From an optimization exercise on the open Yosys and OpenROAD flow, aimed at small area; shortcuts taken in it are not production practice.
RTL that was checked went through simulation tests only; none was proved equivalent to the original.
Not every run is shown, and edits may drop behaviour that the tests do not exercise.
No functional check of the RTL was part of run 4.
The flow treats the clock pin as an ideal source, which a real chip does not have.
Power and IR drop assume default switching activity.

<file path="flow/config.mk">
export PLATFORM = sky130hd
export DESIGN_NAME = BankTicketMachineFSM
export DESIGN_NICKNAME = BankTicketMachineFSM
export VERILOG_FILES = /design/flow/design.v
export SDC_FILE = /design/flow/constraint.sdc
export NUM_CORES = 4
export LEC_CHECK = 0
export CAP_MARGIN = 20
export CORE_MARGIN = 2
export CORE_UTILIZATION = 40
export SLEW_MARGIN = 20
</file>
<file path="flow/constraint.sdc">
create_clock -name core_clock -period 5.0 [get_ports {clk}]
set_input_delay 1.0000 -clock core_clock [delete_from_list [all_inputs] [get_ports {clk}]]
set_output_delay 1.0000 -clock core_clock [all_outputs]
set_load 0.01 [all_outputs]
</file>
<file path="flow/design.v">
module BankTicketMachineFSM (
    input clk,
    input rst_n,
    input [2:0] service_ButtonPress,  
    input [3:0] officer_ButtonPress,    
    output reg [6:0] Tickernum,   
    output reg [1:0] Desknum,    
    output reg [15:0] ticket_WaitingCustomers,   
    output reg [2:0] ticket_ServiceType  
    );
parameter IDLE = 3'b001;
parameter SERVICE = 3'b010;   
parameter DISPLAY = 3'b100;   
parameter General_Serivces = 3'b001;
parameter Loan_Services = 3'b010;
parameter Coustemer_Service = 3'b100;
parameter Officer1 = 4'b0001;
parameter Officer2 = 4'b0010;
parameter Officer3 = 4'b0100;
parameter Officer4 = 4'b1000;
reg [2:0] service_ButtonPress_reg;
reg [3:0] officer_ButtonPress_reg;
reg [15:0] queuingNumber[2:0];  
reg [2:0] state, nextState;  
always @(posedge clk or negedge rst_n) begin
    if(!rst_n)begin
        service_ButtonPress_reg <= 'b0;
        officer_ButtonPress_reg <= 'b0;
    end
    else begin
        service_ButtonPress_reg <= service_ButtonPress;
        officer_ButtonPress_reg <= officer_ButtonPress;
    end
end
always @(posedge clk or negedge rst_n) begin
    if (!rst_n) begin
        state <= IDLE;  
    end 
    else begin
        state <= nextState;  
    end
end
always @(*)begin
    if(!rst_n)begin
        nextState <= IDLE;
    end
    else begin
        if(service_ButtonPress!=3'b000)begin
            nextState <= SERVICE;
        end
        else if (officer_ButtonPress!=4'b0000) begin
            nextState <= DISPLAY;
        end
        else begin
            nextState <= IDLE;
        end
    end
end
always@(posedge clk or negedge rst_n)begin
    if (!rst_n) begin
        Tickernum <= 'b0;
        Desknum <= 'b0;
        ticket_WaitingCustomers <= 'b0;
        ticket_ServiceType <= 'b0;
        queuingNumber[0] <= 'b0;  
        queuingNumber[1] <= 'b0;  
        queuingNumber[2] <= 'b0;  
    end
    else begin
        case(state)
        IDLE:begin
            Tickernum <= Tickernum;
            Desknum <= Desknum;
            ticket_WaitingCustomers <= ticket_WaitingCustomers;
            ticket_ServiceType <= ticket_ServiceType;
            queuingNumber[0] <= queuingNumber[0];  
            queuingNumber[1] <= queuingNumber[1];  
            queuingNumber[2] <= queuingNumber[2];  
        end
        SERVICE:begin
            case(service_ButtonPress_reg)
                General_Serivces:begin
                    queuingNumber[0] <= queuingNumber[0] + 1'b1;
                    ticket_WaitingCustomers <= queuingNumber[0];
                    ticket_ServiceType <= General_Serivces;
                end
                Loan_Services:begin
                    queuingNumber[1] <= queuingNumber[1] + 1'b1;
                    ticket_WaitingCustomers <= queuingNumber[1];
                    ticket_ServiceType <= Loan_Services;
                end
                Coustemer_Service:begin
                    queuingNumber[2] <= queuingNumber[2] + 1'b1;
                    ticket_WaitingCustomers <= queuingNumber[2];
                    ticket_ServiceType <= Coustemer_Service;
                end
                default:begin
                    ticket_WaitingCustomers <= ticket_WaitingCustomers;
                    ticket_ServiceType <= ticket_ServiceType;
                end
            endcase
        end
        DISPLAY:begin
            case(officer_ButtonPress_reg)
                Officer1:begin
                    Desknum <= 2'd0;
                    if(queuingNumber[0]>0)begin
                        queuingNumber[0]<=queuingNumber[0]-1'b1;
                        Tickernum <= Tickernum + 1'b1;
                    end
                    else if(queuingNumber[1]>0)begin
                        queuingNumber[1]<=queuingNumber[1]-1'b1;
                        Tickernum <= Tickernum + 1'b1;
                    end
                    else if(queuingNumber[2]>0)begin
                        queuingNumber[2]<=queuingNumber[2]-1'b1;
                        Tickernum <= Tickernum + 1'b1;
                    end
                    else begin
                        Tickernum <= Tickernum;
                    end
                end
                Officer2:begin
                    Desknum <= 2'd1;
                    if(queuingNumber[1]>0)begin
                        queuingNumber[1]<=queuingNumber[1]-1'b1;
                        Tickernum <= Tickernum + 1'b1;
                    end
                    else if(queuingNumber[2]>0)begin
                        queuingNumber[2]<=queuingNumber[2]-1'b1;
                        Tickernum <= Tickernum + 1'b1;
                    end
                    else if(queuingNumber[2]>0)begin
                        queuingNumber[0]<=queuingNumber[0]-1'b1;
                        Tickernum <= Tickernum + 1'b1;
                    end
                    else begin
                        Tickernum <= Tickernum;
                    end
                end
                Officer3:begin
                    Desknum <= 2'd2;
                    if(queuingNumber[2]>0)begin
                        queuingNumber[2]<=queuingNumber[2]-1'b1;
                        Tickernum <= Tickernum + 1'b1;
                    end
                    else if(queuingNumber[0]>0)begin
                        queuingNumber[0]<=queuingNumber[0]-1'b1;
                        Tickernum <= Tickernum + 1'b1;
                    end
                    else if(queuingNumber[1]>0)begin
                        queuingNumber[1]<=queuingNumber[1]-1'b1;
                        Tickernum <= Tickernum + 1'b1;
                    end
                    else begin
                        Tickernum <= Tickernum;
                    end
                end
                Officer4:begin
                    if(queuingNumber[0]>0)begin
                        queuingNumber[0]<=queuingNumber[0]-1'b1;
                        Tickernum <= Tickernum + 1'b1;
                    end
                    else if(queuingNumber[2]>0)begin
                        queuingNumber[2]<=queuingNumber[2]-1'b1;
                        Tickernum <= Tickernum + 1'b1;
                    end
                    else if(queuingNumber[2]>0)begin
                        queuingNumber[1]<=queuingNumber[1]-1'b1;
                        Tickernum <= Tickernum + 1'b1;
                    end
                    else begin
                        Tickernum <= Tickernum;
                    end
                end
                default:begin
                    Tickernum <= Tickernum;
                    Desknum <= Desknum;
                end
            endcase
        end
        endcase
    end
end
endmodule
</file>
<file path="flow/run.sh">
#!/bin/bash
# synth_recipe.tcl (not shown) runs the flow's synth.tcl, then flattens the netlist and writes it again
# the make line also repeats each setting of config.mk as NAME=value (left out here)
make -C /OpenROAD-flow-scripts/flow DESIGN_CONFIG=/design/flow/config.mk WORK_HOME=/design/flow/orfs CLKGATE_MAP_FILE= SYNTH_SCRIPT=/design/flow/synth_recipe.tcl finish
</file>
Fig. 1: run 1, pin map
Bar = 20 um. Pins as bars across the die edge, other pins in grey.
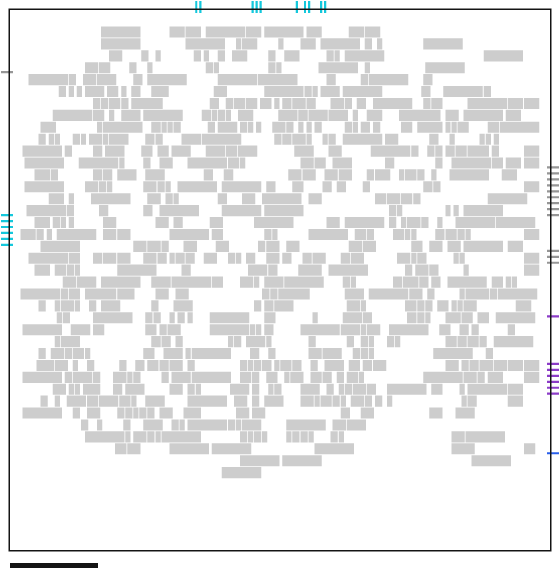
`Tickernum`: shown in purple, pins 7, direction output, edge right. `ticket_WaitingCustomers`: shown in cyan, pins 16, direction output, edge 10 top, 6 left. `rst_n`: shown in blue, pins 1, direction input, edge right.
All pins by edge: 20 right, 10 top, 7 left.
x dimension of the die: 123 um
height of the die: 123 um

Fig. 2: run 1, M2 wires
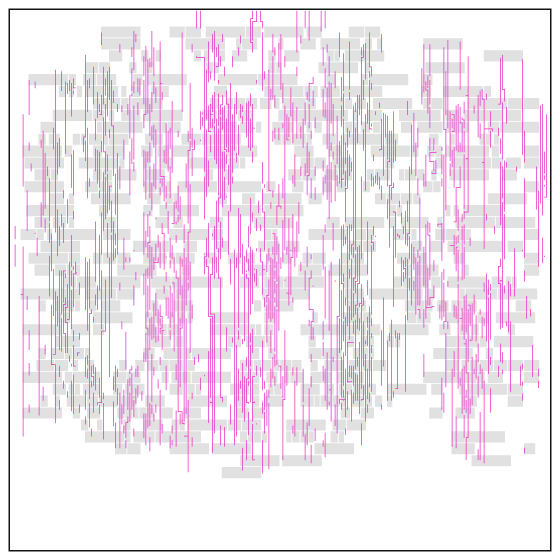
The wires run mostly vertical. The layer carries 6,680 um of wire. 576 nets have wire on it. The layer holds 48% of the routed length.
overall via count from detail_route: 4,757
post-detailed-routing wire length: 14,000 um
met2 GRT Util: 0.335

Fig. 3: run 1, I/O nets highlighted
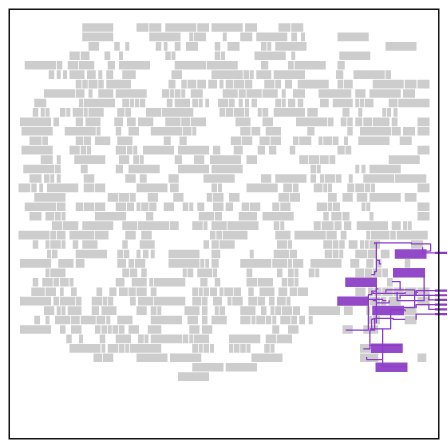
`Tickernum`: shown in purple, direction output, end cells 7, buffers 7, wire 244 um.
number of port buffers: 36
number of top-level pins: 37

Fig. 4: run 1, metal 1
Bar = 20 um.
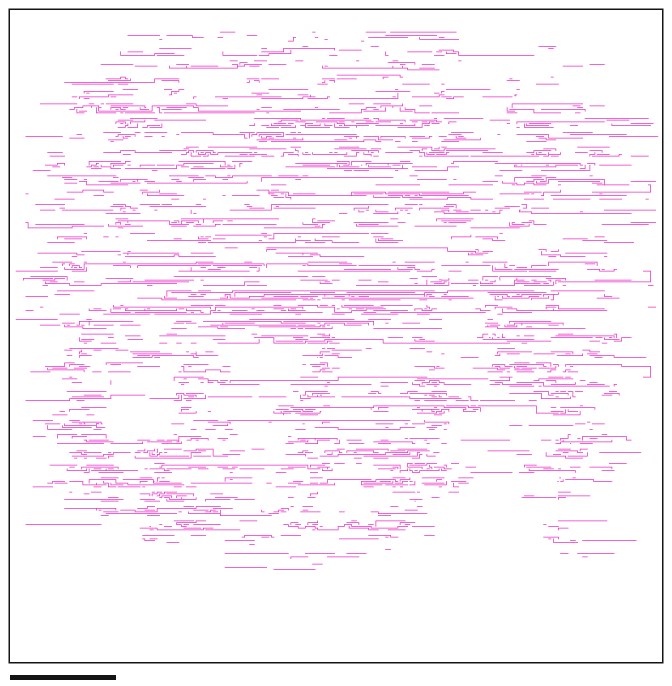
The layer carries 6,550 um of wire. The layer holds 47% of the routed length. The longest straight run is 38.2 um. The wires run mostly horizontal. 669 nets have wire on it.
GRT met1 Usage: 0.254

==> results.toml, run 1 <==
[status]
status = "no timing/DRC/antenna violations"

[yosys]
netlist_area_mm2 = 0.00570
synthDominantCellAreaShare = 0.373
asyncSetResetFlopFracSynth = 1.00
synth.most_common_cell = "sky130_fd_sc_hd__dfrtp_1"
yosys_register_bits = 86
edff_count_synth = 0
synthesis.yosys.warnings = 2
yosys.cell_types.count = 65
synthesized_area_per_cell_um2 = 9.12
synthTopCellsByArea = "sky130_fd_sc_hd__dfrtp_1 37%, sky130_fd_sc_hd__ha_1 9.4%, sky130_fd_sc_hd__o21ai_0 5.9%"

[clocking]
cts_htree_levels = 3
cts_repair_resize_count = 0
clock_insertion_delay_worst_skew_ps = 350
clk_path_buf_depth = 2
cts_hold_buffers = 0
num_clock_sinks = 86

[pwr]
power_density_mw_per_mm2 = 371
ir_worst_vdd_mv = 0.222

[timing]
timing.final.crit_share = 0.736
timing.final.crit_period_ps = 3680

[setup_path]
critPathMaxFanout = 31

[final_layout]
num_antenna_cells = 0
max_flop_register = "queuingNumber"

[routing]
post_drt_wl_per_cell_um = 16.7
via_per_inst = 5.65
detail_route.iter0.violations = 315
drt_pre_antenna_iters = 4

[global_routing]
grt_util_all_layers = 0.199
antenna_found_initial = 0

[floorplan]
core_mm2 = 0.0139
run 1: report_power, final:
part | internal, W | switching (W) | leakage, nW | total (W)
sequential | 0.000844 | 0.000198 | 1.12 | 0.00104
combinational | 0.000375 | 0.000369 | 1.65 | 0.000744
clock | 0.000350 | 0.000283 | 0.132 | 0.000634
run 1: kinds of logic (layout without fill, tap and decap cells):
family                     count (synthesis)  in the layout  synth area share
buffers and inverters                     34             71            0.0253
AOI/OAI and AO/OA                        203            203             0.227
adders and majority gates                 46             46             0.105
DFF                                       86             86             0.378
and+or+nand+nor                          201            201             0.176
muxes                                      7              7            0.0149
xor gates and xnor gates                  48             48            0.0738
run 1: routing by layer:
| layer | part of all wire | GRT usage | routed length, um | up-vias |
|---|---|---|---|---|
| met5 | 0 | 0 | 0 | - |
| met4 | 0.024 | 0.0689 | 340 | 0 |
| met3 | 0.033 | 0.0392 | 461 | 22 |
| met2 | 0.48 | 0.335 | 6680 | 78 |
| met1 | 0.47 | 0.254 | 6550 | 2286 |
| li1 | - | - | - | 2371 |
run 1: critical path, stage by stage, from the launching register on:
cell	delay, ps
sky130_fd_sc_hd__dfstp_2	540
sky130_fd_sc_hd__nor2_1	40
sky130_fd_sc_hd__nand2_1	300
sky130_fd_sc_hd__clkinv_1	110
sky130_fd_sc_hd__buf_4	240
sky130_fd_sc_hd__buf_4	300
sky130_fd_sc_hd__fa_1	450
sky130_fd_sc_hd__a21o_1	210
sky130_fd_sc_hd__a21oi_1	260
sky130_fd_sc_hd__o21ai_0	120
sky130_fd_sc_hd__a21o_1	250
sky130_fd_sc_hd__a211o_1	270
sky130_fd_sc_hd__a31oi_1	220
sky130_fd_sc_hd__xor2_1	160
sky130_fd_sc_hd__o21ai_0	80
run 1: per-stage QoR:
step / setup slack [ps] / total power (W) / util / instances / area (um2)
after floorplan: 867 / 0.00151 / - / 625 / 5700
after global placement: 1480 / 0.00177 / 0.449 / 826 / 6240
after detailed placement: 1350 / 0.00180 / 0.449 / 826 / 6240
after CTS: 1340 / 0.00244 / 0.469 / 842 / 6520
after global routing: 1090 / 0.00259 / 0.470 / 842 / 6520
final: 1320 / 0.00242 / 0.470 / 842 / 6520
run 1: worst paths after layout:
path                                         endpoint  depth (start not counted)         start
hold / removal                           Tickernum[6]                          1  Tickernum[6]
min in group asynchronous                Tickernum[1]                          1         rst_n
max in group asynchronous  ticket_WaitingCustomers[7]                          2         rst_n
setup reg to reg                 queuingNumber[1][14]                         14      state[0]
hold reg to reg                          Tickernum[6]                          1  Tickernum[6]
setup / recovery                 queuingNumber[1][14]                         14      state[0]
run 1: cells in the final DEF (no fill, tap or decap), types with 9 or more instances in the layout:
cell type                         netlist  final
sky130_fd_sc_hd__nor4_1                12     12
sky130_fd_sc_hd__o22a_1                16     16
sky130_fd_sc_hd__o22ai_1               19     19
sky130_fd_sc_hd__ha_1                  43     43
sky130_fd_sc_hd__o21ai_0               67     67
sky130_fd_sc_hd__dfrtp_1               85     85
sky130_fd_sc_hd__nand2b_1              10     10
sky130_fd_sc_hd__inv_1                 11     11
sky130_fd_sc_hd__nand3_1               13     13
sky130_fd_sc_hd__a21oi_1               33     33
sky130_fd_sc_hd__nand2_1               80     80
sky130_fd_sc_hd__xor2_1                22     22
sky130_fd_sc_hd__xnor2_1               26     26
sky130_fd_sc_hd__nor2_1                28     28
sky130_fd_sc_hd__nor3_1                17     17
sky130_fd_sc_hd__clkdlybuf4s50_1        0     35
sky130_fd_sc_hd__clkbuf_16              0      9
run 1: final cells by class:
type	instances	area, um2	share of cell area
Multi-Input combinational cell	505	3410	0.523
Tap cell	180	225	0.0345
Sequential cell	86	2150	0.330
Clock inverter	5	33.8	0.00518
Clock buffer	11	243	0.0372
Timing Repair Buffer	43	410	0.0629
Inverter	12	45.0	0.00691
==> run 2: changes to the inputs <==
==> flow/design.v (replaced) <==
module BankTicketMachineFSM (
    input clk,
    input rst_n,
    input [2:0] service_ButtonPress,
    input [3:0] officer_ButtonPress,
    output reg [6:0] Tickernum,
    output reg [1:0] Desknum,
    output reg [15:0] ticket_WaitingCustomers,
    output reg [2:0] ticket_ServiceType
    );
wire [2:0] s = service_ButtonPress;
wire [3:0] o = officer_ButtonPress;
wire s_oh = (s == 3'b001) | (s == 3'b010) | (s == 3'b100);
wire o_oh = (o == 4'b0001) | (o == 4'b0010) | (o == 4'b0100) | (o == 4'b1000);
wire [2:0] act_d = (s != 3'b000) ? (s_oh ? {1'b0, s[2] | s[1], s[2] | s[0]} : 3'b000)
                                 : (o_oh ? {1'b1, o[3] | o[2], o[3] | o[1]} : 3'b000);
reg [2:0] act;
reg vld;
always @(posedge clk or negedge rst_n) begin
    if (!rst_n) begin
        act <= 3'b000;
        vld <= 1'b0;
    end else begin
        act <= act_d;
        vld <= 1'b1;
    end
end
reg [15:0] q0, q1, q2;
wire nz0 = |q0;
wire nz1 = |q1;
wire nz2 = |q2;
wire isS = ~act[2] & (act[1] | act[0]);
wire S0 = (act == 3'b001);
wire S1 = (act == 3'b010);
wire S2 = (act == 3'b011);
wire O1 = (act == 3'b100);
wire O2 = (act == 3'b101);
wire O3 = (act == 3'b110);
wire O4 = (act == 3'b111);
wire sel0 = S0 | ((O1 | O4) & nz0) | (O3 & ~nz2 & nz0);
wire sel1 = S1 | (O1 & ~nz0 & nz1) | (O2 & nz1) | (O3 & ~nz2 & ~nz0 & nz1);
wire sel2 = S2 | (O1 & ~nz0 & ~nz1 & nz2) | (O2 & ~nz1 & nz2) | (O3 & nz2) | (O4 & ~nz0 & nz2);
wire found = act[2] & (sel0 | sel1 | sel2);
wire [15:0] qs = ({16{sel0}} & q0) | ({16{sel1}} & q1) | ({16{sel2}} & q2);
wire [15:0] x = qs ^ {16{act[2]}};
wire [15:0] t;
assign t[0] = vld;
genvar i;
generate for (i = 1; i < 16; i = i + 1) begin : chain
    assign t[i] = t[i-1] & x[i-1];
end endgenerate
wire [15:0] nq = qs ^ t;
always @(posedge clk) begin
    if (sel0 | ~vld) q0 <= nq;
    if (sel1 | ~vld) q1 <= nq;
    if (sel2 | ~vld) q2 <= nq;
end
always @(posedge clk or negedge rst_n) begin
    if (!rst_n) begin
        Tickernum <= 7'd0;
        Desknum <= 2'd0;
        ticket_WaitingCustomers <= 16'd0;
        ticket_ServiceType <= 3'b000;
    end else begin
        if (found) Tickernum <= Tickernum + 1'b1;
        if (O1) Desknum <= 2'd0;
        if (O2) Desknum <= 2'd1;
        if (O3) Desknum <= 2'd2;
        if (isS) begin
            ticket_WaitingCustomers <= qs;
            ticket_ServiceType <= {S2, S1, S0};
        end
    end
end
endmodule
==> run 2 against run 1 <==
Compared with the run above:
- non-clock buffer count increased by 4
- still clean
- sequential share of layout area increased by 20 points
- critical path depth decreased by 2
- sequential power decreased by 13%
- via count decreased by 47%
- clock-buffer cell count decreased by 2
- final cell count decreased by 48%
- clock power decreased by 25%
- worst setup slack got worse by 310 ps
- utilization increased by 2.5 points
- synthesized cell count decreased by 55%
- highest routed layer unchanged
- cell area decreased by 35%
- critical path type unchanged
==> results.toml, run 2 <==
[min_path]
min_delay_path_depth = 1

[setup_path]
worstRegToRegCells = 12
critPathMaxFanout = 16
worstSetupEndpoint = "q0[15]"
r2r_startpoint = "q0[0]"
worst_setup_path_startpoint = "q0[0]"
critical_path.reg2reg.endpoint = "q0[15]"

[clocking]
num_clock_sinks = 80
clock_insertion_delay_worst_skew_ps = 350

[routing]
post_drt_wl_per_cell_um = 18.6
dr_total_vias = 2531
drt_wl_total_um = 8140
drt_pre_antenna_iters = 8

[yosys]
synthesized_area_per_cell_um2 = 12.6
yosys.cell_types.count = 40
synthesis.yosys.warnings = 1
edff_count_synth = 48
yosys_register_bits = 80
synthTopCellsByArea = "sky130_fd_sc_hd__edfxtp_1 41%, sky130_fd_sc_hd__dfrtp_1 23%, sky130_fd_sc_hd__a222oi_1 4.6%"
asyncSetResetFlopFracSynth = 0.400
synthDominantCellAreaShare = 0.411
netlist_area_mm2 = 0.00351

[placed_design]
placed_cells = 423
buffer_ports.inserted = 36

[pwr]
power_density_mw_per_mm2 = 399
ir_worst_vdd_mv = 0.166

[timing]
final.setup.worst_slack_ps = 1010

[global_routing]
antenna_found_initial = 0

[final_layout]
multi_input_area_mm2 = 0.00121
most-common-layout-cells = "48 x sky130_fd_sc_hd__edfxtp_1, 36 x sky130_fd_sc_hd__clkdlybuf4s50_1, 32 x sky130_fd_sc_hd__dfrtp_1"
num_antenna_cells = 0
ff_latch_area_mm2 = 0.00224

[floorplan]
number_of_top_level_pins = 37
die_h_um = 97.7

[status]
status = "no timing/DRC/antenna violations"
-- run 2: changes by cell type in the layout (fill, tap and decap cells not counted), moves of 10 or more --
cell,change
sky130_fd_sc_hd__nand2_1,-58
sky130_fd_sc_hd__dfrtp_1,-53
sky130_fd_sc_hd__edfxtp_1,+48
sky130_fd_sc_hd__o21ai_0,-48
sky130_fd_sc_hd__ha_1,-42
sky130_fd_sc_hd__a21oi_1,-31
sky130_fd_sc_hd__o22ai_1,-18
sky130_fd_sc_hd__a222oi_1,+16
sky130_fd_sc_hd__o22a_1,-16
sky130_fd_sc_hd__xnor2_1,-11
sky130_fd_sc_hd__nor3_1,-10
-- run 2: metrics by stage --
stage / hold WS [ps] / power (W) / instance area, um2
finish: 472 / 0.00170 / 4250
CTS: 479 / 0.00171 / 4240
floorplan: 508 / 0.00104 / 3510
detailed placement: 467 / 0.00123 / 4040
global route: 487 / 0.00178 / 4250
global placement: 463 / 0.00123 / 4040
-- run 2: power by group --
| part | internal (W) | total, W | switching, W |
|---|---|---|---|
| Combinational | 0.000153 | 0.000318 | 0.000165 |
| Sequential | 0.000824 | 0.000902 | 0.0000776 |
| Clock | 0.000236 | 0.000477 | 0.000240 |
-- run 2: critical path, stage by stage, from the launching register on --
cell                        delay, ps
sky130_fd_sc_hd__edfxtp_1         420
sky130_fd_sc_hd__nor4_1           480
sky130_fd_sc_hd__nand4_1          260
sky130_fd_sc_hd__nor2_1           220
sky130_fd_sc_hd__o211ai_1         120
sky130_fd_sc_hd__nand2_1          450
sky130_fd_sc_hd__a222oi_1         140
sky130_fd_sc_hd__buf_4            220
sky130_fd_sc_hd__or4_1            550
sky130_fd_sc_hd__a221oi_2         290
sky130_fd_sc_hd__buf_4            220
sky130_fd_sc_hd__o2111ai_1        140
sky130_fd_sc_hd__xor2_1           190
-- run 2: worst min path at each step --
stage          slack (ps)           end
6_report              470  Tickernum[6]
5_1_grt               490  Tickernum[6]
4_1_cts               480  Tickernum[6]
3_5_place_dp          470  Tickernum[6]
3_3_place_gp          460  Tickernum[6]
2_1_floorplan         510  Tickernum[6]
-- run 2: cells by family (layout without fill, tap and decap cells) --
group,count (synthesis),count (layout),synth area share
compound gates,56,56,0.120
xor+xnor,29,29,0.0724
fa+ha+maj,1,1,0.00357
buf+inv,15,67,0.0175
flops,80,80,0.639
mux,3,3,0.00963
other cells,1,1,0.00107
simple gates,94,94,0.137
-- run 2: final cells by class --
| class | instances | share of cell area |
|---|---|---|
| Clock buffer | 9 | 0.0291 |
| Inverter | 4 | 0.00353 |
| Clock inverter | 7 | 0.0180 |
| Multi-Input combinational cell | 184 | 0.286 |
| Sequential cell | 80 | 0.528 |
| Tap cell | 108 | 0.0318 |
| Timing Repair Buffer | 47 | 0.104 |
-- run 2: per-layer routing --
metal | global-route usage | routed length, um | vias up
li1 | - | - | 1178
met1 | 0.247 | 3570 | 1264
met2 | 0.293 | 4080 | 79
met3 | 0.0396 | 384 | 10
met4 | 0.0641 | 110 | 0
met5 | 0 | 0 | -
Fig. 5: run 2, pin map
Bar = 20 um. Pins as bars across the die edge, other pins in grey.
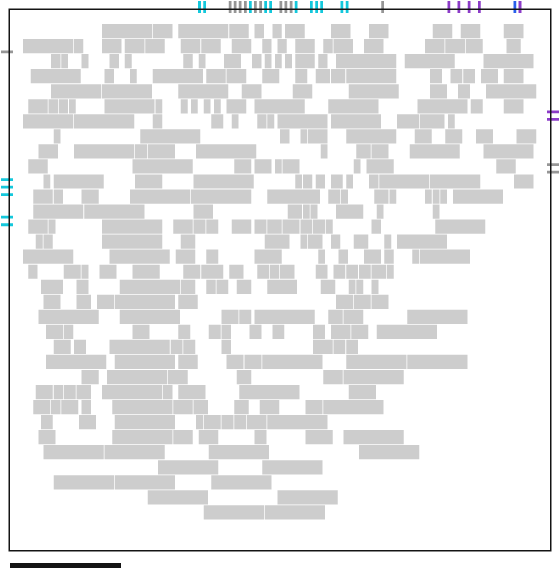
`rst_n`: shown in blue, pins 1, direction input, edge top. `Tickernum`: shown in purple, pins 7, direction output, edge 5 top, 2 right. `ticket_WaitingCustomers`: shown in cyan, pins 16, direction output, edge 11 top, 5 left.

Fig. 6: run 2, cell outlines without signal wires
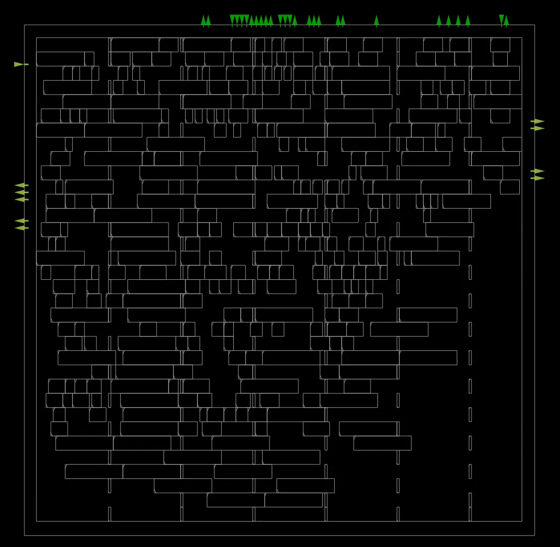
count of placed standard cells in the final layout, fillers left out: 439
Post-Route Utilization: 0.495
FFs & Latches: 80

==> run 3: changes to the inputs <==
==> flow/flow/run.sh (new file) <==
#!/bin/bash
# The standard ORFS layout (standard.sh) with three changes:
#  - the port buffers are sky130_fd_sc_hd__buf_1 cells;
#  - the clock is buffered by flow/clkbuf.tcl before CTS: a root buffer on
#    the clock port drives one buffer per group of registers. The clock net
#    then has a single sink and clock_tree_synthesis leaves it as it is;
#  - no dummy clock loads;
#  - after synthesis, flow/downsize.tcl gives each gate its smallest drive
#    strength, and the buffers synthesis added are removed; the repairs
#    size up what the layout needs.
# make's output goes to flow_make.log; each ORFS step logs to orfs/logs.
set -euo pipefail
here=$(pwd)
export BUFFER_PORTS_ARGS="-buffer_cell sky130_fd_sc_hd__buf_1"
export PRE_CTS_TCL="$here/flow/clkbuf.tcl"
export CTS_ARGS="-clk_nets clk -dont_use_dummy_load -buf_list sky130_fd_sc_hd__clkbuf_16"
export PRE_FLOORPLAN_TCL="$here/flow/downsize.tcl"
export REMOVE_ABC_BUFFERS=1
export CLKROOT_CELL=sky130_fd_sc_hd__clkbuf_4
export CLKLEAF_CELL=sky130_fd_sc_hd__clkbuf_8
export CLK_COLS=3
export CLK_ROWS=2
bash standard.sh > flow_make.log 2>&1
==> flow/flow/clkbuf.tcl (new file) <==
# Clock buffering in place of the H-tree: split the register clock pins into
# CLK_COLS x CLK_ROWS groups of equal size by position, drive each group from
# one CLKLEAF_CELL buffer at the group's centre, and drive those buffers from
# one CLKROOT_CELL buffer on the clock port. The clock net then has a single
# sink, so clock_tree_synthesis leaves it alone.
set block [ord::get_db_block]
set clknet [$block findNet clk]
set leafm [[ord::get_db] findMaster $::env(CLKLEAF_CELL)]
set rootm [[ord::get_db] findMaster $::env(CLKROOT_CELL)]
set cols $::env(CLK_COLS)
set rows $::env(CLK_ROWS)
set pins {}
foreach it [$clknet getITerms] {
  set bb [[$it getInst] getBBox]
  lappend pins [list $it [expr {([$bb xMin] + [$bb xMax]) / 2}] [expr {([$bb yMin] + [$bb yMax]) / 2}]]
}
set n [llength $pins]
set groups {}
set byx [lsort -integer -index 1 $pins]
for {set c 0} {$c < $cols} {incr c} {
  set slice [lrange $byx [expr {$c * $n / $cols}] [expr {($c + 1) * $n / $cols - 1}]]
  set m [llength $slice]
  set byy [lsort -integer -index 2 $slice]
  for {set r 0} {$r < $rows} {incr r} {
    lappend groups [lrange $byy [expr {$r * $m / $rows}] [expr {($r + 1) * $m / $rows - 1}]]
  }
}
set root [odb::dbInst_create $block $rootm clkbuf_root]
set rnet [odb::dbNet_create $block clknet_root]
$rnet setSigType CLOCK
[$root findITerm A] connect $clknet
[$root findITerm X] connect $rnet
set ax 0; set ay 0; set k 0; set sizes {}
foreach g $groups {
  set sx 0; set sy 0
  foreach p $g { incr sx [lindex $p 1]; incr sy [lindex $p 2] }
  set gx [expr {$sx / [llength $g]}]; set gy [expr {$sy / [llength $g]}]
  incr ax $gx; incr ay $gy
  set inst [odb::dbInst_create $block $leafm clkbuf_leaf_$k]
  set net [odb::dbNet_create $block clknet_leaf_$k]
  $net setSigType CLOCK
  [$inst findITerm A] connect $rnet
  [$inst findITerm X] connect $net
  $inst setLocation [expr {$gx - [$leafm getWidth] / 2}] [expr {$gy - [$leafm getHeight] / 2}]
  $inst setPlacementStatus PLACED
  foreach p $g {
    set it [lindex $p 0]
    $it disconnect
    $it connect $net
  }
  lappend sizes [llength $g]
  incr k
}
$root setLocation [expr {$ax / $k - [$rootm getWidth] / 2}] [expr {$ay / $k - [$rootm getHeight] / 2}]
$root setPlacementStatus PLACED
puts "clkbuf: $n clock pins in groups of $sizes"
==> flow/flow/downsize.tcl (new file) <==
# Synthesis sizes some gates for speed it does not need. Give every
# combinational cell the smallest-area drive strength of its kind; the
# timing repairs that follow size up whatever the layout needs.
set n 0
foreach inst [get_cells *] {
  set m [get_property $inst ref_name]
  if {![regexp {^(sky130_fd_sc_hd__[a-z0-9]+)_([0-9]+)$} $m -> base drive]} continue
  if {[regexp {__(df|edf|sdf|dl|conb|tap|fill|decap)} $base]} continue
  set best $m
  set best_area [get_property [get_lib_cells */$m] area]
  foreach d {0 1 2} {
    set c [get_lib_cells -quiet */${base}_$d]
    if {$c eq ""} continue
    if {[get_property $c dont_use]} continue
    set a [get_property $c area]
    if {$a < $best_area - 1e-6} { set best ${base}_$d; set best_area $a }
  }
  if {$best ne $m} {
    replace_cell $inst [get_lib_cells */$best]
    incr n
  }
}
puts "downsize: replaced $n cells"
==> flow/standard.sh (new file) <==
#!/bin/bash
# synth_recipe.tcl (not shown) runs the flow's synth.tcl, then flattens the netlist and writes it again
# the make line also repeats each setting of config.mk as NAME=value (left out here)
make -C /OpenROAD-flow-scripts/flow DESIGN_CONFIG=/design/flow/config.mk WORK_HOME=/design/flow/orfs CLKGATE_MAP_FILE= SYNTH_SCRIPT=/design/flow/synth_recipe.tcl "${@:-finish}"
--- a/flow/config.mk
+++ b/flow/config.mk
@@ -8,4 +8,5 @@
 export CAP_MARGIN = 20
 export CORE_MARGIN = 2
 export CORE_UTILIZATION = 40
+export GPL_TIMING_DRIVEN = 0
 export SLEW_MARGIN = 20
removed: flow/run.sh
==> run 3 against run 2 <==
Compared with the run above:
- highest routed layer unchanged
- worst hold slack worse by 99 ps
- register-to-register slack got worse by 540 ps
- still clean on timing, DRC and antenna
- final cell count down 3.4%
- clock power fell by 35%
- critical path type unchanged
==> results.toml, run 3 <==
[status]
status = "no timing/DRC/antenna violations"

[final_layout]
final_common_cell = "sky130_fd_sc_hd__edfxtp_1"
num_antenna_cells = 0

[timing]
timing.final.crit_period_ps = 4520
final.setup.worst_slack_ps = 479
timing.final.crit_share = 0.904

[setup_path]
timing.critical_path.cells = "nor4_1, nand4_1, o22ai_1, a31oi_1, nand2_1, a222oi_1, or4_1, a221oi_2, buf_4, o2111ai_1, xor2_1"
critical_path_s_top_delay_family = "simple AND/OR/NAND/NOR gates"
cp_slowest_cell = "sky130_fd_sc_hd__or4_1"
stage_delay_of_the_slowest_cell_on_the_critical_path_ps = 630

[pwr]
ir_worst_vdd_mv = 0.217
total_power_w = 0.00145

[placed_design]
buffer_ports.inserted = 36
place_worst_setup_slack_ps = 61.8

[clocking]
cts_hold_buffers = 0
cts_repair_resize_count = 0

[floorplan]
core_mm2 = 0.00859
x_dimension_of_the_die_um = 97.3
number_of_top_level_pins = 37

[global_routing]
grt_util_all_layers = 0.156

[yosys]
asyncSetResetFlopFracSynth = 0.400
edff_count_synth = 48
synthesis.yosys.warnings = 1
yosys.cell_types.count = 40
synthTopCellsByArea = "sky130_fd_sc_hd__edfxtp_1 41%, sky130_fd_sc_hd__dfrtp_1 23%, sky130_fd_sc_hd__a222oi_1 4.6%"

[routing]
detail_route.iter0.violations = 153
via_per_inst = 5.85
## run 3: area by class of cell
cell class / count / area (um2)
Buffer: 7 / 90.1
Fill cell: 822 / 4700
Inverter: 4 / 15.0
Multi-Input combinational cell: 184 / 1210
Sequential cell: 80 / 2240
Tap cell: 108 / 135
Timing Repair Buffer: 41 / 201
## run 3: cell families (layout without fill, tap and decap cells)
logic type	Yosys count	in the layout	share of synthesized area
buffers and inverters	15	52	0.0175
and+or+nand+nor	94	94	0.137
muxes	3	3	0.00963
AOI/OAI and AO/OA	56	56	0.120
other	1	1	0.00107
DFF	80	80	0.639
adders and majority gates	1	1	0.00357
xor gates and xnor gates	29	29	0.0724
## run 3: worst paths after layout
kind / startpoint / endpoint / cells after the start
setup / recovery: q0[12] / q0[15] / 11
hold / removal: rst_n / ticket_WaitingCustomers[1] / 1
setup reg to reg: q0[12] / q0[15] / 11
hold reg to reg: Tickernum[6] / Tickernum[6] / 1
max in group asynchronous: rst_n / ticket_WaitingCustomers[12] / 2
min in group core_clock: Tickernum[6] / Tickernum[6] / 1
## run 3: per-stage QoR
stage	std cells	cell area (um2)	hold slack, ps	util
after floorplan	268	3440	508	-
after global placement	412	3710	461	0.432
after detailed placement	417	3800	461	0.442
after CTS	424	3890	466	0.453
after global routing	424	3890	350	0.453
final	424	3890	373	0.453
## run 3: metal layers
metal / vias to the layer above / routed length, um / global-route usage
li1: 1160 / - / -
met1: 1230 / 3240 / 0.221
met2: 80 / 3600 / 0.264
met3: 10 / 466 / 0.0187
met4: 0 / 121 / 0.0256
met5: - / 0 / 0
## run 3: power by group
group	total [W]	leakage [nW]	switching [W]	internal, W
Combinational	0.000244	0.440	0.000157	0.0000874
Sequential	0.000895	0.913	0.0000716	0.000824
Clock	0.000312	0.0477	0.000195	0.000117
Fig. 7: run 3, M2 wires
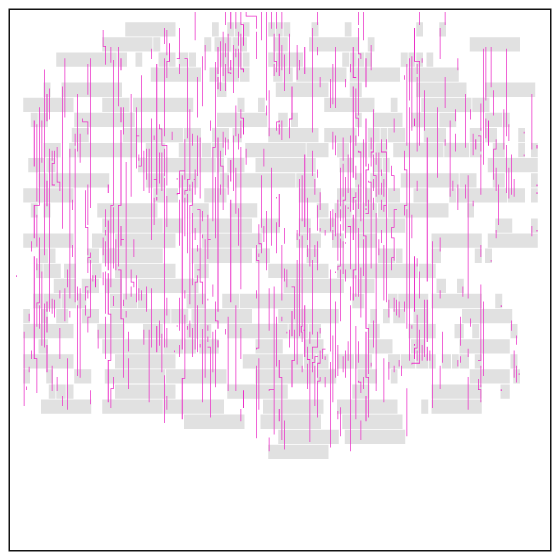
The wires run mostly vertical. The longest straight run is 45.6 um. The layer holds 48% of the routed length.
met2 GRT Util: 0.264
post-detailed-routing wire length: 7430 um
overall via count from detail_route: 2,480

Fig. 8: run 3, I/O nets highlighted
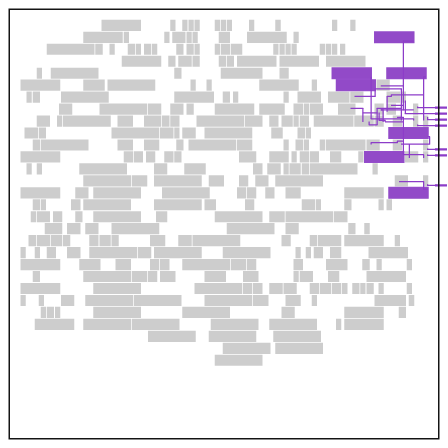
`Tickernum`: shown in purple, direction output, end cells 7, buffers 7, wire 197 um.

==> run 4: changes to the inputs <==
==> flow/design.v (replaced) <==
module BankTicketMachineFSM (
    input clk,
    input rst_n,
    input [2:0] service_ButtonPress,
    input [3:0] officer_ButtonPress,
    output reg [6:0] Tickernum,
    output reg [1:0] Desknum,
    output reg [15:0] ticket_WaitingCustomers,
    output reg [2:0] ticket_ServiceType
    );
reg [2:0] act;
reg vld;
reg [15:0] q0, q1, q2;
wire [2:0] act_d;
wire nz0, nz1, nz2;
wire sel0, sel1, sel2, en0, en1, en2, dn, ld_n, vld_n;
wire [6:0] tn_d;
wire [1:0] dk_d;
wire [2:0] st_d;
bank_ctrl ctrl (
    .s(service_ButtonPress), .o(officer_ButtonPress), .act(act), .vld(vld),
    .nz0(nz0), .nz1(nz1), .nz2(nz2), .tn(Tickernum), .dk(Desknum), .st(ticket_ServiceType),
    .act_d(act_d), .sel0(sel0), .sel1(sel1), .sel2(sel2), .en0(en0), .en1(en1), .en2(en2),
    .dn(dn), .ld_n(ld_n), .vld_n(vld_n), .tn_d(tn_d), .dk_d(dk_d), .st_d(st_d));
bank_nz z0 (.q(q0), .nz(nz0));
bank_nz z1 (.q(q1), .nz(nz1));
bank_nz z2 (.q(q2), .nz(nz2));
wire [15:0] qs_n, x, t_n, nq, wc_d;
wire [3:0] tg, pg_n;
genvar i;
generate for (i = 0; i < 16; i = i + 1) begin : bits
    wire wc_h;
    bank_aoi222 mx (.a1(sel0), .a2(q0[i]), .b1(sel1), .b2(q1[i]), .c1(sel2), .c2(q2[i]), .y(qs_n[i]));
    if (i < 15) begin : xb
        bank_xnor2 xg (.a(qs_n[i]), .b(dn), .y(x[i]));
    end else begin : xn
        assign x[i] = 1'b0;
    end
    if (i % 4 == 0) begin : g0
        bank_xnor2 ng (.a(qs_n[i]), .b(tg[i/4]), .y(nq[i]));
        assign t_n[i] = 1'b0;
    end else begin : gn
        if (i % 4 == 1) begin : n1
            bank_nand2 tg1 (.a(tg[i/4]), .b(x[i-1]), .y(t_n[i]));
        end else if (i % 4 == 2) begin : n2
            bank_nand3 tg2 (.a(tg[i/4]), .b(x[i-2]), .c(x[i-1]), .y(t_n[i]));
        end else begin : n3
            bank_nand4 tg3 (.a(tg[i/4]), .b(x[i-3]), .c(x[i-2]), .d(x[i-1]), .y(t_n[i]));
        end
        bank_xor2 ng (.a(qs_n[i]), .b(t_n[i]), .y(nq[i]));
    end
    bank_nand2 wh (.a(ticket_WaitingCustomers[i]), .b(ld_n), .y(wc_h));
    bank_o21ai wm (.a1(qs_n[i]), .a2(ld_n), .b1(wc_h), .y(wc_d[i]));
end endgenerate
generate for (i = 0; i < 3; i = i + 1) begin : grp
    bank_nand4 pg (.a(x[4*i]), .b(x[4*i+1]), .c(x[4*i+2]), .d(x[4*i+3]), .y(pg_n[i]));
end endgenerate
assign pg_n[3] = 1'b1;
assign tg[0] = vld;
bank_nor2 tg1 (.a(vld_n), .b(pg_n[0]), .y(tg[1]));
bank_nor3 tg2 (.a(vld_n), .b(pg_n[0]), .c(pg_n[1]), .y(tg[2]));
bank_nor4 tg3 (.a(vld_n), .b(pg_n[0]), .c(pg_n[1]), .d(pg_n[2]), .y(tg[3]));
always @(posedge clk or negedge rst_n) begin
    if (!rst_n) begin
        act <= 3'b000;
        vld <= 1'b0;
    end else begin
        act <= act_d;
        vld <= 1'b1;
    end
end
always @(posedge clk) begin
    if (en0) q0 <= nq;
    if (en1) q1 <= nq;
    if (en2) q2 <= nq;
end
always @(posedge clk or negedge rst_n) begin
    if (!rst_n) begin
        Tickernum <= 7'd0;
        Desknum <= 2'd0;
        ticket_WaitingCustomers <= 16'd0;
        ticket_ServiceType <= 3'b000;
    end else begin
        Tickernum <= tn_d;
        Desknum <= dk_d;
        ticket_WaitingCustomers <= wc_d;
        ticket_ServiceType <= st_d;
    end
end
endmodule
module bank_ctrl (
    input [2:0] s, input [3:0] o, input [2:0] act, input vld,
    input nz0, input nz1, input nz2,
    input [6:0] tn, input [1:0] dk, input [2:0] st,
    output [2:0] act_d,
    output sel0, output sel1, output sel2, output en0, output en1, output en2,
    output dn, output ld_n, output vld_n,
    output [6:0] tn_d, output [1:0] dk_d, output [2:0] st_d
    );
wire s_oh = (s == 3'b001) | (s == 3'b010) | (s == 3'b100);
wire o_oh = (o == 4'b0001) | (o == 4'b0010) | (o == 4'b0100) | (o == 4'b1000);
assign act_d = (s != 3'b000) ? (s_oh ? {1'b0, s[2] | s[1], s[2] | s[0]} : 3'b000)
                             : (o_oh ? {1'b1, o[3] | o[2], o[3] | o[1]} : 3'b000);
wire isS = ~act[2] & (act[1] | act[0]);
wire S0 = (act == 3'b001);
wire S1 = (act == 3'b010);
wire S2 = (act == 3'b011);
wire O1 = (act == 3'b100);
wire O2 = (act == 3'b101);
wire O3 = (act == 3'b110);
wire O4 = (act == 3'b111);
assign sel0 = S0 | ((O1 | O4) & nz0) | (O3 & ~nz2 & nz0);
assign sel1 = S1 | (O1 & ~nz0 & nz1) | (O2 & nz1) | (O3 & ~nz2 & ~nz0 & nz1);
assign sel2 = S2 | (O1 & ~nz0 & ~nz1 & nz2) | (O2 & ~nz1 & nz2) | (O3 & nz2) | (O4 & ~nz0 & nz2);
assign vld_n = ~vld;
assign en0 = sel0 | vld_n;
assign en1 = sel1 | vld_n;
assign en2 = sel2 | vld_n;
assign dn = act[2];
assign ld_n = ~isS;
wire found = act[2] & (sel0 | sel1 | sel2);
assign tn_d = tn + found;
assign dk_d = O1 ? 2'd0 : O2 ? 2'd1 : O3 ? 2'd2 : dk;
assign st_d = isS ? {S2, S1, S0} : st;
endmodule
module bank_nz (input [15:0] q, output nz);
assign nz = |q;
endmodule
module bank_aoi222 (input a1, input a2, input b1, input b2, input c1, input c2, output y);
assign y = ~((a1 & a2) | (b1 & b2) | (c1 & c2));
endmodule
module bank_xor2 (input a, input b, output y);
assign y = a ^ b;
endmodule
module bank_xnor2 (input a, input b, output y);
assign y = ~(a ^ b);
endmodule
module bank_nand2 (input a, input b, output y);
assign y = ~(a & b);
endmodule
module bank_nor2 (input a, input b, output y);
assign y = ~(a | b);
endmodule
module bank_o21ai (input a1, input a2, input b1, output y);
assign y = ~((a1 | a2) & b1);
endmodule
module bank_nand3 (input a, input b, input c, output y);
assign y = ~(a & b & c);
endmodule
module bank_nand4 (input a, input b, input c, input d, output y);
assign y = ~(a & b & c & d);
endmodule
module bank_nor3 (input a, input b, input c, output y);
assign y = ~(a | b | c);
endmodule
module bank_nor4 (input a, input b, input c, input d, output y);
assign y = ~(a | b | c | d);
endmodule
--- a/flow/config.mk
+++ b/flow/config.mk
@@ -10,3 +10,5 @@
 export CORE_UTILIZATION = 40
 export GPL_TIMING_DRIVEN = 0
 export SLEW_MARGIN = 20
+export SYNTH_HIERARCHICAL = 1
+export SYNTH_MINIMUM_KEEP_SIZE = 0
==> run 4 against run 3 <==
Compared with the run above:
- critical path depth unchanged
- sequential power down 2.3%
- first-iteration DRC count up 50%
- worst hold slack better by 86 ps
- register-to-register slack worse by 30 ps
- highest routed layer unchanged
==> results.toml, run 4 <==
[status]
status = "no timing/DRC/antenna violations"

[placed_design]
place_worst_setup_slack_ps = 109
post_dp_cell_area_mm2 = 0.00380
buffer_ports.inserted = 36

[yosys]
synthesis.yosys.warnings = 7

[global_routing]
grt_use_met1 = 0.228
grt_most_used_layer = "met2"
grt_util_all_layers = 0.159

[setup_path]
critical_path.most_common_cell = "sky130_fd_sc_hd__nand4_1"
worstRegToRegCells = 11
worstSetupEndpoint = "q2[11]"
stage_delay_of_the_slowest_cell_on_the_critical_path_ps = 760
critical_path.reg2reg.endpoint = "q2[11]"
cp_slowest_cell = "sky130_fd_sc_hd__a222oi_1"
critPathMaxFanout = 16

[final_layout]
num_antenna_cells = 0
most-common-layout-cells = "48 x sky130_fd_sc_hd__edfxtp_1, 35 x sky130_fd_sc_hd__buf_1, 32 x sky130_fd_sc_hd__dfrtp_1"
final_common_cell = "sky130_fd_sc_hd__edfxtp_1"
layout.cell_area.non_filler_mm2 = 0.00395

[routing]
post_drt_wl_per_cell_um = 17.0
via_per_inst = 5.51

[floorplan]
x_dimension_of_the_die_um = 96.5
core_mm2 = 0.00826

[clocking]
clock_insertion_delay_worst_skew_ps = 410

[timing]
final.setup.worst_slack_ps = 452
timing.final.crit_share = 0.910

[pwr]
ir_worst_vdd_mv = 0.153
## run 4: where the power goes
part           switching [W]  internal (W)
Clock               0.000188      0.000116
Combinational       0.000151     0.0000952
Sequential         0.0000592      0.000815
## run 4: timing repair
action	CTS	global route
setup endpoints to repair	0	21
buffers inserted	0	6
hold endpoints to repair	0	0
resized for setup	0	1
## run 4: final cells by class
class                      count  area (um2)
timing repair buffer          48         294
buffer                         7        90.1
fill                         784        4310
sequential                    80        2240
multi-input combinational    175        1180
tap                          105         131
inverter                       2        7.51
## run 4: worst register-to-register path: stages (launching register included)
cell                       delay (ps)
sky130_fd_sc_hd__edfxtp_1         410
sky130_fd_sc_hd__nor4_1           430
sky130_fd_sc_hd__nand4_1          340
sky130_fd_sc_hd__and4bb_1         300
sky130_fd_sc_hd__o21ai_0          230
sky130_fd_sc_hd__nand2_1          440
sky130_fd_sc_hd__a222oi_1         760
sky130_fd_sc_hd__xnor2_1          260
sky130_fd_sc_hd__nand4_1          230
sky130_fd_sc_hd__nor3_1           450
sky130_fd_sc_hd__nand4_1          180
sky130_fd_sc_hd__xor2_1           220
## run 4: worst min path at each step
stage | slack [ps] | start | to
floorplan | 510 | Tickernum[6] | Tickernum[6]
global placement | 460 | Tickernum[6] | Tickernum[6]
detailed placement | 470 | Tickernum[6] | Tickernum[6]
CTS | 470 | Tickernum[6] | Tickernum[6]
global route | 450 | rst_n | ticket_WaitingCustomers[9]
finish | 460 | rst_n | ticket_WaitingCustomers[9]
## run 4: routing by layer
| metal | part of all wire | wire length, um | vias to the layer above |
|---|---|---|---|
| met5 | 0 | 0 | - |
| met4 | 0.012 | 86 | 0 |
| met2 | 0.49 | 3470 | 58 |
| met3 | 0.052 | 369 | 8 |
| li1 | - | - | 1111 |
| met1 | 0.45 | 3170 | 1121 |
## run 4: per-stage QoR
step / utilization / total power [W] / cells / hold slack [ps]
global route: 0.478 / 0.00150 / 417 / 448
detailed placement: 0.461 / 0.00112 / 404 / 466
CTS: 0.472 / 0.00136 / 411 / 466
finish: 0.478 / 0.00142 / 417 / 459
global placement: 0.445 / 0.00110 / 398 / 459
floorplan: - / 0.00102 / 257 / 507
Fig. 9: run 4, M2 wires
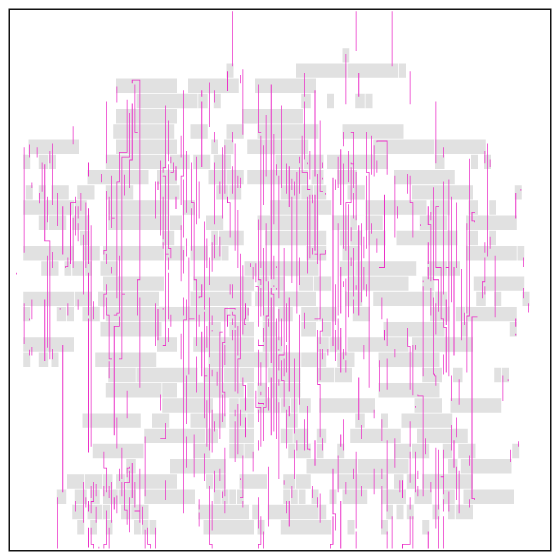
The layer carries 3,470 um of wire. 286 nets have wire on it. The wires run mostly vertical. The longest straight run is 39.4 um.
met2 GRT Util: 0.270
post-detailed-routing wire length: 7100 um
overall via count from detail_route: 2,298

Fig. 10: run 4, I/O nets highlighted
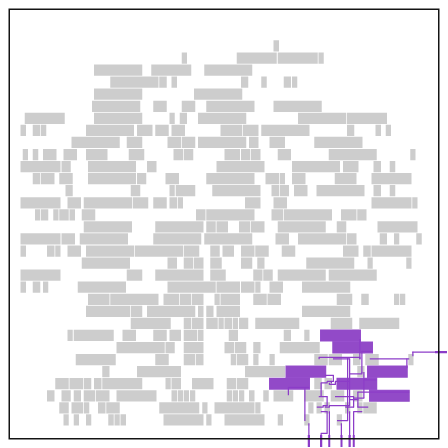
`Tickernum`: shown in purple, direction output, end cells 7, buffers 7, wire 185 um.

==> run 5: changes to the inputs <==
--- a/flow/design.v
+++ b/flow/design.v
@@ -13,7 +13,7 @@
 reg [15:0] q0, q1, q2;
 wire [2:0] act_d;
 wire nz0, nz1, nz2;
-wire sel0, sel1, sel2, en0, en1, en2, dn, ld_n, vld_n;
+wire sel0, sel1, sel2, en0, en1, en2, dn, ld_n;
 wire [6:0] tn_d;
 wire [1:0] dk_d;
 wire [2:0] st_d;
@@ -21,7 +21,7 @@
     .s(service_ButtonPress), .o(officer_ButtonPress), .act(act), .vld(vld),
     .nz0(nz0), .nz1(nz1), .nz2(nz2), .tn(Tickernum), .dk(Desknum), .st(ticket_ServiceType),
     .act_d(act_d), .sel0(sel0), .sel1(sel1), .sel2(sel2), .en0(en0), .en1(en1), .en2(en2),
-    .dn(dn), .ld_n(ld_n), .vld_n(vld_n), .tn_d(tn_d), .dk_d(dk_d), .st_d(st_d));
+    .dn(dn), .ld_n(ld_n), .tn_d(tn_d), .dk_d(dk_d), .st_d(st_d));
 bank_nz z0 (.q(q0), .nz(nz0));
 bank_nz z1 (.q(q1), .nz(nz1));
 bank_nz z2 (.q(q2), .nz(nz2));
@@ -57,9 +57,9 @@
 end endgenerate
 assign pg_n[3] = 1'b1;
 assign tg[0] = vld;
-bank_nor2 tg1 (.a(vld_n), .b(pg_n[0]), .y(tg[1]));
-bank_nor3 tg2 (.a(vld_n), .b(pg_n[0]), .c(pg_n[1]), .y(tg[2]));
-bank_nor4 tg3 (.a(vld_n), .b(pg_n[0]), .c(pg_n[1]), .d(pg_n[2]), .y(tg[3]));
+bank_inv tg1 (.a(pg_n[0]), .y(tg[1]));
+bank_nor2 tg2 (.a(pg_n[0]), .b(pg_n[1]), .y(tg[2]));
+bank_nor3 tg3 (.a(pg_n[0]), .b(pg_n[1]), .c(pg_n[2]), .y(tg[3]));
 always @(posedge clk or negedge rst_n) begin
     if (!rst_n) begin
         act <= 3'b000;
@@ -94,7 +94,7 @@
     input [6:0] tn, input [1:0] dk, input [2:0] st,
     output [2:0] act_d,
     output sel0, output sel1, output sel2, output en0, output en1, output en2,
-    output dn, output ld_n, output vld_n,
+    output dn, output ld_n,
     output [6:0] tn_d, output [1:0] dk_d, output [2:0] st_d
     );
 wire s_oh = (s == 3'b001) | (s == 3'b010) | (s == 3'b100);
@@ -112,10 +112,9 @@
 assign sel0 = S0 | ((O1 | O4) & nz0) | (O3 & ~nz2 & nz0);
 assign sel1 = S1 | (O1 & ~nz0 & nz1) | (O2 & nz1) | (O3 & ~nz2 & ~nz0 & nz1);
 assign sel2 = S2 | (O1 & ~nz0 & ~nz1 & nz2) | (O2 & ~nz1 & nz2) | (O3 & nz2) | (O4 & ~nz0 & nz2);
-assign vld_n = ~vld;
-assign en0 = sel0 | vld_n;
-assign en1 = sel1 | vld_n;
-assign en2 = sel2 | vld_n;
+assign en0 = sel0 | ~vld;
+assign en1 = sel1 | ~vld;
+assign en2 = sel2 | ~vld;
 assign dn = act[2];
 assign ld_n = ~isS;
 wire found = act[2] & (sel0 | sel1 | sel2);
@@ -156,3 +155,6 @@
 module bank_nor4 (input a, input b, input c, input d, output y);
 assign y = ~(a | b | c | d);
 endmodule
+module bank_inv (input a, output y);
+assign y = ~a;
+endmodule
==> run 5 against run 4 <==
Compared with the run above:
- combinational power shrank 6%
- via count decreased by 0.13%
- sequential share of layout area increased by 1.1 points
- worst setup slack improved by 11 ps
- sequential power barely moved
- first-iteration DRC count down 38%
- critical endpoint is now q2[15]
==> results.toml, run 5 <==
[routing]
dr_total_vias = 2295
post_drt_wl_per_cell_um = 17.0
drt_wl_total_um = 6960
drt_pre_antenna_iters = 5
via_per_inst = 5.61
detail_route.iter0.violations = 143

[placed_design]
place_worst_setup_slack_ps = 300
buffer_ports.inserted = 36

[setup_path]
setup.reg_to_reg.worst_slack_ps = 460
critPathMaxFanout = 16
r2r_startpoint = "q2[15]"
worstRegToRegCells = 11
critical_path.reg2reg.endpoint = "q2[15]"

[global_routing]
wire_length_of_the_first_global_routing_pass_um = 11100
antenna_found_initial = 0
grt_util_all_layers = 0.152

[timing]
max_slew_margin = 0.390
final.setup.worst_slack_ps = 462
worst_hold_margin_ps = 461
timing.final.crit_share = 0.908
timing.final.crit_period_ps = 4540

[yosys]
synthesis.yosys.warnings = 7

[clocking]
clock_insertion_delay_worst_skew_ps = 400
clkSlewWorstSetupHoldPaths_ps = 90
cts_hold_buffers = 0

[floorplan]
die_h_um = 96.4
number_of_top_level_pins = 37
floorplan.initialDensity = 0.414
x_dimension_of_the_die_um = 96.4

[pwr]
ir_worst_vdd_mv = 0.203
power_density_mw_per_mm2 = 364

[final_layout]
final_common_cell = "sky130_fd_sc_hd__edfxtp_1"

[status]
status = "no timing/DRC/antenna violations"
==> run 5: area by class of cell <==
class	count	area, um2	share of cell area
Timing Repair Buffer	41	225	0.0582
Buffer	7	90.1	0.0233
Inverter	2	7.51	0.00194
Multi-Input combinational cell	174	1170	0.303
Tap cell	105	131	0.0339
Sequential cell	80	2240	0.580
==> run 5: where the power goes <==
| group | total [W] | switching [W] | internal [W] |
|---|---|---|---|
| registers | 0.000874 | 0.0000594 | 0.000815 |
| clock network | 0.000304 | 0.000188 | 0.000117 |
| logic | 0.000231 | 0.000145 | 0.0000859 |
| total | 0.00141 | 0.000392 | 0.00102 |
==> run 5: routing by layer <==
| layer | up-vias | track usage | share of wire |
|---|---|---|---|
| met5 | - | 0 | 0 |
| met4 | 0 | 0.0164 | 0.013 |
| met3 | 10 | 0.0186 | 0.056 |
| met2 | 65 | 0.267 | 0.49 |
| met1 | 1128 | 0.210 | 0.45 |
| li1 | 1092 | - | - |
==> run 5: worst max-delay path by stage <==
| stage | start | depth (start not counted) | endpoint | slack, ps |
|---|---|---|---|---|
| final | q2[15] | 11 | q2[15] | 460 |
| after global routing | q2[12] | 11 | q0[14] | 70 |
| after CTS | q2[12] | 11 | q1[15] | 300 |
| after detailed placement | q2[12] | 11 | q1[15] | 300 |
| after global placement | act[2] | 8 | q1[15] | -170 |
| after floorplan | act[2] | 8 | q0[15] | 1350 |
==> run 5: per-stage QoR <==
stage / utilization / cells / area [um2] / power (W)
finish: 0.469 / 409 / 3870 / 0.00141
global route: 0.469 / 409 / 3870 / 0.00149
CTS: 0.468 / 409 / 3860 / 0.00135
detailed placement: 0.457 / 402 / 3770 / 0.00112
global placement: 0.444 / 397 / 3670 / 0.00110
floorplan: - / 256 / 3400 / 0.00102
==> run 5: timing repair <==
item,CTS,global route
gates resized for setup,0,1
endpoints found under the hold margin,0,0
setup endpoints to repair,0,9
==> run 5: critical path, cell delays in order, from the launching register on <==
cell	delay, ps
sky130_fd_sc_hd__edfxtp_1	400
sky130_fd_sc_hd__nor4_1	430
sky130_fd_sc_hd__nand4_1	400
sky130_fd_sc_hd__and4bb_1	330
sky130_fd_sc_hd__o21ai_0	240
sky130_fd_sc_hd__nand2_1	420
sky130_fd_sc_hd__a222oi_1	750
sky130_fd_sc_hd__xnor2_1	240
sky130_fd_sc_hd__nand4_1	250
sky130_fd_sc_hd__nor3_2	410
sky130_fd_sc_hd__nand4_1	170
sky130_fd_sc_hd__xor2_1	210
Fig. 11: run 5, I/O nets highlighted
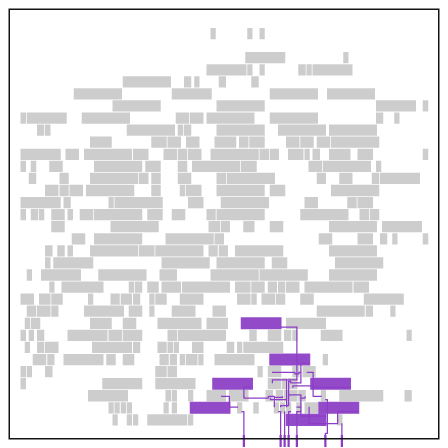
`Tickernum`: shown in purple, direction output, end cells 7, buffers 7, wire 176 um.

Fig. 12: run 5, cell outlines without signal wires
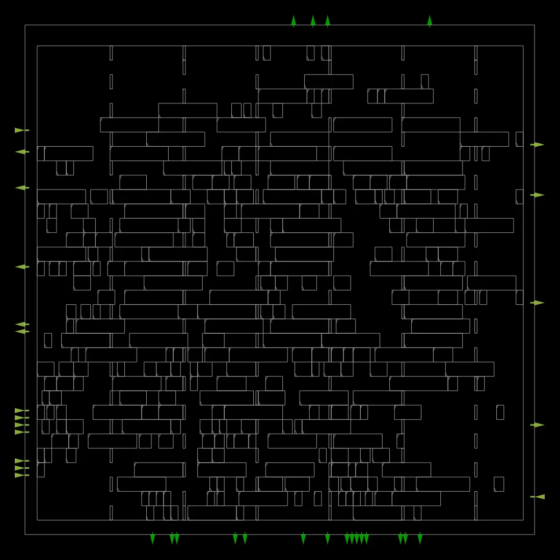
Post-Route Utilization: 0.469
sequential share of cell area: 0.580
number of well taps: 105
count of placed standard cells in the final layout, fillers left out: 409
number of fill cells: 775

==> run 6: changes to the inputs <==
--- a/flow/config.mk
+++ b/flow/config.mk
@@ -5,10 +5,10 @@
 export SDC_FILE = /design/flow/constraint.sdc
 export NUM_CORES = 4
 export LEC_CHECK = 0
-export CAP_MARGIN = 20
+export CAP_MARGIN = 0
 export CORE_MARGIN = 2
 export CORE_UTILIZATION = 40
 export GPL_TIMING_DRIVEN = 0
-export SLEW_MARGIN = 20
+export SLEW_MARGIN = 0
 export SYNTH_HIERARCHICAL = 1
 export SYNTH_MINIMUM_KEEP_SIZE = 0
==> run 6 against run 5 <==
Compared with the run above:
- synthesized cell count stayed put
- clock skew rose by 0.92 ps
- utilization is 0.076 points lower
- global-route usage increased by 0.11 points
- first-iteration DRC count is 5.6% lower
- combinational power is essentially flat
- sequential share of layout area rose by 0.061 points
- power up 0.14%
- flip-flop and latch count did not move
- critical path type unchanged
- largest cell class unchanged
- largest power group unchanged
- highest routed layer unchanged
==> results.toml, run 6 <==
[status]
status = "no timing/DRC/antenna violations"

[setup_path]
critPathMaxFanout = 16
r2r_startpoint = "q2[15]"
cp_slowest_cell = "sky130_fd_sc_hd__a222oi_1"
setup.reg_to_reg.worst_slack_ps = 550
timing.critical_path.cells = "nor4_1, nand4_1, and4bb_1, o21ai_0, nand2_1, a222oi_1, xnor2_1, nand4_1, nor3_2, nand4_1, xor2_1"
critical_path_s_top_delay_family = "simple AND/OR/NAND/NOR gates"

[clocking]
clock_insertion_delay_worst_skew_ps = 410

[floorplan]
number_of_top_level_pins = 37
die_h_um = 96.4
core_mm2 = 0.00826

[global_routing]
antenna_found_initial = 0
grt_util_all_layers = 0.153
wire_length_of_the_first_global_routing_pass_um = 11200

[pwr]
cell_internal_power_w = 0.00102
power_density_mw_per_mm2 = 365
sw_frac_of_total = 0.278
ir_worst_vdd_mv = 0.226
sequentialPowerShare = 0.620

[routing]
detail_route.iter0.violations = 135
via_per_inst = 5.54
post_drt_wl_per_cell_um = 16.9

[timing]
timing.final.crit_share = 0.889

[min_path]
worst_hold_path.endpoint = "Tickernum[6]"

[placed_design]
placed_cells = 402
buffer_ports.inserted = 36

[final_layout]
final-instance-count-excl-fill = 411
## run 6: routing by layer
metal	wire, um	up-vias	global-route usage	share of wire
li1	-	1099	-	-
met1	3000	1091	0.217	0.43
met2	3380	82	0.265	0.49
met3	495	6	0.0171	0.071
met4	72	0	0.0141	0.010
met5	0	-	0	0
## run 6: area by class of cell
| cell class | instances | area (um2) | area share |
|---|---|---|---|
| multi-input cells | 174 | 1170 | 0.303 |
| repair buffers | 43 | 224 | 0.0579 |
| well taps | 105 | 131 | 0.0340 |
| flip-flops and latches | 80 | 2240 | 0.580 |
| plain buffers | 7 | 90.1 | 0.0233 |
| inverters | 2 | 7.51 | 0.00194 |
## run 6: repair_timing
action | 4_1_cts | 5_1_grt
endpoints found under the setup margin | 0 | 9
setup buffers | 0 | 2
hold buffers | 0 | 0
resized for setup | 0 | 1
## run 6: how the worst max path moves through the flow
stage | slack (ps) | end | cells past startpoint
2_1_floorplan | 1350 | q0[15] | 8
3_3_place_gp | -170 | q1[15] | 8
3_5_place_dp | 160 | q1[15] | 11
4_1_cts | 160 | q1[15] | 11
5_1_grt | 180 | q1[14] | 11
6_report | 550 | q2[15] | 11
## run 6: worst reg2reg max path: cells and delay by family, from the launching register on
family | cells | cell delay, ps
and+or+nand+nor | 7 | 2400
xor gates and xnor gates | 2 | 470
DFF | 1 | 400
AOI/OAI and AO/OA | 2 | 900
## run 6: through the flow
stage	setup TNS (ps)	power (W)	setup WS, ps	util
floorplan	0	0.00102	1350	-
global placement	-1280	0.00110	-169	0.444
detailed placement	0	0.00112	156	0.454
CTS	0	0.00135	161	0.465
global route	0	0.00149	180	0.468
finish	0	0.00141	555	0.468
## run 6: power by group through the flow
stage / registers, W / clock network, W / logic, W
after CTS: 0.000890 / 0.000230 / 0.000231
after global placement: 0.000887 / 0 / 0.000215
final: 0.000875 / 0.000305 / 0.000231
after detailed placement: 0.000889 / 0 / 0.000231
after floorplan: 0.000894 / 0 / 0.000124
after global routing: 0.000887 / 0.000342 / 0.000260
Fig. 13: run 6, cell outlines without signal wires
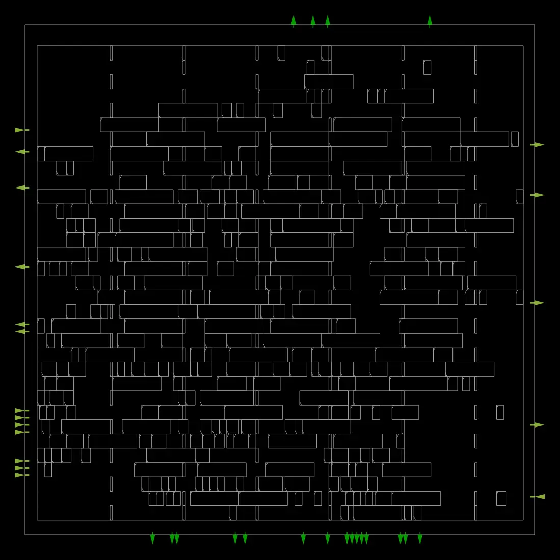
sequential share of cell area: 0.580
Post-Route Utilization: 0.468
number of fill cells: 772

Fig. 14: run 6, M2 wires
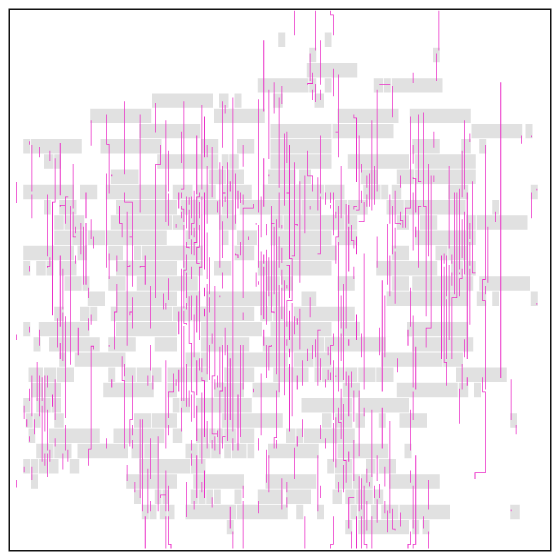
281 nets have wire on it. The longest straight run is 59.5 um.
post-detailed-routing wire length: 6940 um
met2 GRT Util: 0.265
overall via count from detail_route: 2,278

==> run 7: changes to the inputs <==
--- a/flow/config.mk
+++ b/flow/config.mk
@@ -7,7 +7,7 @@
 export LEC_CHECK = 0
 export CAP_MARGIN = 0
 export CORE_MARGIN = 2
-export CORE_UTILIZATION = 40
+export CORE_UTILIZATION = 65
 export GPL_TIMING_DRIVEN = 0
 export SLEW_MARGIN = 0
 export SYNTH_HIERARCHICAL = 1
==> run 7 against run 6 <==
Compared with the run above:
- utilization rose by 29 points
- highest routed layer unchanged
- via count rose by 3.4%
- cell area shrank 0.39%
- largest cell class unchanged
==> results.toml, run 7 <==
[global_routing]
grt_util_all_layers = 0.242
antenna_found_initial = 0

[clocking]
clock_insertion_delay_worst_skew_ps = 430

[pwr]
sw_frac_of_total = 0.280
sequentialPowerShare = 0.616
share_clk_of_total_power = 0.215
power_switching_w = 0.000397
p_comb_frac = 0.168
cell_internal_power_w = 0.00102

[setup_path]
setup.reg_to_reg.worst_slack_ps = 540
critPathMaxFanout = 16
timing.critical_path.cells = "nor4_1, nand4_1, and4bb_1, o21ai_0, nand2_1, a222oi_1, xnor2_1, nand4_1, nor3_2, nand4_1, xor2_1"
worst_setup_path_startpoint = "q2[15]"
critical_path_s_top_delay_family = "simple AND/OR/NAND/NOR gates"
critical_path.most_common_cell = "sky130_fd_sc_hd__nand4_1"
worstRegToRegCells = 11
r2r_startpoint = "q2[15]"

[final_layout]
num_antenna_cells = 0
layout.cell_area.non_filler_mm2 = 0.00385
most-common-layout-cells = "48 x sky130_fd_sc_hd__edfxtp_1, 35 x sky130_fd_sc_hd__buf_1, 32 x sky130_fd_sc_hd__dfrtp_1"
postLayoutCoreUtil = 0.759

[placed_design]
post_dp_cell_area_mm2 = 0.00369
buffer_ports.inserted = 36

[timing]
tns_ps = 0
worst_hold_margin_ps = 483
final.setup.worst_slack_ps = 542

[routing]
dr_total_vias = 2356
detail_route.iter0.violations = 171
via_per_inst = 6.17

[yosys]
synthesis.yosys.warnings = 7

[min_path]
min-delay-start = "Tickernum[6]"
min_delay_path_depth = 1

[status]
status = "no timing/DRC/antenna violations"
[run 7: cell count changes in the layout (fill, tap and decap cells not counted), sizes merged]
cell / previous run / this run
buf: 43 / 49
[run 7: power by group through the flow]
| stage | Clock, W | Combinational, W | Sequential, W |
|---|---|---|---|
| 2_1_floorplan | 0 | 0.000124 | 0.000894 |
| 3_3_place_gp | 0 | 0.000211 | 0.000885 |
| 3_5_place_dp | 0 | 0.000228 | 0.000889 |
| 4_1_cts | 0.000230 | 0.000228 | 0.000890 |
| 5_1_grt | 0.000330 | 0.000268 | 0.000888 |
| 6_report | 0.000306 | 0.000239 | 0.000876 |
[run 7: how the worst max path moves through the flow]
stage | endpoint | slack [ps] | cells past startpoint
3_5_place_dp | q0[15] | 160 | 11
3_3_place_gp | q0[15] | 70 | 8
2_1_floorplan | q0[15] | 1350 | 8
6_report | q0[15] | 540 | 11
5_1_grt | q2[15] | 150 | 11
4_1_cts | q0[15] | 150 | 11
[run 7: metal layers]
layer / vias up / global-route usage / part of all wire
met3: 7 / 0.0261 / 0.069
met1: 1148 / 0.339 / 0.42
met5: - / 0 / 0
met2: 88 / 0.429 / 0.50
met4: 0 / 0.0255 / 0.0093
li1: 1113 / - / -
[run 7: final cells by class]
cell class,instances,area [um2],share of cell area
Buffer,7,90.1,0.0234
Timing Repair Buffer,49,253,0.0656
Multi-Input combinational cell,174,1170,0.304
Sequential cell,80,2240,0.582
Inverter,2,7.51,0.00195
Tap cell,70,87.6,0.0227
[run 7: what timing repair did]
item	4_1_cts	5_1_grt
gates resized for setup	0	1
setup endpoints to repair	0	9
setup buffers	0	8
[run 7: through the flow]
step	instances	total power, W
finish	382	0.00142
global route	382	0.00149
floorplan	256	0.00102
global placement	362	0.00110
CTS	374	0.00135
detailed placement	367	0.00112
Fig. 15: run 7, cell outlines without signal wires
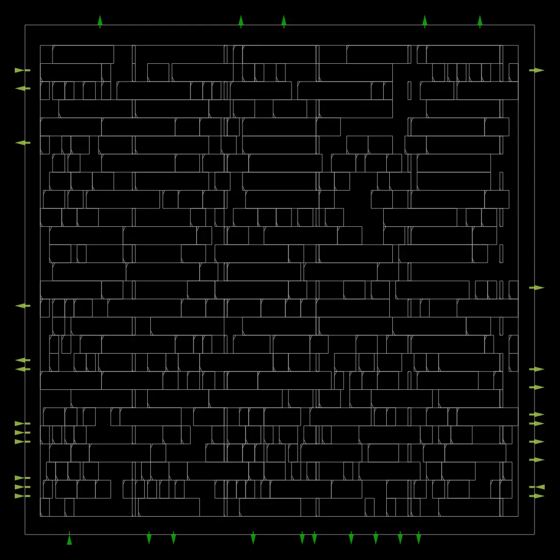
total core area: 0.00507 mm2
count of placed standard cells in the final layout, fillers left out: 382

Fig. 16: run 7, I/O nets highlighted
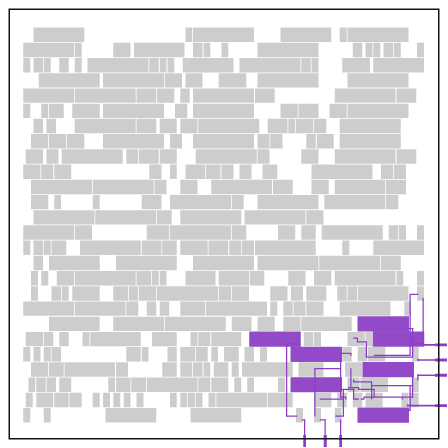
`Tickernum`: shown in purple, direction output, end cells 7, buffers 7, wire 173 um.

==> run 8: changes to the inputs <==
--- a/flow/flow/run.sh
+++ b/flow/flow/run.sh
@@ -7,7 +7,10 @@
 #  - no dummy clock loads;
 #  - after synthesis, flow/downsize.tcl gives each gate its smallest drive
 #    strength, and the buffers synthesis added are removed; the repairs
-#    size up what the layout needs.
+#    size up what the layout needs;
+#  - the repairs may resize a cell to any drive strength, not only to one
+#    of the same footprint (MATCH_CELL_FOOTPRINT 0, passed to make as a
+#    command-line variable so that it overrides the platform's setting).
 # make's output goes to flow_make.log; each ORFS step logs to orfs/logs.
 set -euo pipefail
 here=$(pwd)
@@ -20,4 +23,5 @@
 export CLKLEAF_CELL=sky130_fd_sc_hd__clkbuf_8
 export CLK_COLS=3
 export CLK_ROWS=2
+export MAKEFLAGS="MATCH_CELL_FOOTPRINT=0 RECOVER_POWER=100"
 bash standard.sh > flow_make.log 2>&1
--- a/flow/config.mk
+++ b/flow/config.mk
@@ -7,7 +7,7 @@
 export LEC_CHECK = 0
 export CAP_MARGIN = 0
 export CORE_MARGIN = 2
-export CORE_UTILIZATION = 65
+export CORE_UTILIZATION = 40
 export GPL_TIMING_DRIVEN = 0
 export SLEW_MARGIN = 0
 export SYNTH_HIERARCHICAL = 1
==> run 8 against run 7 <==
Compared with the run above:
- die area rose by 59%
- utilization fell by 30 points
- cell area fell by 0.78%
- maximum frequency rose by 0.30%
- critical endpoint is now q2[15]
- critical path depth did not move
- largest cell class unchanged
- combinational power fell by 8%
- final cell count rose by 7.1%
- largest power group unchanged
- via count fell by 4.6%
- the layout now fails its checks (capacitance limit, slew limit)
==> results.toml, run 8 <==
[global_routing]
grt_util_all_layers = 0.152
antenna_found_initial = 0
wire_length_of_the_first_global_routing_pass_um = 11100

[setup_path]
worstRegToRegCells = 11
critPathMaxFanout = 16
critical_path.most_common_cell = "sky130_fd_sc_hd__nand4_1"
cp_slowest_cell = "sky130_fd_sc_hd__a222oi_1"
stage_delay_of_the_slowest_cell_on_the_critical_path_ps = 690
timing.critical_path.cells = "nor4_1, nand4_1, and4bb_1, o21ai_0, nand2_1, a222oi_1, xnor2_1, nand4_1, nor3_2, nand4_1, xor2_1"

[clocking]
clkSlewWorstSetupHoldPaths_ps = 90
cts_hold_buffers = 0
cts_setup_buffers = 0
cts_repair_resize_count = 0

[pwr]
ir_worst_vdd_mv = 0.196
power_density_mw_per_mm2 = 366

[routing]
via_per_inst = 5.50
post_drt_wl_per_cell_um = 16.9
drt_wl_total_um = 6900
drt_pre_antenna_iters = 4

[timing]
max_slew_margin = -0.158
timing.final.crit_period_ps = 4440
final.setup.worst_slack_ps = 556
worst_hold_margin_ps = 477
timing.final.crit_share = 0.889
slew_violations = 33

[status]
status = "finished with violations"
check-failures = "capacitance limit, slew limit"

[floorplan]
die_h_um = 96.4
floorplan.initialDensity = 0.414
number_of_top_level_pins = 37
core_mm2 = 0.00826

[run]
maxCapViolations = 1

[final_layout]
most-common-layout-cells = "48 x sky130_fd_sc_hd__edfxtp_1, 35 x sky130_fd_sc_hd__buf_1, 32 x sky130_fd_sc_hd__dfrtp_1"
num_antenna_cells = 0
final_common_cell = "sky130_fd_sc_hd__edfxtp_1"

[min_path]
worst_hold_path.endpoint = "Tickernum[6]"
min-delay-start = "Tickernum[6]"
min_delay_path_depth = 1

[placed_design]
place_worst_setup_slack_ps = 119
buffer_ports.inserted = 36

[yosys]
synthesis.yosys.warnings = 7
## run 8: final cells by class
class	instances	area [um2]
multi-input cells	174	1160
repair buffers	41	185
plain buffers	7	90.1
inverters	2	7.51
flip-flops and latches	80	2240
well taps	105	131
fillers	791	4440
## run 8: through the flow
stage | cell area, um2 | instances | setup TNS, ps | total power (W)
3_3_place_gp | 3670 | 397 | -1280 | 0.00110
6_report | 3820 | 409 | 0 | 0.00140
5_1_grt | 3820 | 409 | 0 | 0.00148
4_1_cts | 3840 | 409 | 0 | 0.00135
3_5_place_dp | 3750 | 402 | 0 | 0.00112
2_1_floorplan | 3400 | 256 | 0 | 0.00102
## run 8: how the worst max path moves through the flow
| stage | from | end | slack, ps | depth (start not counted) |
|---|---|---|---|---|
| final | q2[15] | q2[15] | 560 | 11 |
| after global routing | q2[12] | q1[15] | 200 | 11 |
| after CTS | q2[12] | q1[15] | 110 | 11 |
| after detailed placement | q2[12] | q0[15] | 120 | 11 |
| after global placement | act[2] | q1[15] | -170 | 8 |
| after floorplan | act[2] | q0[15] | 1350 | 8 |
## run 8: critical path, delay by kind of cell, from the launching register on
family                    cells  cell delay (ps)
DFF                           1              400
xor gates and xnor gates      2              460
AOI/OAI and AO/OA             2              890
and+or+nand+nor               7             2410
## run 8: report_power, final
group | internal [W] | total (W) | switching, W
registers | 0.000815 | 0.000874 | 0.0000588
logic | 0.0000799 | 0.000221 | 0.000141
clock network | 0.000117 | 0.000304 | 0.000188
## run 8: metal layers
| layer | up-vias | part of all wire | track usage |
|---|---|---|---|
| met5 | - | 0 | 0 |
| li1 | 1094 | - | - |
| met3 | 5 | 0.060 | 0.0186 |
| met1 | 1095 | 0.43 | 0.208 |
| met2 | 54 | 0.50 | 0.271 |
| met4 | 0 | 0.010 | 0.0164 |
Fig. 17: run 8, I/O nets highlighted
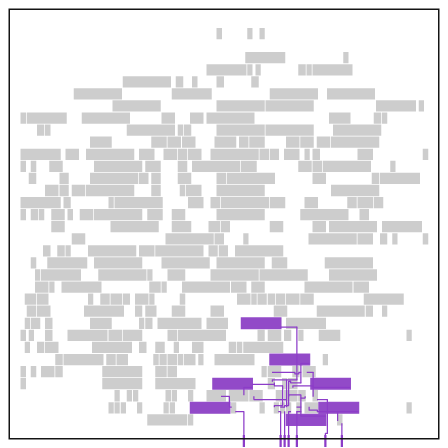
`Tickernum`: shown in purple, direction output, end cells 7, buffers 7, wire 178 um.

Fig. 18: run 8, M2 wires
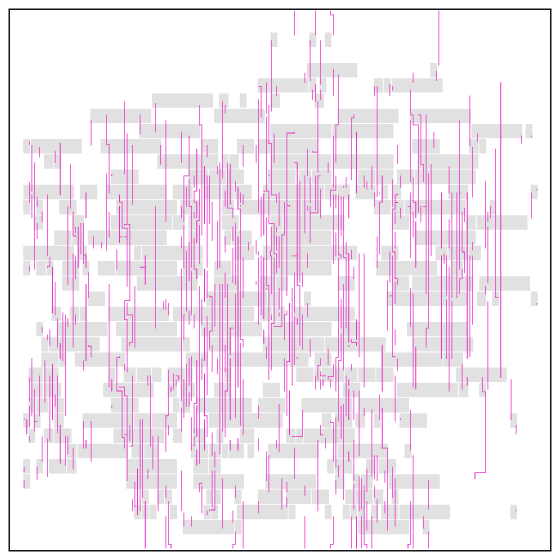
The wires run mostly vertical. 281 nets have wire on it. The layer holds 50% of the routed length.

==> run 9: changes to the inputs <==
--- a/flow/flow/run.sh
+++ b/flow/flow/run.sh
@@ -23,5 +23,5 @@
 export CLKLEAF_CELL=sky130_fd_sc_hd__clkbuf_8
 export CLK_COLS=3
 export CLK_ROWS=2
-export MAKEFLAGS="MATCH_CELL_FOOTPRINT=0 RECOVER_POWER=100"
+export MAKEFLAGS="MATCH_CELL_FOOTPRINT=0"
 bash standard.sh > flow_make.log 2>&1
--- a/flow/config.mk
+++ b/flow/config.mk
@@ -5,10 +5,10 @@
 export SDC_FILE = /design/flow/constraint.sdc
 export NUM_CORES = 4
 export LEC_CHECK = 0
-export CAP_MARGIN = 0
+export CAP_MARGIN = 20
 export CORE_MARGIN = 2
 export CORE_UTILIZATION = 40
 export GPL_TIMING_DRIVEN = 0
-export SLEW_MARGIN = 0
+export SLEW_MARGIN = 20
 export SYNTH_HIERARCHICAL = 1
 export SYNTH_MINIMUM_KEEP_SIZE = 0
==> run 9 against run 8 <==
Compared with the run above:
- the run now finishes clean
- cell area rose by 1.3%
- first-iteration DRC count down 2.7%
- maximum frequency is 2.1% lower
- die area did not move
- clock skew decreased by 2.3 ps
- synthesized cell count unchanged
- global-route usage is essentially flat
- sequential share of layout area shrank 0.75 points
- worst hold slack got worse by 8.5 ps
- combinational power increased by 5%
- critical path depth did not move
- critical path type unchanged
- largest cell class unchanged
==> results.toml, run 9 <==
[routing]
post_drt_wl_per_cell_um = 17.0
detail_route.iter0.violations = 143
met3_wirelength_um = 388
drt_pre_antenna_iters = 5
via_per_inst = 5.61
detailroute.wirelength.met2_um = 3380

[timing]
timing.final.crit_period_ps = 4540
final.setup.worst_slack_ps = 462
slew_violations = 0
timing.final.crit_share = 0.908
max_slew_margin = 0.390

[final_layout]
final_common_cell = "sky130_fd_sc_hd__edfxtp_1"
num_antenna_cells = 0
fillerInstances = 775

[clocking]
cts_setup_buffers = 0
clkSlewWorstSetupHoldPaths_ps = 90
cts_repair_resize_count = 0

[yosys]
synthesis.yosys.warnings = 7

[status]
status = "no timing/DRC/antenna violations"

[setup_path]
worstRegToRegCells = 11
setup.reg_to_reg.worst_slack_ps = 460
critical_path.reg2reg.endpoint = "q2[15]"

[floorplan]
x_dimension_of_the_die_um = 96.4
die_h_um = 96.4

[pwr]
power_density_mw_per_mm2 = 364

[global_routing]
antenna_found_initial = 0
grt_util_all_layers = 0.152
wire_length_of_the_first_global_routing_pass_um = 11100

[placed_design]
buffer_ports.inserted = 36
run 9: through the flow:
stage | std cells | power [W] | hold slack (ps) | instance area (um2) | setup TNS [ps]
floorplan | 256 | 0.00102 | 507 | 3400 | 0
global placement | 397 | 0.00110 | 458 | 3670 | -1280
detailed placement | 402 | 0.00112 | 467 | 3770 | 0
CTS | 409 | 0.00135 | 467 | 3860 | 0
global route | 409 | 0.00149 | 468 | 3870 | 0
finish | 409 | 0.00141 | 469 | 3870 | 0
run 9: final cells by class:
type | instances | area, um2 | share of cell area
timing repair buffer | 41 | 225 | 0.0582
sequential | 80 | 2240 | 0.580
buffer | 7 | 90.1 | 0.0233
tap | 105 | 131 | 0.0339
multi-input combinational | 174 | 1170 | 0.303
inverter | 2 | 7.51 | 0.00194
run 9: power breakdown:
group	internal (W)	switching, W	leakage [nW]	total, W
registers	0.000815	0.0000594	0.919	0.000874
clock network	0.000117	0.000188	0.0477	0.000304
logic	0.0000859	0.000145	0.421	0.000231
total	0.00102	0.000392	1.39	0.00141
run 9: worst max-delay path by stage:
stage / start / slack, ps / endpoint / depth (start not counted)
2_1_floorplan: act[2] / 1350 / q0[15] / 8
3_3_place_gp: act[2] / -170 / q1[15] / 8
3_5_place_dp: q2[12] / 300 / q1[15] / 11
4_1_cts: q2[12] / 300 / q1[15] / 11
5_1_grt: q2[12] / 70 / q0[14] / 11
6_report: q2[15] / 460 / q2[15] / 11
run 9: layer usage:
layer | vias up | GRT usage
met4 | 0 | 0.0164
met3 | 10 | 0.0186
met2 | 65 | 0.267
met1 | 1127 | 0.210
met5 | - | 0
li1 | 1092 | -
run 9: worst max-delay path, stage by stage (launching register included):
cell and delay, ps:
sky130_fd_sc_hd__edfxtp_1 400, sky130_fd_sc_hd__nor4_1 430, sky130_fd_sc_hd__nand4_1 400, sky130_fd_sc_hd__and4bb_1 330, sky130_fd_sc_hd__o21ai_0 240, sky130_fd_sc_hd__nand2_1 420, sky130_fd_sc_hd__a222oi_1 750, sky130_fd_sc_hd__xnor2_1 240
sky130_fd_sc_hd__nand4_1 250, sky130_fd_sc_hd__nor3_2 410, sky130_fd_sc_hd__nand4_1 170, sky130_fd_sc_hd__xor2_1 210
Fig. 19: run 9, metal 1
Bar = 20 um.
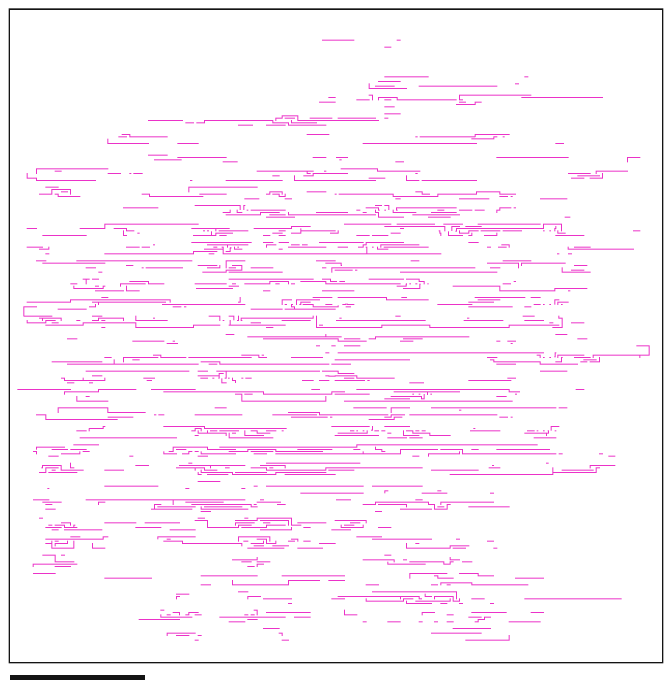
The layer carries 3,100 um of wire. The wires run mostly horizontal. The longest straight run is 32.2 um.
overall via count from detail_route: 2,294
GRT met1 Usage: 0.210
post-detailed-routing wire length: 6960 um

Fig. 20: run 9, M2 wires
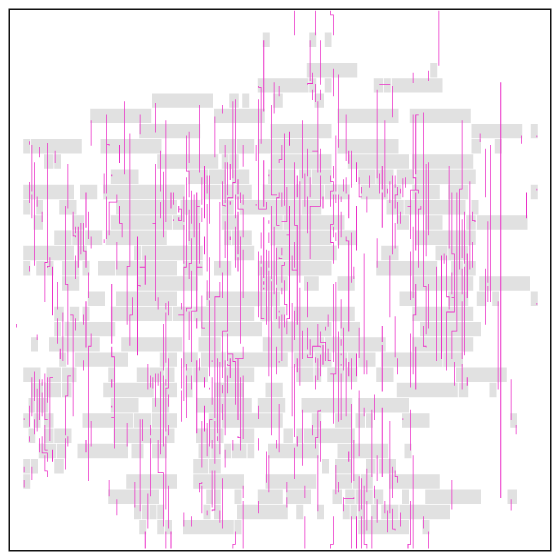
281 nets have wire on it. The longest straight run is 74.1 um. The wires run mostly vertical.

==> run 10: changes to the inputs <==
==> flow/flow/run.sh (replaced) <==
#!/bin/bash
# The standard ORFS layout (standard.sh) with these changes:
#  - the port buffers are sky130_fd_sc_hd__buf_1 cells;
#  - the clock is buffered by flow/clkbuf.tcl before CTS: a root buffer on
#    the clock port drives one buffer per group of registers. The clock net
#    then has a single sink and clock_tree_synthesis leaves it as it is;
#  - no dummy clock loads;
#  - after synthesis, flow/downsize.tcl gives each gate its smallest drive
#    strength, and the buffers synthesis added are removed; the repairs
#    size up what the layout needs;
#  - after CTS, flow/shrink.tcl gives each gate the smallest drive strength
#    that keeps the slew, capacitance and fanout limits and some setup slack.
# make's output goes to flow_make.log; each ORFS step logs to orfs/logs.
set -euo pipefail
here=$(pwd)
export BUFFER_PORTS_ARGS="-buffer_cell sky130_fd_sc_hd__buf_1"
export PRE_CTS_TCL="$here/flow/clkbuf.tcl"
export CTS_ARGS="-clk_nets clk -dont_use_dummy_load -buf_list sky130_fd_sc_hd__clkbuf_16"
export PRE_FLOORPLAN_TCL="$here/flow/downsize.tcl"
export REMOVE_ABC_BUFFERS=1
export POST_CTS_TCL="$here/flow/shrink.tcl"
export SHRINK_SETUP_MARGIN=0.2
export CLKROOT_CELL=sky130_fd_sc_hd__clkbuf_4
export CLKLEAF_CELL=sky130_fd_sc_hd__clkbuf_8
export CLK_COLS=3
export CLK_ROWS=2
bash standard.sh > flow_make.log 2>&1
==> flow/flow/shrink.tcl (new file) <==
# Area recovery after CTS: give each gate, largest first, the smallest
# drive strength of its kind that keeps every slew, capacitance and fanout
# limit, and keeps the worst setup slack above SHRINK_SETUP_MARGIN ns (or
# its current value, if that is lower) and the worst hold slack at or above
# zero. Registers and clock buffers keep their cells.
estimate_parasitics -placement
proc shrink_limits_ok {} {
  return [expr {[sta::max_slew_violation_count] == 0
                && [sta::max_capacitance_violation_count] == 0
                && [sta::max_fanout_violation_count] == 0}]
}
set setup_floor [expr {min($::env(SHRINK_SETUP_MARGIN) * 1e-9, [sta::worst_slack_cmd max])}]
set hold_floor [expr {min(0.0, [sta::worst_slack_cmd min])}]
set limits0 [shrink_limits_ok]
set items {}
foreach inst [get_cells *] {
  set m [get_property $inst ref_name]
  if {[regexp {__(df|edf|sdf|dl|conb|tap|fill|decap|clkbuf|clkinv)} $m]} continue
  if {![regexp {^(sky130_fd_sc_hd__[a-z0-9]+)_([0-9]+)$} $m -> base drive]} continue
  lappend items [list $inst $m $base [get_property [get_lib_cells */$m] area]]
}
set items [lsort -real -decreasing -index 3 $items]
set n 0
set saved 0.0
foreach it $items {
  lassign $it inst m base area
  set cands {}
  foreach c [get_lib_cells */${base}_*] {
    set cn [get_name $c]
    if {![regexp "^${base}_\[0-9\]+\$" $cn]} continue
    if {[get_property $c dont_use]} continue
    set a [get_property $c area]
    if {$a < $area - 1e-6} { lappend cands [list $cn $a] }
  }
  foreach c [lsort -real -index 1 $cands] {
    lassign $c cn a
    replace_cell $inst [get_lib_cells */$cn]
    if {[sta::worst_slack_cmd max] >= $setup_floor && [sta::worst_slack_cmd min] >= $hold_floor
        && (![expr {$limits0}] || [shrink_limits_ok])} {
      incr n
      set saved [expr {$saved + $area - $a}]
      break
    }
    replace_cell $inst [get_lib_cells */$m]
  }
}
puts [format "shrink: resized %d cells, %.1f um2 less; worst setup slack %.3f ns" $n $saved [expr {[sta::worst_slack_cmd max] * 1e9}]]
detailed_placement
check_placement
--- a/flow/config.mk
+++ b/flow/config.mk
@@ -5,10 +5,10 @@
 export SDC_FILE = /design/flow/constraint.sdc
 export NUM_CORES = 4
 export LEC_CHECK = 0
-export CAP_MARGIN = 20
+export CAP_MARGIN = 0
 export CORE_MARGIN = 2
 export CORE_UTILIZATION = 40
 export GPL_TIMING_DRIVEN = 0
-export SLEW_MARGIN = 20
+export SLEW_MARGIN = 0
 export SYNTH_HIERARCHICAL = 1
 export SYNTH_MINIMUM_KEEP_SIZE = 0
==> run 10 against run 9 <==
Compared with the run above:
- worst hold slack improved by 13 ps
- combinational power fell by 4%
- routed wire length rose by 0.34%
- flip-flop and latch count did not move
- critical path depth did not move
- maximum frequency rose by 1.9%
- via count fell by 0.22%
- register-to-register slack improved by 80 ps
- still clean
- global-route usage rose by 0.089 points
==> results.toml, run 10 <==
[status]
status = "no timing/DRC/antenna violations"

[timing]
timing.final.crit_share = 0.891
worst_hold_margin_ps = 481
tns_ps = 0
slew_violations = 0
max_slew_margin = 0.227
timing_worst_slew_pin_value_ps = 1160
timing.final.crit_period_ps = 4450
final.setup.worst_slack_ps = 547

[global_routing]
grt_util_all_layers = 0.153
wire_length_of_the_first_global_routing_pass_um = 11200
antenna_found_initial = 0

[floorplan]
floorplan.initialDensity = 0.414
core_mm2 = 0.00826
die_h_um = 96.4
number_of_top_level_pins = 37
x_dimension_of_the_die_um = 96.4

[routing]
via_per_inst = 5.57
dr_total_vias = 2289
detail_route.iter0.violations = 168
count_of_unresolved_drc_violations_after_routing = 0
drt_pre_antenna_iters = 5
post_drt_wl_per_cell_um = 17.0

[yosys]
synthCells = 260
synthesis.yosys.warnings = 7

[final_layout]
final_common_cell = "sky130_fd_sc_hd__edfxtp_1"
postLayoutCoreUtil = 0.461
final-instance-count-excl-fill = 411
most-common-layout-cells = "48 x sky130_fd_sc_hd__edfxtp_1, 40 x sky130_fd_sc_hd__buf_1, 32 x sky130_fd_sc_hd__dfrtp_1"
num_antenna_cells = 0

[pwr]
ir_worst_vdd_mv = 0.239
sw_frac_of_total = 0.281
power_switching_w = 0.000394
p_comb_frac = 0.157
sequentialPowerShare = 0.623
cell_internal_power_w = 0.00101
power_density_mw_per_mm2 = 369
share_clk_of_total_power = 0.220

[placed_design]
placed_cells = 402
buffer_ports.inserted = 36
place_worst_setup_slack_ps = 156

[run]
maxCapViolations = 0

[setup_path]
critical_path.most_common_cell = "sky130_fd_sc_hd__nand4_1"
cp_slowest_cell = "sky130_fd_sc_hd__a222oi_1"
timing.critical_path.cells = "nor4_1, nand4_1, and4bb_1, o21ai_0, nand2_1, a222oi_1, xnor2_1, nand4_1, nor3_2, nand4_1, xor2_1"
critPathMaxFanout = 16
stage_delay_of_the_slowest_cell_on_the_critical_path_ps = 750

[clocking]
clkSlewWorstSetupHoldPaths_ps = 90
[run 10: per-stage QoR]
stage | cell area (um2) | power (W)
after floorplan | 3400 | 0.00102
after global placement | 3670 | 0.00110
after detailed placement | 3750 | 0.00112
after global routing | 3800 | 0.00148
final | 3800 | 0.00140
[run 10: worst max-delay path: cells and delay by family (launching register included)]
kind             cells  cell delay [ps]
AND/OR/NAND/NOR      7             2380
AO/OA/AOI/OAI        2              950
XOR/XNOR             2              430
flip-flops           1              400
[run 10: area by class of cell]
type	count	area (um2)
fillers	779	4450
repair buffers	43	170
flip-flops and latches	80	2240
well taps	105	131
plain buffers	7	90.1
multi-input cells	174	1160
inverters	2	7.51
[run 10: per-layer routing]
layer	routed length, um	track usage	part of all wire
met1	3130	0.220	0.45
met3	406	0.0171	0.058
met5	0	0	0
met4	75	0.0141	0.011
met2	3370	0.262	0.48
[run 10: power by group through the flow]
| stage | combinational (W) | clock [W] | sequential, W |
|---|---|---|---|
| after floorplan | 0.000124 | 0 | 0.000894 |
| after global placement | 0.000215 | 0 | 0.000887 |
| after detailed placement | 0.000231 | 0 | 0.000889 |
| after global routing | 0.000250 | 0.000342 | 0.000888 |
| final | 0.000221 | 0.000309 | 0.000875 |
[run 10: path summary, 6_finish.rpt]
kind / from / to / slack (ps) / cells past startpoint
min: Tickernum[6] / Tickernum[6] / 480 / 1
min reg2reg: Tickernum[6] / Tickernum[6] / 480 / 1
min in group asynchronous: rst_n / Tickernum[6] / 640 / 1
max in group asynchronous: rst_n / ticket_WaitingCustomers[8] / 3890 / 1
max: q2[12] / q0[15] / 550 / 11
max reg2reg: q2[12] / q0[15] / 550 / 11
Fig. 21: run 10, M2 wires
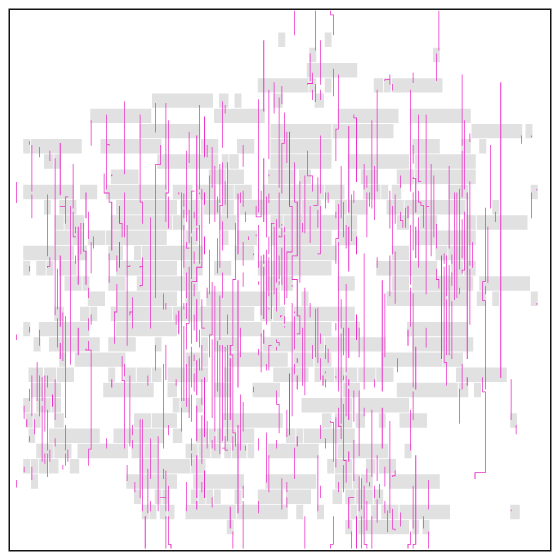
281 nets have wire on it. The layer carries 3,370 um of wire. The layer holds 48% of the routed length. The longest straight run is 52.7 um. The wires run mostly vertical.

Fig. 22: run 10, metal 1
Bar = 20 um.
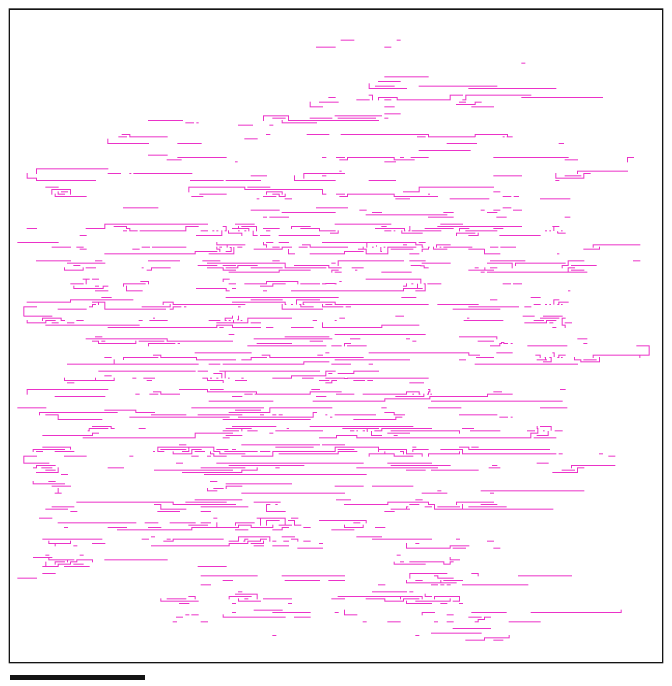
The layer carries 3,130 um of wire. The wires run mostly horizontal.
post-detailed-routing wire length: 6990 um
GRT met1 Usage: 0.220

==> run 11: changes to the inputs <==
--- a/flow/design.v
+++ b/flow/design.v
@@ -88,27 +88,33 @@
     end
 end
 endmodule
-module bank_ctrl (
-    input [2:0] s, input [3:0] o, input [2:0] act, input vld,
-    input nz0, input nz1, input nz2,
+module bank_ctrl (input [2:0] s, input [3:0] o, input [2:0] act, input vld, input nz0, input nz1, input nz2,
     input [6:0] tn, input [1:0] dk, input [2:0] st,
-    output [2:0] act_d,
-    output sel0, output sel1, output sel2, output en0, output en1, output en2,
-    output dn, output ld_n,
-    output [6:0] tn_d, output [1:0] dk_d, output [2:0] st_d
-    );
-wire s_oh = (s == 3'b001) | (s == 3'b010) | (s == 3'b100);
-wire o_oh = (o == 4'b0001) | (o == 4'b0010) | (o == 4'b0100) | (o == 4'b1000);
-assign act_d = (s != 3'b000) ? (s_oh ? {1'b0, s[2] | s[1], s[2] | s[0]} : 3'b000)
-                             : (o_oh ? {1'b1, o[3] | o[2], o[3] | o[1]} : 3'b000);
-wire isS = ~act[2] & (act[1] | act[0]);
-wire S0 = (act == 3'b001);
-wire S1 = (act == 3'b010);
-wire S2 = (act == 3'b011);
-wire O1 = (act == 3'b100);
-wire O2 = (act == 3'b101);
-wire O3 = (act == 3'b110);
-wire O4 = (act == 3'b111);
+    output reg [2:0] act_d, output sel0, output sel1, output sel2, output en0, output en1, output en2,
+    output dn, output ld_n, output [6:0] tn_d, output [1:0] dk_d, output [2:0] st_d);
+always @(*) begin
+    case (s)
+        3'b001: act_d = 3'd1;
+        3'b010: act_d = 3'd2;
+        3'b100: act_d = 3'd3;
+        3'b000: case (o)
+            4'b0001: act_d = 3'd4;
+            4'b0010: act_d = 3'd5;
+            4'b0100: act_d = 3'd7;
+            4'b1000: act_d = 3'd6;
+            default: act_d = 3'd0;
+        endcase
+        default: act_d = 3'd0;
+    endcase
+end
+wire S0 = (act == 3'd1);
+wire S1 = (act == 3'd2);
+wire S2 = (act == 3'd3);
+wire O1 = (act == 3'd4);
+wire O2 = (act == 3'd5);
+wire O3 = (act == 3'd7);
+wire O4 = (act == 3'd6);
+wire isS = S0 | S1 | S2;
 assign sel0 = S0 | ((O1 | O4) & nz0) | (O3 & ~nz2 & nz0);
 assign sel1 = S1 | (O1 & ~nz0 & nz1) | (O2 & nz1) | (O3 & ~nz2 & ~nz0 & nz1);
 assign sel2 = S2 | (O1 & ~nz0 & ~nz1 & nz2) | (O2 & ~nz1 & nz2) | (O3 & nz2) | (O4 & ~nz0 & nz2);
--- a/flow/flow/run.sh
+++ b/flow/flow/run.sh
@@ -22,6 +22,6 @@
 export SHRINK_SETUP_MARGIN=0.2
 export CLKROOT_CELL=sky130_fd_sc_hd__clkbuf_4
 export CLKLEAF_CELL=sky130_fd_sc_hd__clkbuf_8
-export CLK_COLS=3
-export CLK_ROWS=2
+export CLK_COLS=5
+export CLK_ROWS=1
 bash standard.sh > flow_make.log 2>&1
==> run 11 against run 10 <==
Compared with the run above:
- still clean
- synthesized cell count is 2.3% lower
- die area is 0.74% lower
- via count is 2.0% lower
- sequential share of layout area is 0.79 points higher
- register-to-register slack hardly changed
- global-route usage is 0.33 points higher
- critical path depth is 3 lower
- clock power is 9.1% lower
- worst hold slack worse by 4.8 ps
- power is 5.2% lower
- critical path type unchanged
- critical endpoint unchanged
==> results.toml, run 11 <==
[yosys]
edff_count_synth = 48
synth.most_common_cell = "sky130_fd_sc_hd__edfxtp_1"
asyncSetResetFlopFracSynth = 0.400
synthCells = 254
yosys_register_bits = 80

[routing]
drt_pre_antenna_iters = 7
count_of_unresolved_drc_violations_after_routing = 0
via_per_inst = 5.57
detail_route.iter0.violations = 166

[timing]
max_slew_margin = 0.160
final.setup.worst_slack_ps = 549
slew_violations = 0
timing_worst_slew_pin_value_ps = 1260
tns_ps = 0

[floorplan]
core_mm2 = 0.00822
floorplan.initialDensity = 0.413

[clocking]
clock_insertion_delay_worst_skew_ps = 380
clkSlewWorstSetupHoldPaths_ps = 100

[pwr]
p_comb_frac = 0.148
sequentialPowerShare = 0.640
sw_frac_of_total = 0.273
power_density_mw_per_mm2 = 355
ir_worst_vdd_mv = 0.278

[status]
status = "no timing/DRC/antenna violations"

[final_layout]
fillerInstances = 767

[setup_path]
critPathMaxFanout = 30

[placed_design]
buffer_ports.inserted = 36
place_worst_setup_slack_ps = 210
[run 11: per-stage QoR]
stage	util	total power [W]	instances	area [um2]
2_1_floorplan	-	0.000981	251	3380
3_3_place_gp	0.444	0.00106	392	3650
3_5_place_dp	0.452	0.00107	396	3720
5_1_grt	0.457	0.00140	403	3750
6_report	0.457	0.00133	403	3750
[run 11: worst max-delay path: stages (launching register included)]
cell	delay, ps
sky130_fd_sc_hd__dfrtp_1	1190
sky130_fd_sc_hd__o22ai_1	480
sky130_fd_sc_hd__buf_4	310
sky130_fd_sc_hd__a222oi_1	760
sky130_fd_sc_hd__xnor2_1	210
sky130_fd_sc_hd__nand4_1	230
sky130_fd_sc_hd__nor3_1	570
sky130_fd_sc_hd__nand4_1	190
sky130_fd_sc_hd__xor2_1	220
[run 11: worst paths after layout]
check / startpoint / end / slack, ps / cells past startpoint
worst min register to register: Tickernum[6] / Tickernum[6] / 480 / 1
max in group asynchronous: rst_n / ticket_WaitingCustomers[2] / 3850 / 1
min in group asynchronous: rst_n / Desknum[0] / 680 / 1
worst max register to register: act[2] / q0[15] / 550 / 8
worst min-delay path: Tickernum[6] / Tickernum[6] / 480 / 1
worst max-delay path: act[2] / q0[15] / 550 / 8
[run 11: metal layers]
layer | vias up | track usage | share of wire
li1 | 1082 | - | -
met1 | 1082 | 0.212 | 0.43
met2 | 69 | 0.281 | 0.51
met3 | 11 | 0.0110 | 0.052
met4 | 0 | 0.0226 | 0.014
met5 | - | 0 | 0
[run 11: layout make-up]
class,count,area [um2],area share
Sequential cell,80,2240,0.597
Multi-Input combinational cell,167,1130,0.301
Timing Repair Buffer,41,159,0.0423
Tap cell,105,131,0.0350
Buffer,6,76.3,0.0203
Inverter,4,15.0,0.00400
[run 11: logic make-up after synthesis]
logic type / after synthesis / synth area share
buf+inv: 7 / 0.0103
xor+xnor: 38 / 0.0975
flops: 80 / 0.657
other cells: 1 / 0.00110
fa+ha+maj: 2 / 0.00733
simple gates: 72 / 0.111
compound gates: 54 / 0.116
[run 11: power groups by stage]
stage                     logic [W]  clock network, W  registers [W]
after floorplan            0.000109                 0       0.000872
after global placement     0.000193                 0       0.000866
after detailed placement   0.000206                 0       0.000866
after global routing       0.000223          0.000316       0.000863
final                      0.000198          0.000281       0.000853
[run 11: Yosys stat by module (local to each module, per instance), excerpt]
module | cells | area (um2)
bank_nor3 | 1 | 10.0
bank_nand4 | 1 | 6.26
bank_xor2 | 1 | 8.76
bank_nor2 | 1 | 3.75
bank_xnor2 | 1 | 8.76
bank_nand3 | 1 | 5.00
bank_aoi222 | 1 | 10.0
bank_o21ai | 1 | 5.00
bank_nand2 | 1 | 3.75
bank_ctrl | 61 | 404
bank_nz | 5 | 31.3
Fig. 23: run 11, metal 1
Bar = 20 um.
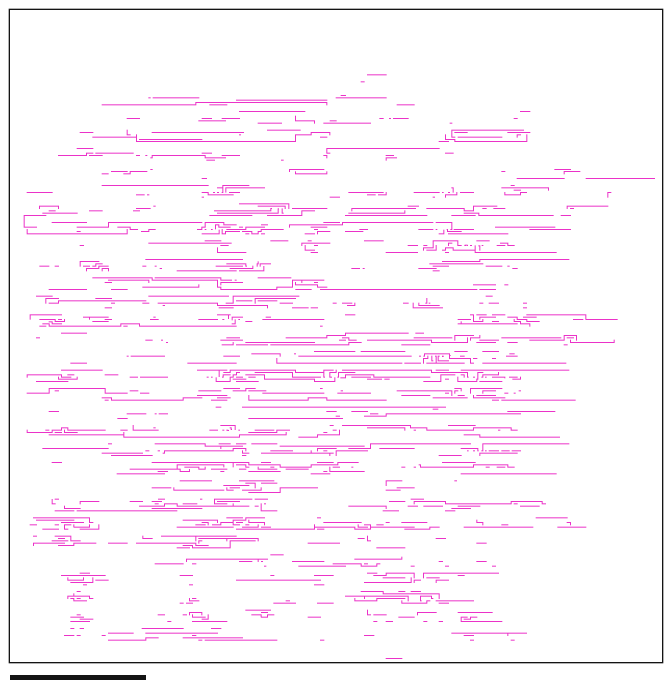
The wires run mostly horizontal. The layer holds 43% of the routed length. The layer carries 2,950 um of wire. 279 nets have wire on it. The longest straight run is 29.9 um.

Fig. 24: run 11, pin map
Bar = 20 um. Pins as bars across the die edge, other pins in grey.
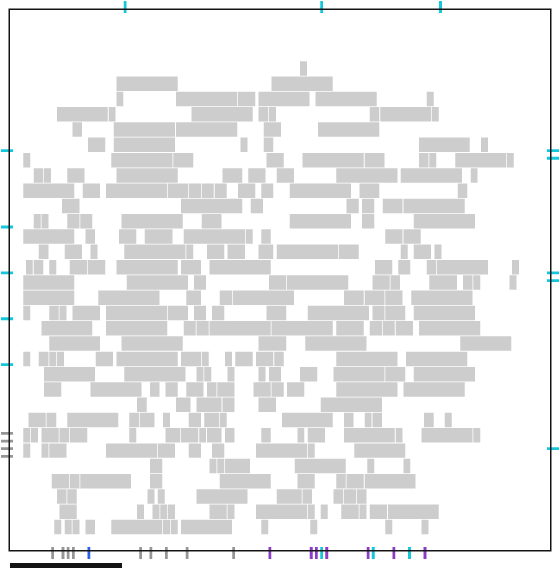
`rst_n`: shown in blue, pins 1, direction input, edge bottom. `ticket_WaitingCustomers`: shown in cyan, pins 16, direction output, edge 5 left, 5 right, 3 top, 3 bottom. `Tickernum`: shown in purple, pins 7, direction output, edge bottom.
All pins by edge: 20 bottom, 9 left, 5 right, 3 top.

==> run 12: changes to the inputs <==
--- a/flow/flow/run.sh
+++ b/flow/flow/run.sh
@@ -22,6 +22,6 @@
 export SHRINK_SETUP_MARGIN=0.2
 export CLKROOT_CELL=sky130_fd_sc_hd__clkbuf_4
 export CLKLEAF_CELL=sky130_fd_sc_hd__clkbuf_8
-export CLK_COLS=5
+export CLK_COLS=4
 export CLK_ROWS=1
 bash standard.sh > flow_make.log 2>&1
==> run 12 against run 11 <==
Compared with the run above:
- largest cell class unchanged
- global-route usage decreased by 0.20 points
- synthesized cell count stayed put
- still clean
- worst setup slack gained 16 ps
- largest power group unchanged
==> results.toml, run 12 <==
[status]
status = "no timing/DRC/antenna violations"

[final_layout]
postLayoutCoreUtil = 0.455
final-instance-count-excl-fill = 402
num_antenna_cells = 0
final_common_cell = "sky130_fd_sc_hd__edfxtp_1"

[routing]
detail_route.iter0.violations = 135
post_drt_wl_per_cell_um = 17.0
drt_pre_antenna_iters = 5
via_per_inst = 5.53
drt_wl_total_um = 6820

[run]
maxCapViolations = 0

[yosys]
edff_count_synth = 48
synthDominantCellAreaShare = 0.422
yosys_register_bits = 80
synth.most_common_cell = "sky130_fd_sc_hd__edfxtp_1"
yosys.cell_types.count = 34
synthesis.yosys.warnings = 8
synthTopCellsByArea = "sky130_fd_sc_hd__edfxtp_1 42%, sky130_fd_sc_hd__dfrtp_1 23%, sky130_fd_sc_hd__xnor2_1 6.4%"
synthCells = 254

[min_path]
min_delay_path_depth = 1
min-delay-start = "Tickernum[6]"
worst_hold_path.endpoint = "Tickernum[6]"

[timing]
timing.final.crit_share = 0.887
tns_ps = 0
max_slew_margin = 0.160
timing_worst_slew_pin_value_ps = 1260
timing.final.crit_period_ps = 4440

[setup_path]
critPathMaxFanout = 30
worstRegToRegCells = 8
r2r_startpoint = "act[2]"
worst_setup_path_startpoint = "act[2]"

[pwr]
ir_worst_vdd_mv = 0.282
total_power_w = 0.00131

[floorplan]
die_h_um = 96.1
x_dimension_of_the_die_um = 96.1
number_of_top_level_pins = 37

[global_routing]
grt_util_all_layers = 0.154
wire_length_of_the_first_global_routing_pass_um = 11200
antenna_found_initial = 0

[placed_design]
placed_cells = 396

[clocking]
clock_insertion_delay_worst_skew_ps = 370
[run 12: metrics by stage]
| stage | setup slack, ps | instance area, um2 | hold slack, ps |
|---|---|---|---|
| after floorplan | 1460 | 3380 | 507 |
| after global placement | 197 | 3650 | 460 |
| after detailed placement | 210 | 3720 | 468 |
| after global routing | 176 | 3740 | 522 |
| final | 565 | 3740 | 478 |
[run 12: where the power goes]
part / total (W) / internal, W / switching (W)
logic: 0.000197 / 0.0000687 / 0.000128
registers: 0.000853 / 0.000800 / 0.0000532
clock network: 0.000255 / 0.0000829 / 0.000172
[run 12: final cells by class]
| type | count | area, um2 | share of cell area |
|---|---|---|---|
| plain buffers | 5 | 62.6 | 0.0167 |
| well taps | 105 | 131 | 0.0351 |
| repair buffers | 41 | 159 | 0.0425 |
| multi-input cells | 167 | 1130 | 0.302 |
| inverters | 4 | 15.0 | 0.00401 |
| flip-flops and latches | 80 | 2240 | 0.599 |
[run 12: routing by layer]
| metal | routed length (um) | GRT usage |
|---|---|---|
| met5 | 0 | 0 |
| met1 | 3030 | 0.209 |
| met4 | 95 | 0.0214 |
| met2 | 3370 | 0.275 |
| met3 | 326 | 0.0141 |
[run 12: logic make-up (layout without fill, tap and decap cells)]
| logic type | count (synthesis) | count (layout) | share of synthesized area |
|---|---|---|---|
| flops | 80 | 80 | 0.657 |
| simple gates | 72 | 72 | 0.111 |
| compound gates | 54 | 54 | 0.116 |
| xor+xnor | 38 | 38 | 0.0975 |
| buf+inv | 7 | 50 | 0.0103 |
| fa+ha+maj | 2 | 2 | 0.00733 |
| other cells | 1 | 1 | 0.00110 |
[run 12: how the worst max path moves through the flow]
stage | endpoint | slack (ps) | cells past startpoint
2_1_floorplan | q0[15] | 1460 | 11
3_3_place_gp | q1[15] | 200 | 11
3_5_place_dp | q1[15] | 210 | 8
5_1_grt | q0[15] | 180 | 9
6_report | q0[15] | 560 | 8
[run 12: critical path: stages (launching register included)]
cell and delay [ps]:
sky130_fd_sc_hd__dfrtp_1 1200, sky130_fd_sc_hd__o22ai_1 480, sky130_fd_sc_hd__buf_4 310, sky130_fd_sc_hd__a222oi_1 760, sky130_fd_sc_hd__xnor2_1 210, sky130_fd_sc_hd__nand4_1 220
sky130_fd_sc_hd__nor3_1 560, sky130_fd_sc_hd__nand4_1 200, sky130_fd_sc_hd__xor2_1 220
[run 12: per-module statistics from Yosys, one instance, submodules excluded, a selection]
module | cells inside | copies in the design | cell area (um2)
bank_xnor2 | 1 | 19 | 8.76
bank_aoi222 | 1 | 16 | 10.0
BankTicketMachineFSM | 81 | 1 | 2250
bank_xor2 | 1 | 12 | 8.76
bank_o21ai | 1 | 16 | 5.00
bank_nand3 | 1 | 4 | 5.00
bank_nand2 | 1 | 20 | 3.75
bank_nor3 | 1 | 1 | 10.0
bank_nand4 | 1 | 7 | 6.26
bank_inv | 1 | 1 | 3.75
Fig. 25: run 12, pin map
Bar = 20 um. Pins as bars across the die edge, other pins in grey.
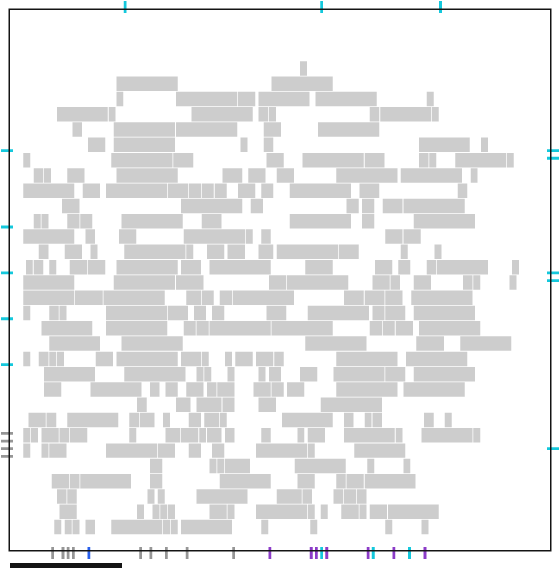
`rst_n`: shown in blue, pins 1, direction input, edge bottom. `Tickernum`: shown in purple, pins 7, direction output, edge bottom. `ticket_WaitingCustomers`: shown in cyan, pins 16, direction output, edge 5 left, 5 right, 3 top, 3 bottom.

Fig. 26: run 12, metal 1
Bar = 20 um.
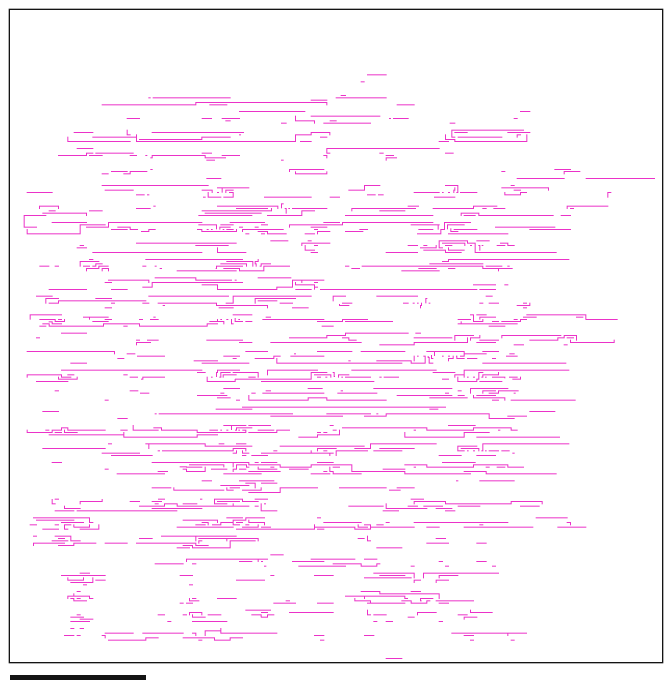
The layer carries 3,030 um of wire. The wires run mostly horizontal. The longest straight run is 29.9 um.
overall via count from detail_route: 2,225
GRT met1 Usage: 0.209

==> run 13: changes to the inputs <==
--- a/flow/flow/run.sh
+++ b/flow/flow/run.sh
@@ -22,6 +22,6 @@
 export SHRINK_SETUP_MARGIN=0.2
 export CLKROOT_CELL=sky130_fd_sc_hd__clkbuf_4
 export CLKLEAF_CELL=sky130_fd_sc_hd__clkbuf_8
-export CLK_COLS=4
-export CLK_ROWS=1
+export CLK_COLS=2
+export CLK_ROWS=2
 bash standard.sh > flow_make.log 2>&1
==> run 13 against run 12 <==
Compared with the run above:
- still clean on timing, DRC and antenna
- cell area about the same
- clock power hardly changed
- flip-flop and latch count did not move
- critical path depth increased by 3
- sequential power about the same
- register-to-register slack improved by 60 ps
- sequential share of layout area about the same
- worst hold slack about the same
- utilization about the same
==> results.toml, run 13 <==
[yosys]
synthTopCellsByCount = "48 x sky130_fd_sc_hd__edfxtp_1, 32 x sky130_fd_sc_hd__dfrtp_1, 25 x sky130_fd_sc_hd__xnor2_1"
yosys_register_bits = 80
edff_count_synth = 48
yosys.cell_types.count = 34
synthCells = 254
synth_largest_area_cell = "sky130_fd_sc_hd__edfxtp_1"
synthesis.yosys.warnings = 8
asyncSetResetFlopFracSynth = 0.400
synth_top_flop_cell = "sky130_fd_sc_hd__edfxtp_1"
synth.most_common_cell = "sky130_fd_sc_hd__edfxtp_1"
synthTopCellsByArea = "sky130_fd_sc_hd__edfxtp_1 42%, sky130_fd_sc_hd__dfrtp_1 23%, sky130_fd_sc_hd__xnor2_1 6.4%"
synthDominantCellAreaShare = 0.422

[pwr]
power_switching_w = 0.000356
p_comb_frac = 0.150
sw_frac_of_total = 0.273
ir_worst_vdd_mv = 0.144
sequentialPowerShare = 0.652
share_clk_of_total_power = 0.197
power_density_mw_per_mm2 = 349
cell_internal_power_w = 0.000950
total_power_w = 0.00131

[timing]
max_slew_margin = 0.168
final-hold-violation-count = 0
slew_violations = 0
tns_ps = 0
timing_worst_slew_pin_value_ps = 1250
final-setup-viol-count = 0
timing.final.crit_share = 0.874
timing.final.crit_period_ps = 4370

[status]
status = "no timing/DRC/antenna violations"

[min_path]
hold_class = "flop to flop"

[routing]
drt_wl_total_um = 6820
count_of_unresolved_drc_violations_after_routing = 0
dr_total_vias = 2245
via_per_inst = 5.60
detail_route.iter0.violations = 147
drt_pre_antenna_iters = 6
post_drt_wl_per_cell_um = 17.0

[global_routing]
wire_length_of_the_first_global_routing_pass_um = 11200
grt_util_all_layers = 0.155
antenna_found_initial = 0

[clocking]
clkSlewWorstSetupHoldPaths_ps = 110
clock_insertion_delay_worst_skew_ps = 380

[final_layout]
final-instance-count-excl-fill = 401
final_common_cell = "sky130_fd_sc_hd__edfxtp_1"
num_antenna_cells = 0
layout.cell_area.non_filler_mm2 = 0.00374
most-common-layout-cells = "48 x sky130_fd_sc_hd__edfxtp_1, 39 x sky130_fd_sc_hd__buf_1, 32 x sky130_fd_sc_hd__dfrtp_1"

[floorplan]
number_of_top_level_pins = 37
core_mm2 = 0.00822
floorplan.initialDensity = 0.413

[setup_path]
timing_worst_setup_path_type = "flop to flop"
critPathMaxFanout = 16

[run]
maxCapViolations = 0

[placed_design]
post_dp_cell_area_mm2 = 0.00372
dp.final_hpwl_um = 4900
place.gp.congestion = 0.789
buffer_ports.inserted = 36
placed_cells = 396
run 13: cell types whose count changed in the layout (fill, tap and decap cells not counted):
cell and change:
sky130_fd_sc_hd__buf_4 -1, sky130_fd_sc_hd__o22ai_1 -1, sky130_fd_sc_hd__o22ai_2 +1
run 13: critical path, cell delays in order (launching register included):
cell,delay [ps]
sky130_fd_sc_hd__edfxtp_1,420
sky130_fd_sc_hd__nor4_1,450
sky130_fd_sc_hd__nand4_1,290
sky130_fd_sc_hd__nor2b_1,240
sky130_fd_sc_hd__a2bb2oi_1,160
sky130_fd_sc_hd__o22ai_2,660
sky130_fd_sc_hd__a222oi_1,300
sky130_fd_sc_hd__xnor2_1,350
sky130_fd_sc_hd__nand4_1,250
sky130_fd_sc_hd__nor3_1,570
sky130_fd_sc_hd__nand4_1,200
sky130_fd_sc_hd__xor2_1,220
run 13: worst paths after layout:
check,from,endpoint,slack (ps),cells after the start
max in group asynchronous,rst_n,ticket_WaitingCustomers[11],3870,1
max,q0[11],q1[15],630,11
min in group asynchronous,rst_n,Tickernum[1],670,1
min reg2reg,Tickernum[6],Tickernum[6],480,1
max reg2reg,q0[11],q1[15],630,11
min,Tickernum[6],Tickernum[6],480,1
run 13: final cells by class:
| cell class | count | area [um2] |
|---|---|---|
| Multi-Input combinational cell | 167 | 1140 |
| Timing Repair Buffer | 40 | 151 |
| Buffer | 5 | 62.6 |
| Sequential cell | 80 | 2240 |
| Fill cell | 769 | 4480 |
| Tap cell | 105 | 131 |
| Inverter | 4 | 15.0 |
run 13: cell families (layout without fill, tap and decap cells):
family / after synthesis / after routing / synth area share
flops: 80 / 80 / 0.657
buf+inv: 7 / 49 / 0.0103
simple gates: 72 / 72 / 0.111
other cells: 1 / 1 / 0.00110
xor+xnor: 38 / 38 / 0.0975
fa+ha+maj: 2 / 2 / 0.00733
compound gates: 54 / 54 / 0.116
run 13: power groups by stage:
| stage | registers, W | clock network (W) | logic [W] |
|---|---|---|---|
| finish | 0.000853 | 0.000258 | 0.000197 |
| global placement | 0.000866 | 0 | 0.000193 |
| global route | 0.000863 | 0.000287 | 0.000223 |
| detailed placement | 0.000866 | 0 | 0.000206 |
| floorplan | 0.000872 | 0 | 0.000109 |
run 13: modules after synthesis (local to each module, per instance):
module	times used	flops+latches	cells
bank_inv	1	0	1
bank_xnor2	19	0	1
bank_nz	3	0	5
bank_nand3	4	0	1
bank_nand2	20	0	1
BankTicketMachineFSM	1	80	81
bank_nor3	1	0	1
bank_nand4	7	0	1
bank_o21ai	16	0	1
bank_xor2	12	0	1
bank_aoi222	16	0	1
bank_nor2	1	0	1
bank_ctrl	1	0	61
run 13: layer usage:
metal,part of all wire,global-route usage,up-vias
li1,-,-,1075
met1,0.43,0.216,1088
met2,0.48,0.270,69
met3,0.066,0.00861,13
met4,0.020,0.0286,0
met5,0,0,-
run 13: through the flow:
step	worst slack [ps]	utilization	hold slack, ps
2_1_floorplan	1460	-	507
3_3_place_gp	197	0.444	460
3_5_place_dp	210	0.452	468
5_1_grt	156	0.455	522
6_report	630	0.455	478
Fig. 27: run 13, pin map
Bar = 20 um. Pins as bars across the die edge, other pins in grey.
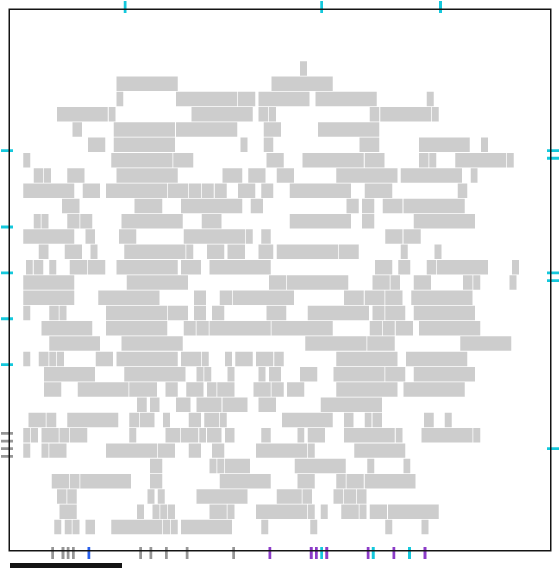
`rst_n`: shown in blue, pins 1, direction input, edge bottom. `Tickernum`: shown in purple, pins 7, direction output, edge bottom. `ticket_WaitingCustomers`: shown in cyan, pins 16, direction output, edge 5 left, 5 right, 3 top, 3 bottom.
All pins by edge: 20 bottom, 9 left, 5 right, 3 top.
height of the die: 96.1 um
x dimension of the die: 96.1 um

Fig. 28: run 13, metal 1
Bar = 20 um.
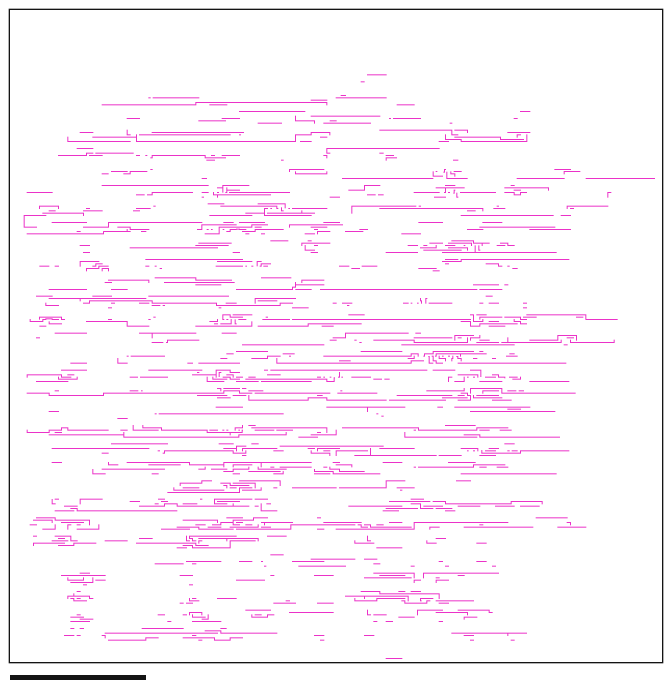
The layer holds 43% of the routed length. The longest straight run is 26.2 um. The layer carries 2,930 um of wire.


## Gallery

I/O nets highlighted.
(a)
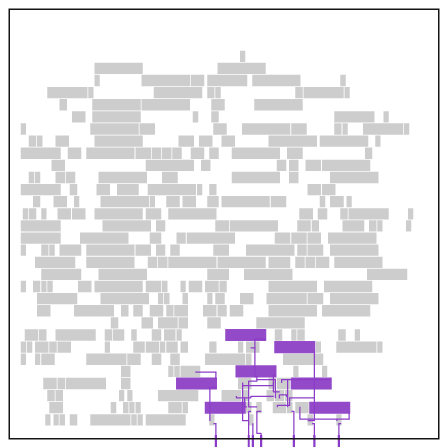
(b)
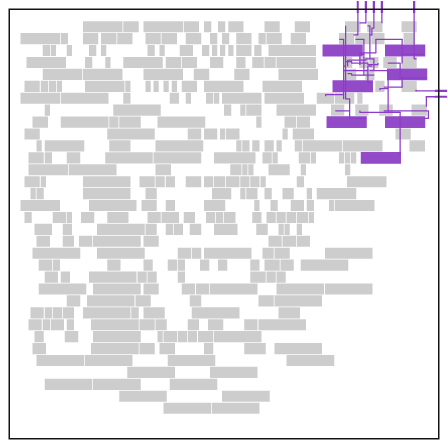
(b) comes from run 2.
(a) comes from run 11.

Key to (b):
`Tickernum`: shown in purple, direction output, end cells 7, buffers 7, wire 235 um.


==> gallery <==
Metal 1.
Bar = 20 um.
panel A
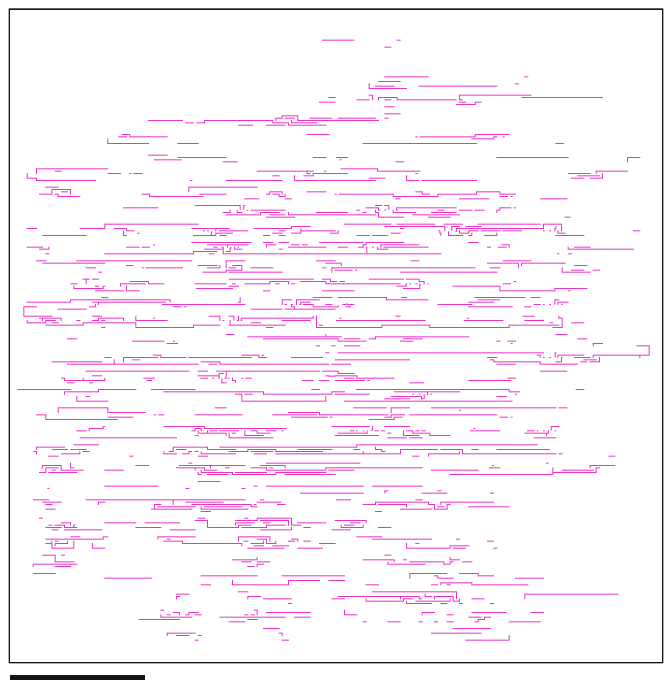
panel B
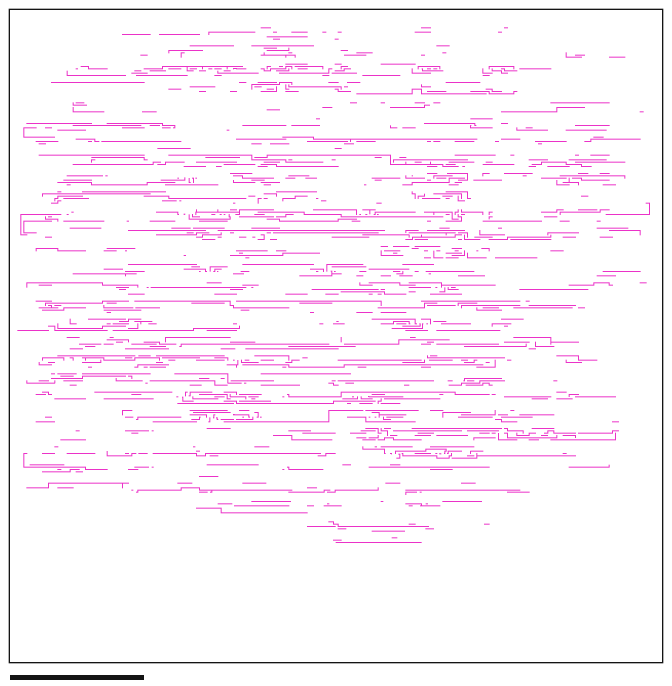
panel C
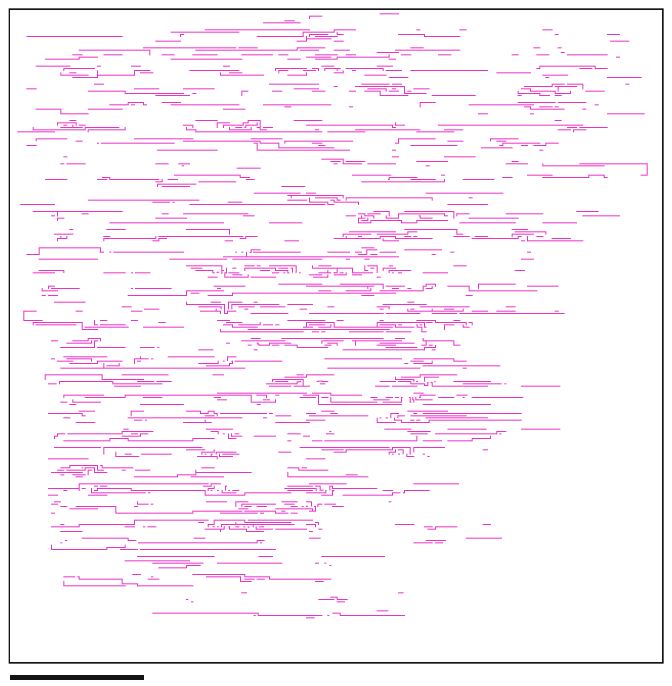
panel D
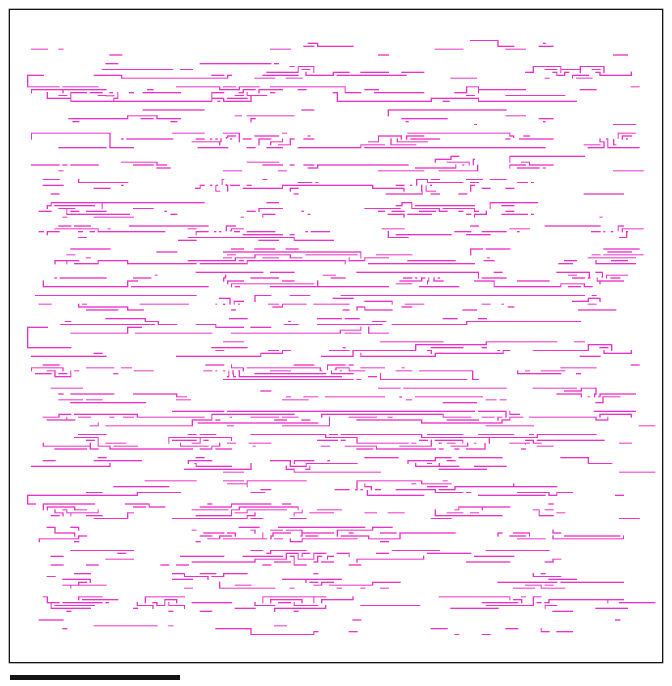
The one with the smallest die is panel D.
Panel B comes from run 3.
Panel A comes from run 5.
Panel D comes from run 7.
Panel C comes from run 2.

Key to panel A:
283 nets have wire on it. The longest straight run is 32.2 um. The wires run mostly horizontal. The layer holds 45% of the routed length.

-- what the ideal ports hide --
How much do the figures lean on ideal ports? The routed layouts below were timed once more, with nothing changed but the port constraints. Step 1 (the two cells are an assumption about what drives the block):
set clk [get_ports {clk}]
set_driving_cell -lib_cell sky130_fd_sc_hd__clkbuf_16 $clk
set_driving_cell -lib_cell sky130_fd_sc_hd__buf_2 [delete_from_list [all_inputs] $clk]
Step 2 also shifts input and output timing later by t, the mid clock arrival at the registers, as if the neighbouring blocks saw the same clock. a / b / c = ideal ports / drivers / drivers and shift; a / b = the first two.
run | shift t [ns] | setup WS [ns] | worst register clock-pin slew, ns | cell pins on the clock port's net
run 1 | 0.389 | 1.321 / 1.321 / 1.321 | 0.06 / 0.06 | 1
run 2 | 0.374 | 1.014 / 1.014 / 1.014 | 0.09 / 0.09 | 1
run 3 | 0.438 | 0.479 / 0.479 / 0.479 | 0.09 / 0.09 | 1
run 4 | 0.439 | 0.452 / 0.452 / 0.452 | 0.08 / 0.08 | 1
run 5 | 0.425 | 0.462 / 0.462 / 0.462 | 0.09 / 0.09 | 1
run 6 | 0.426 | 0.555 / 0.555 / 0.555 | 0.09 / 0.09 | 1
run 7 | 0.446 | 0.542 / 0.542 / 0.542 | 0.09 / 0.09 | 1
run 8 | 0.421 | 0.556 / 0.556 / 0.556 | 0.09 / 0.09 | 1
run 9 | 0.425 | 0.462 / 0.462 / 0.462 | 0.09 / 0.09 | 1
run 10 | 0.435 | 0.547 / 0.547 / 0.547 | 0.09 / 0.09 | 1
run 11 | 0.403 | 0.549 / 0.549 / 0.549 | 0.10 / 0.10 | 1
run 12 | 0.392 | 0.565 / 0.565 / 0.565 | 0.12 / 0.12 | 1
run 13 | 0.407 | 0.630 / 0.630 / 0.630 | 0.11 / 0.11 | 1
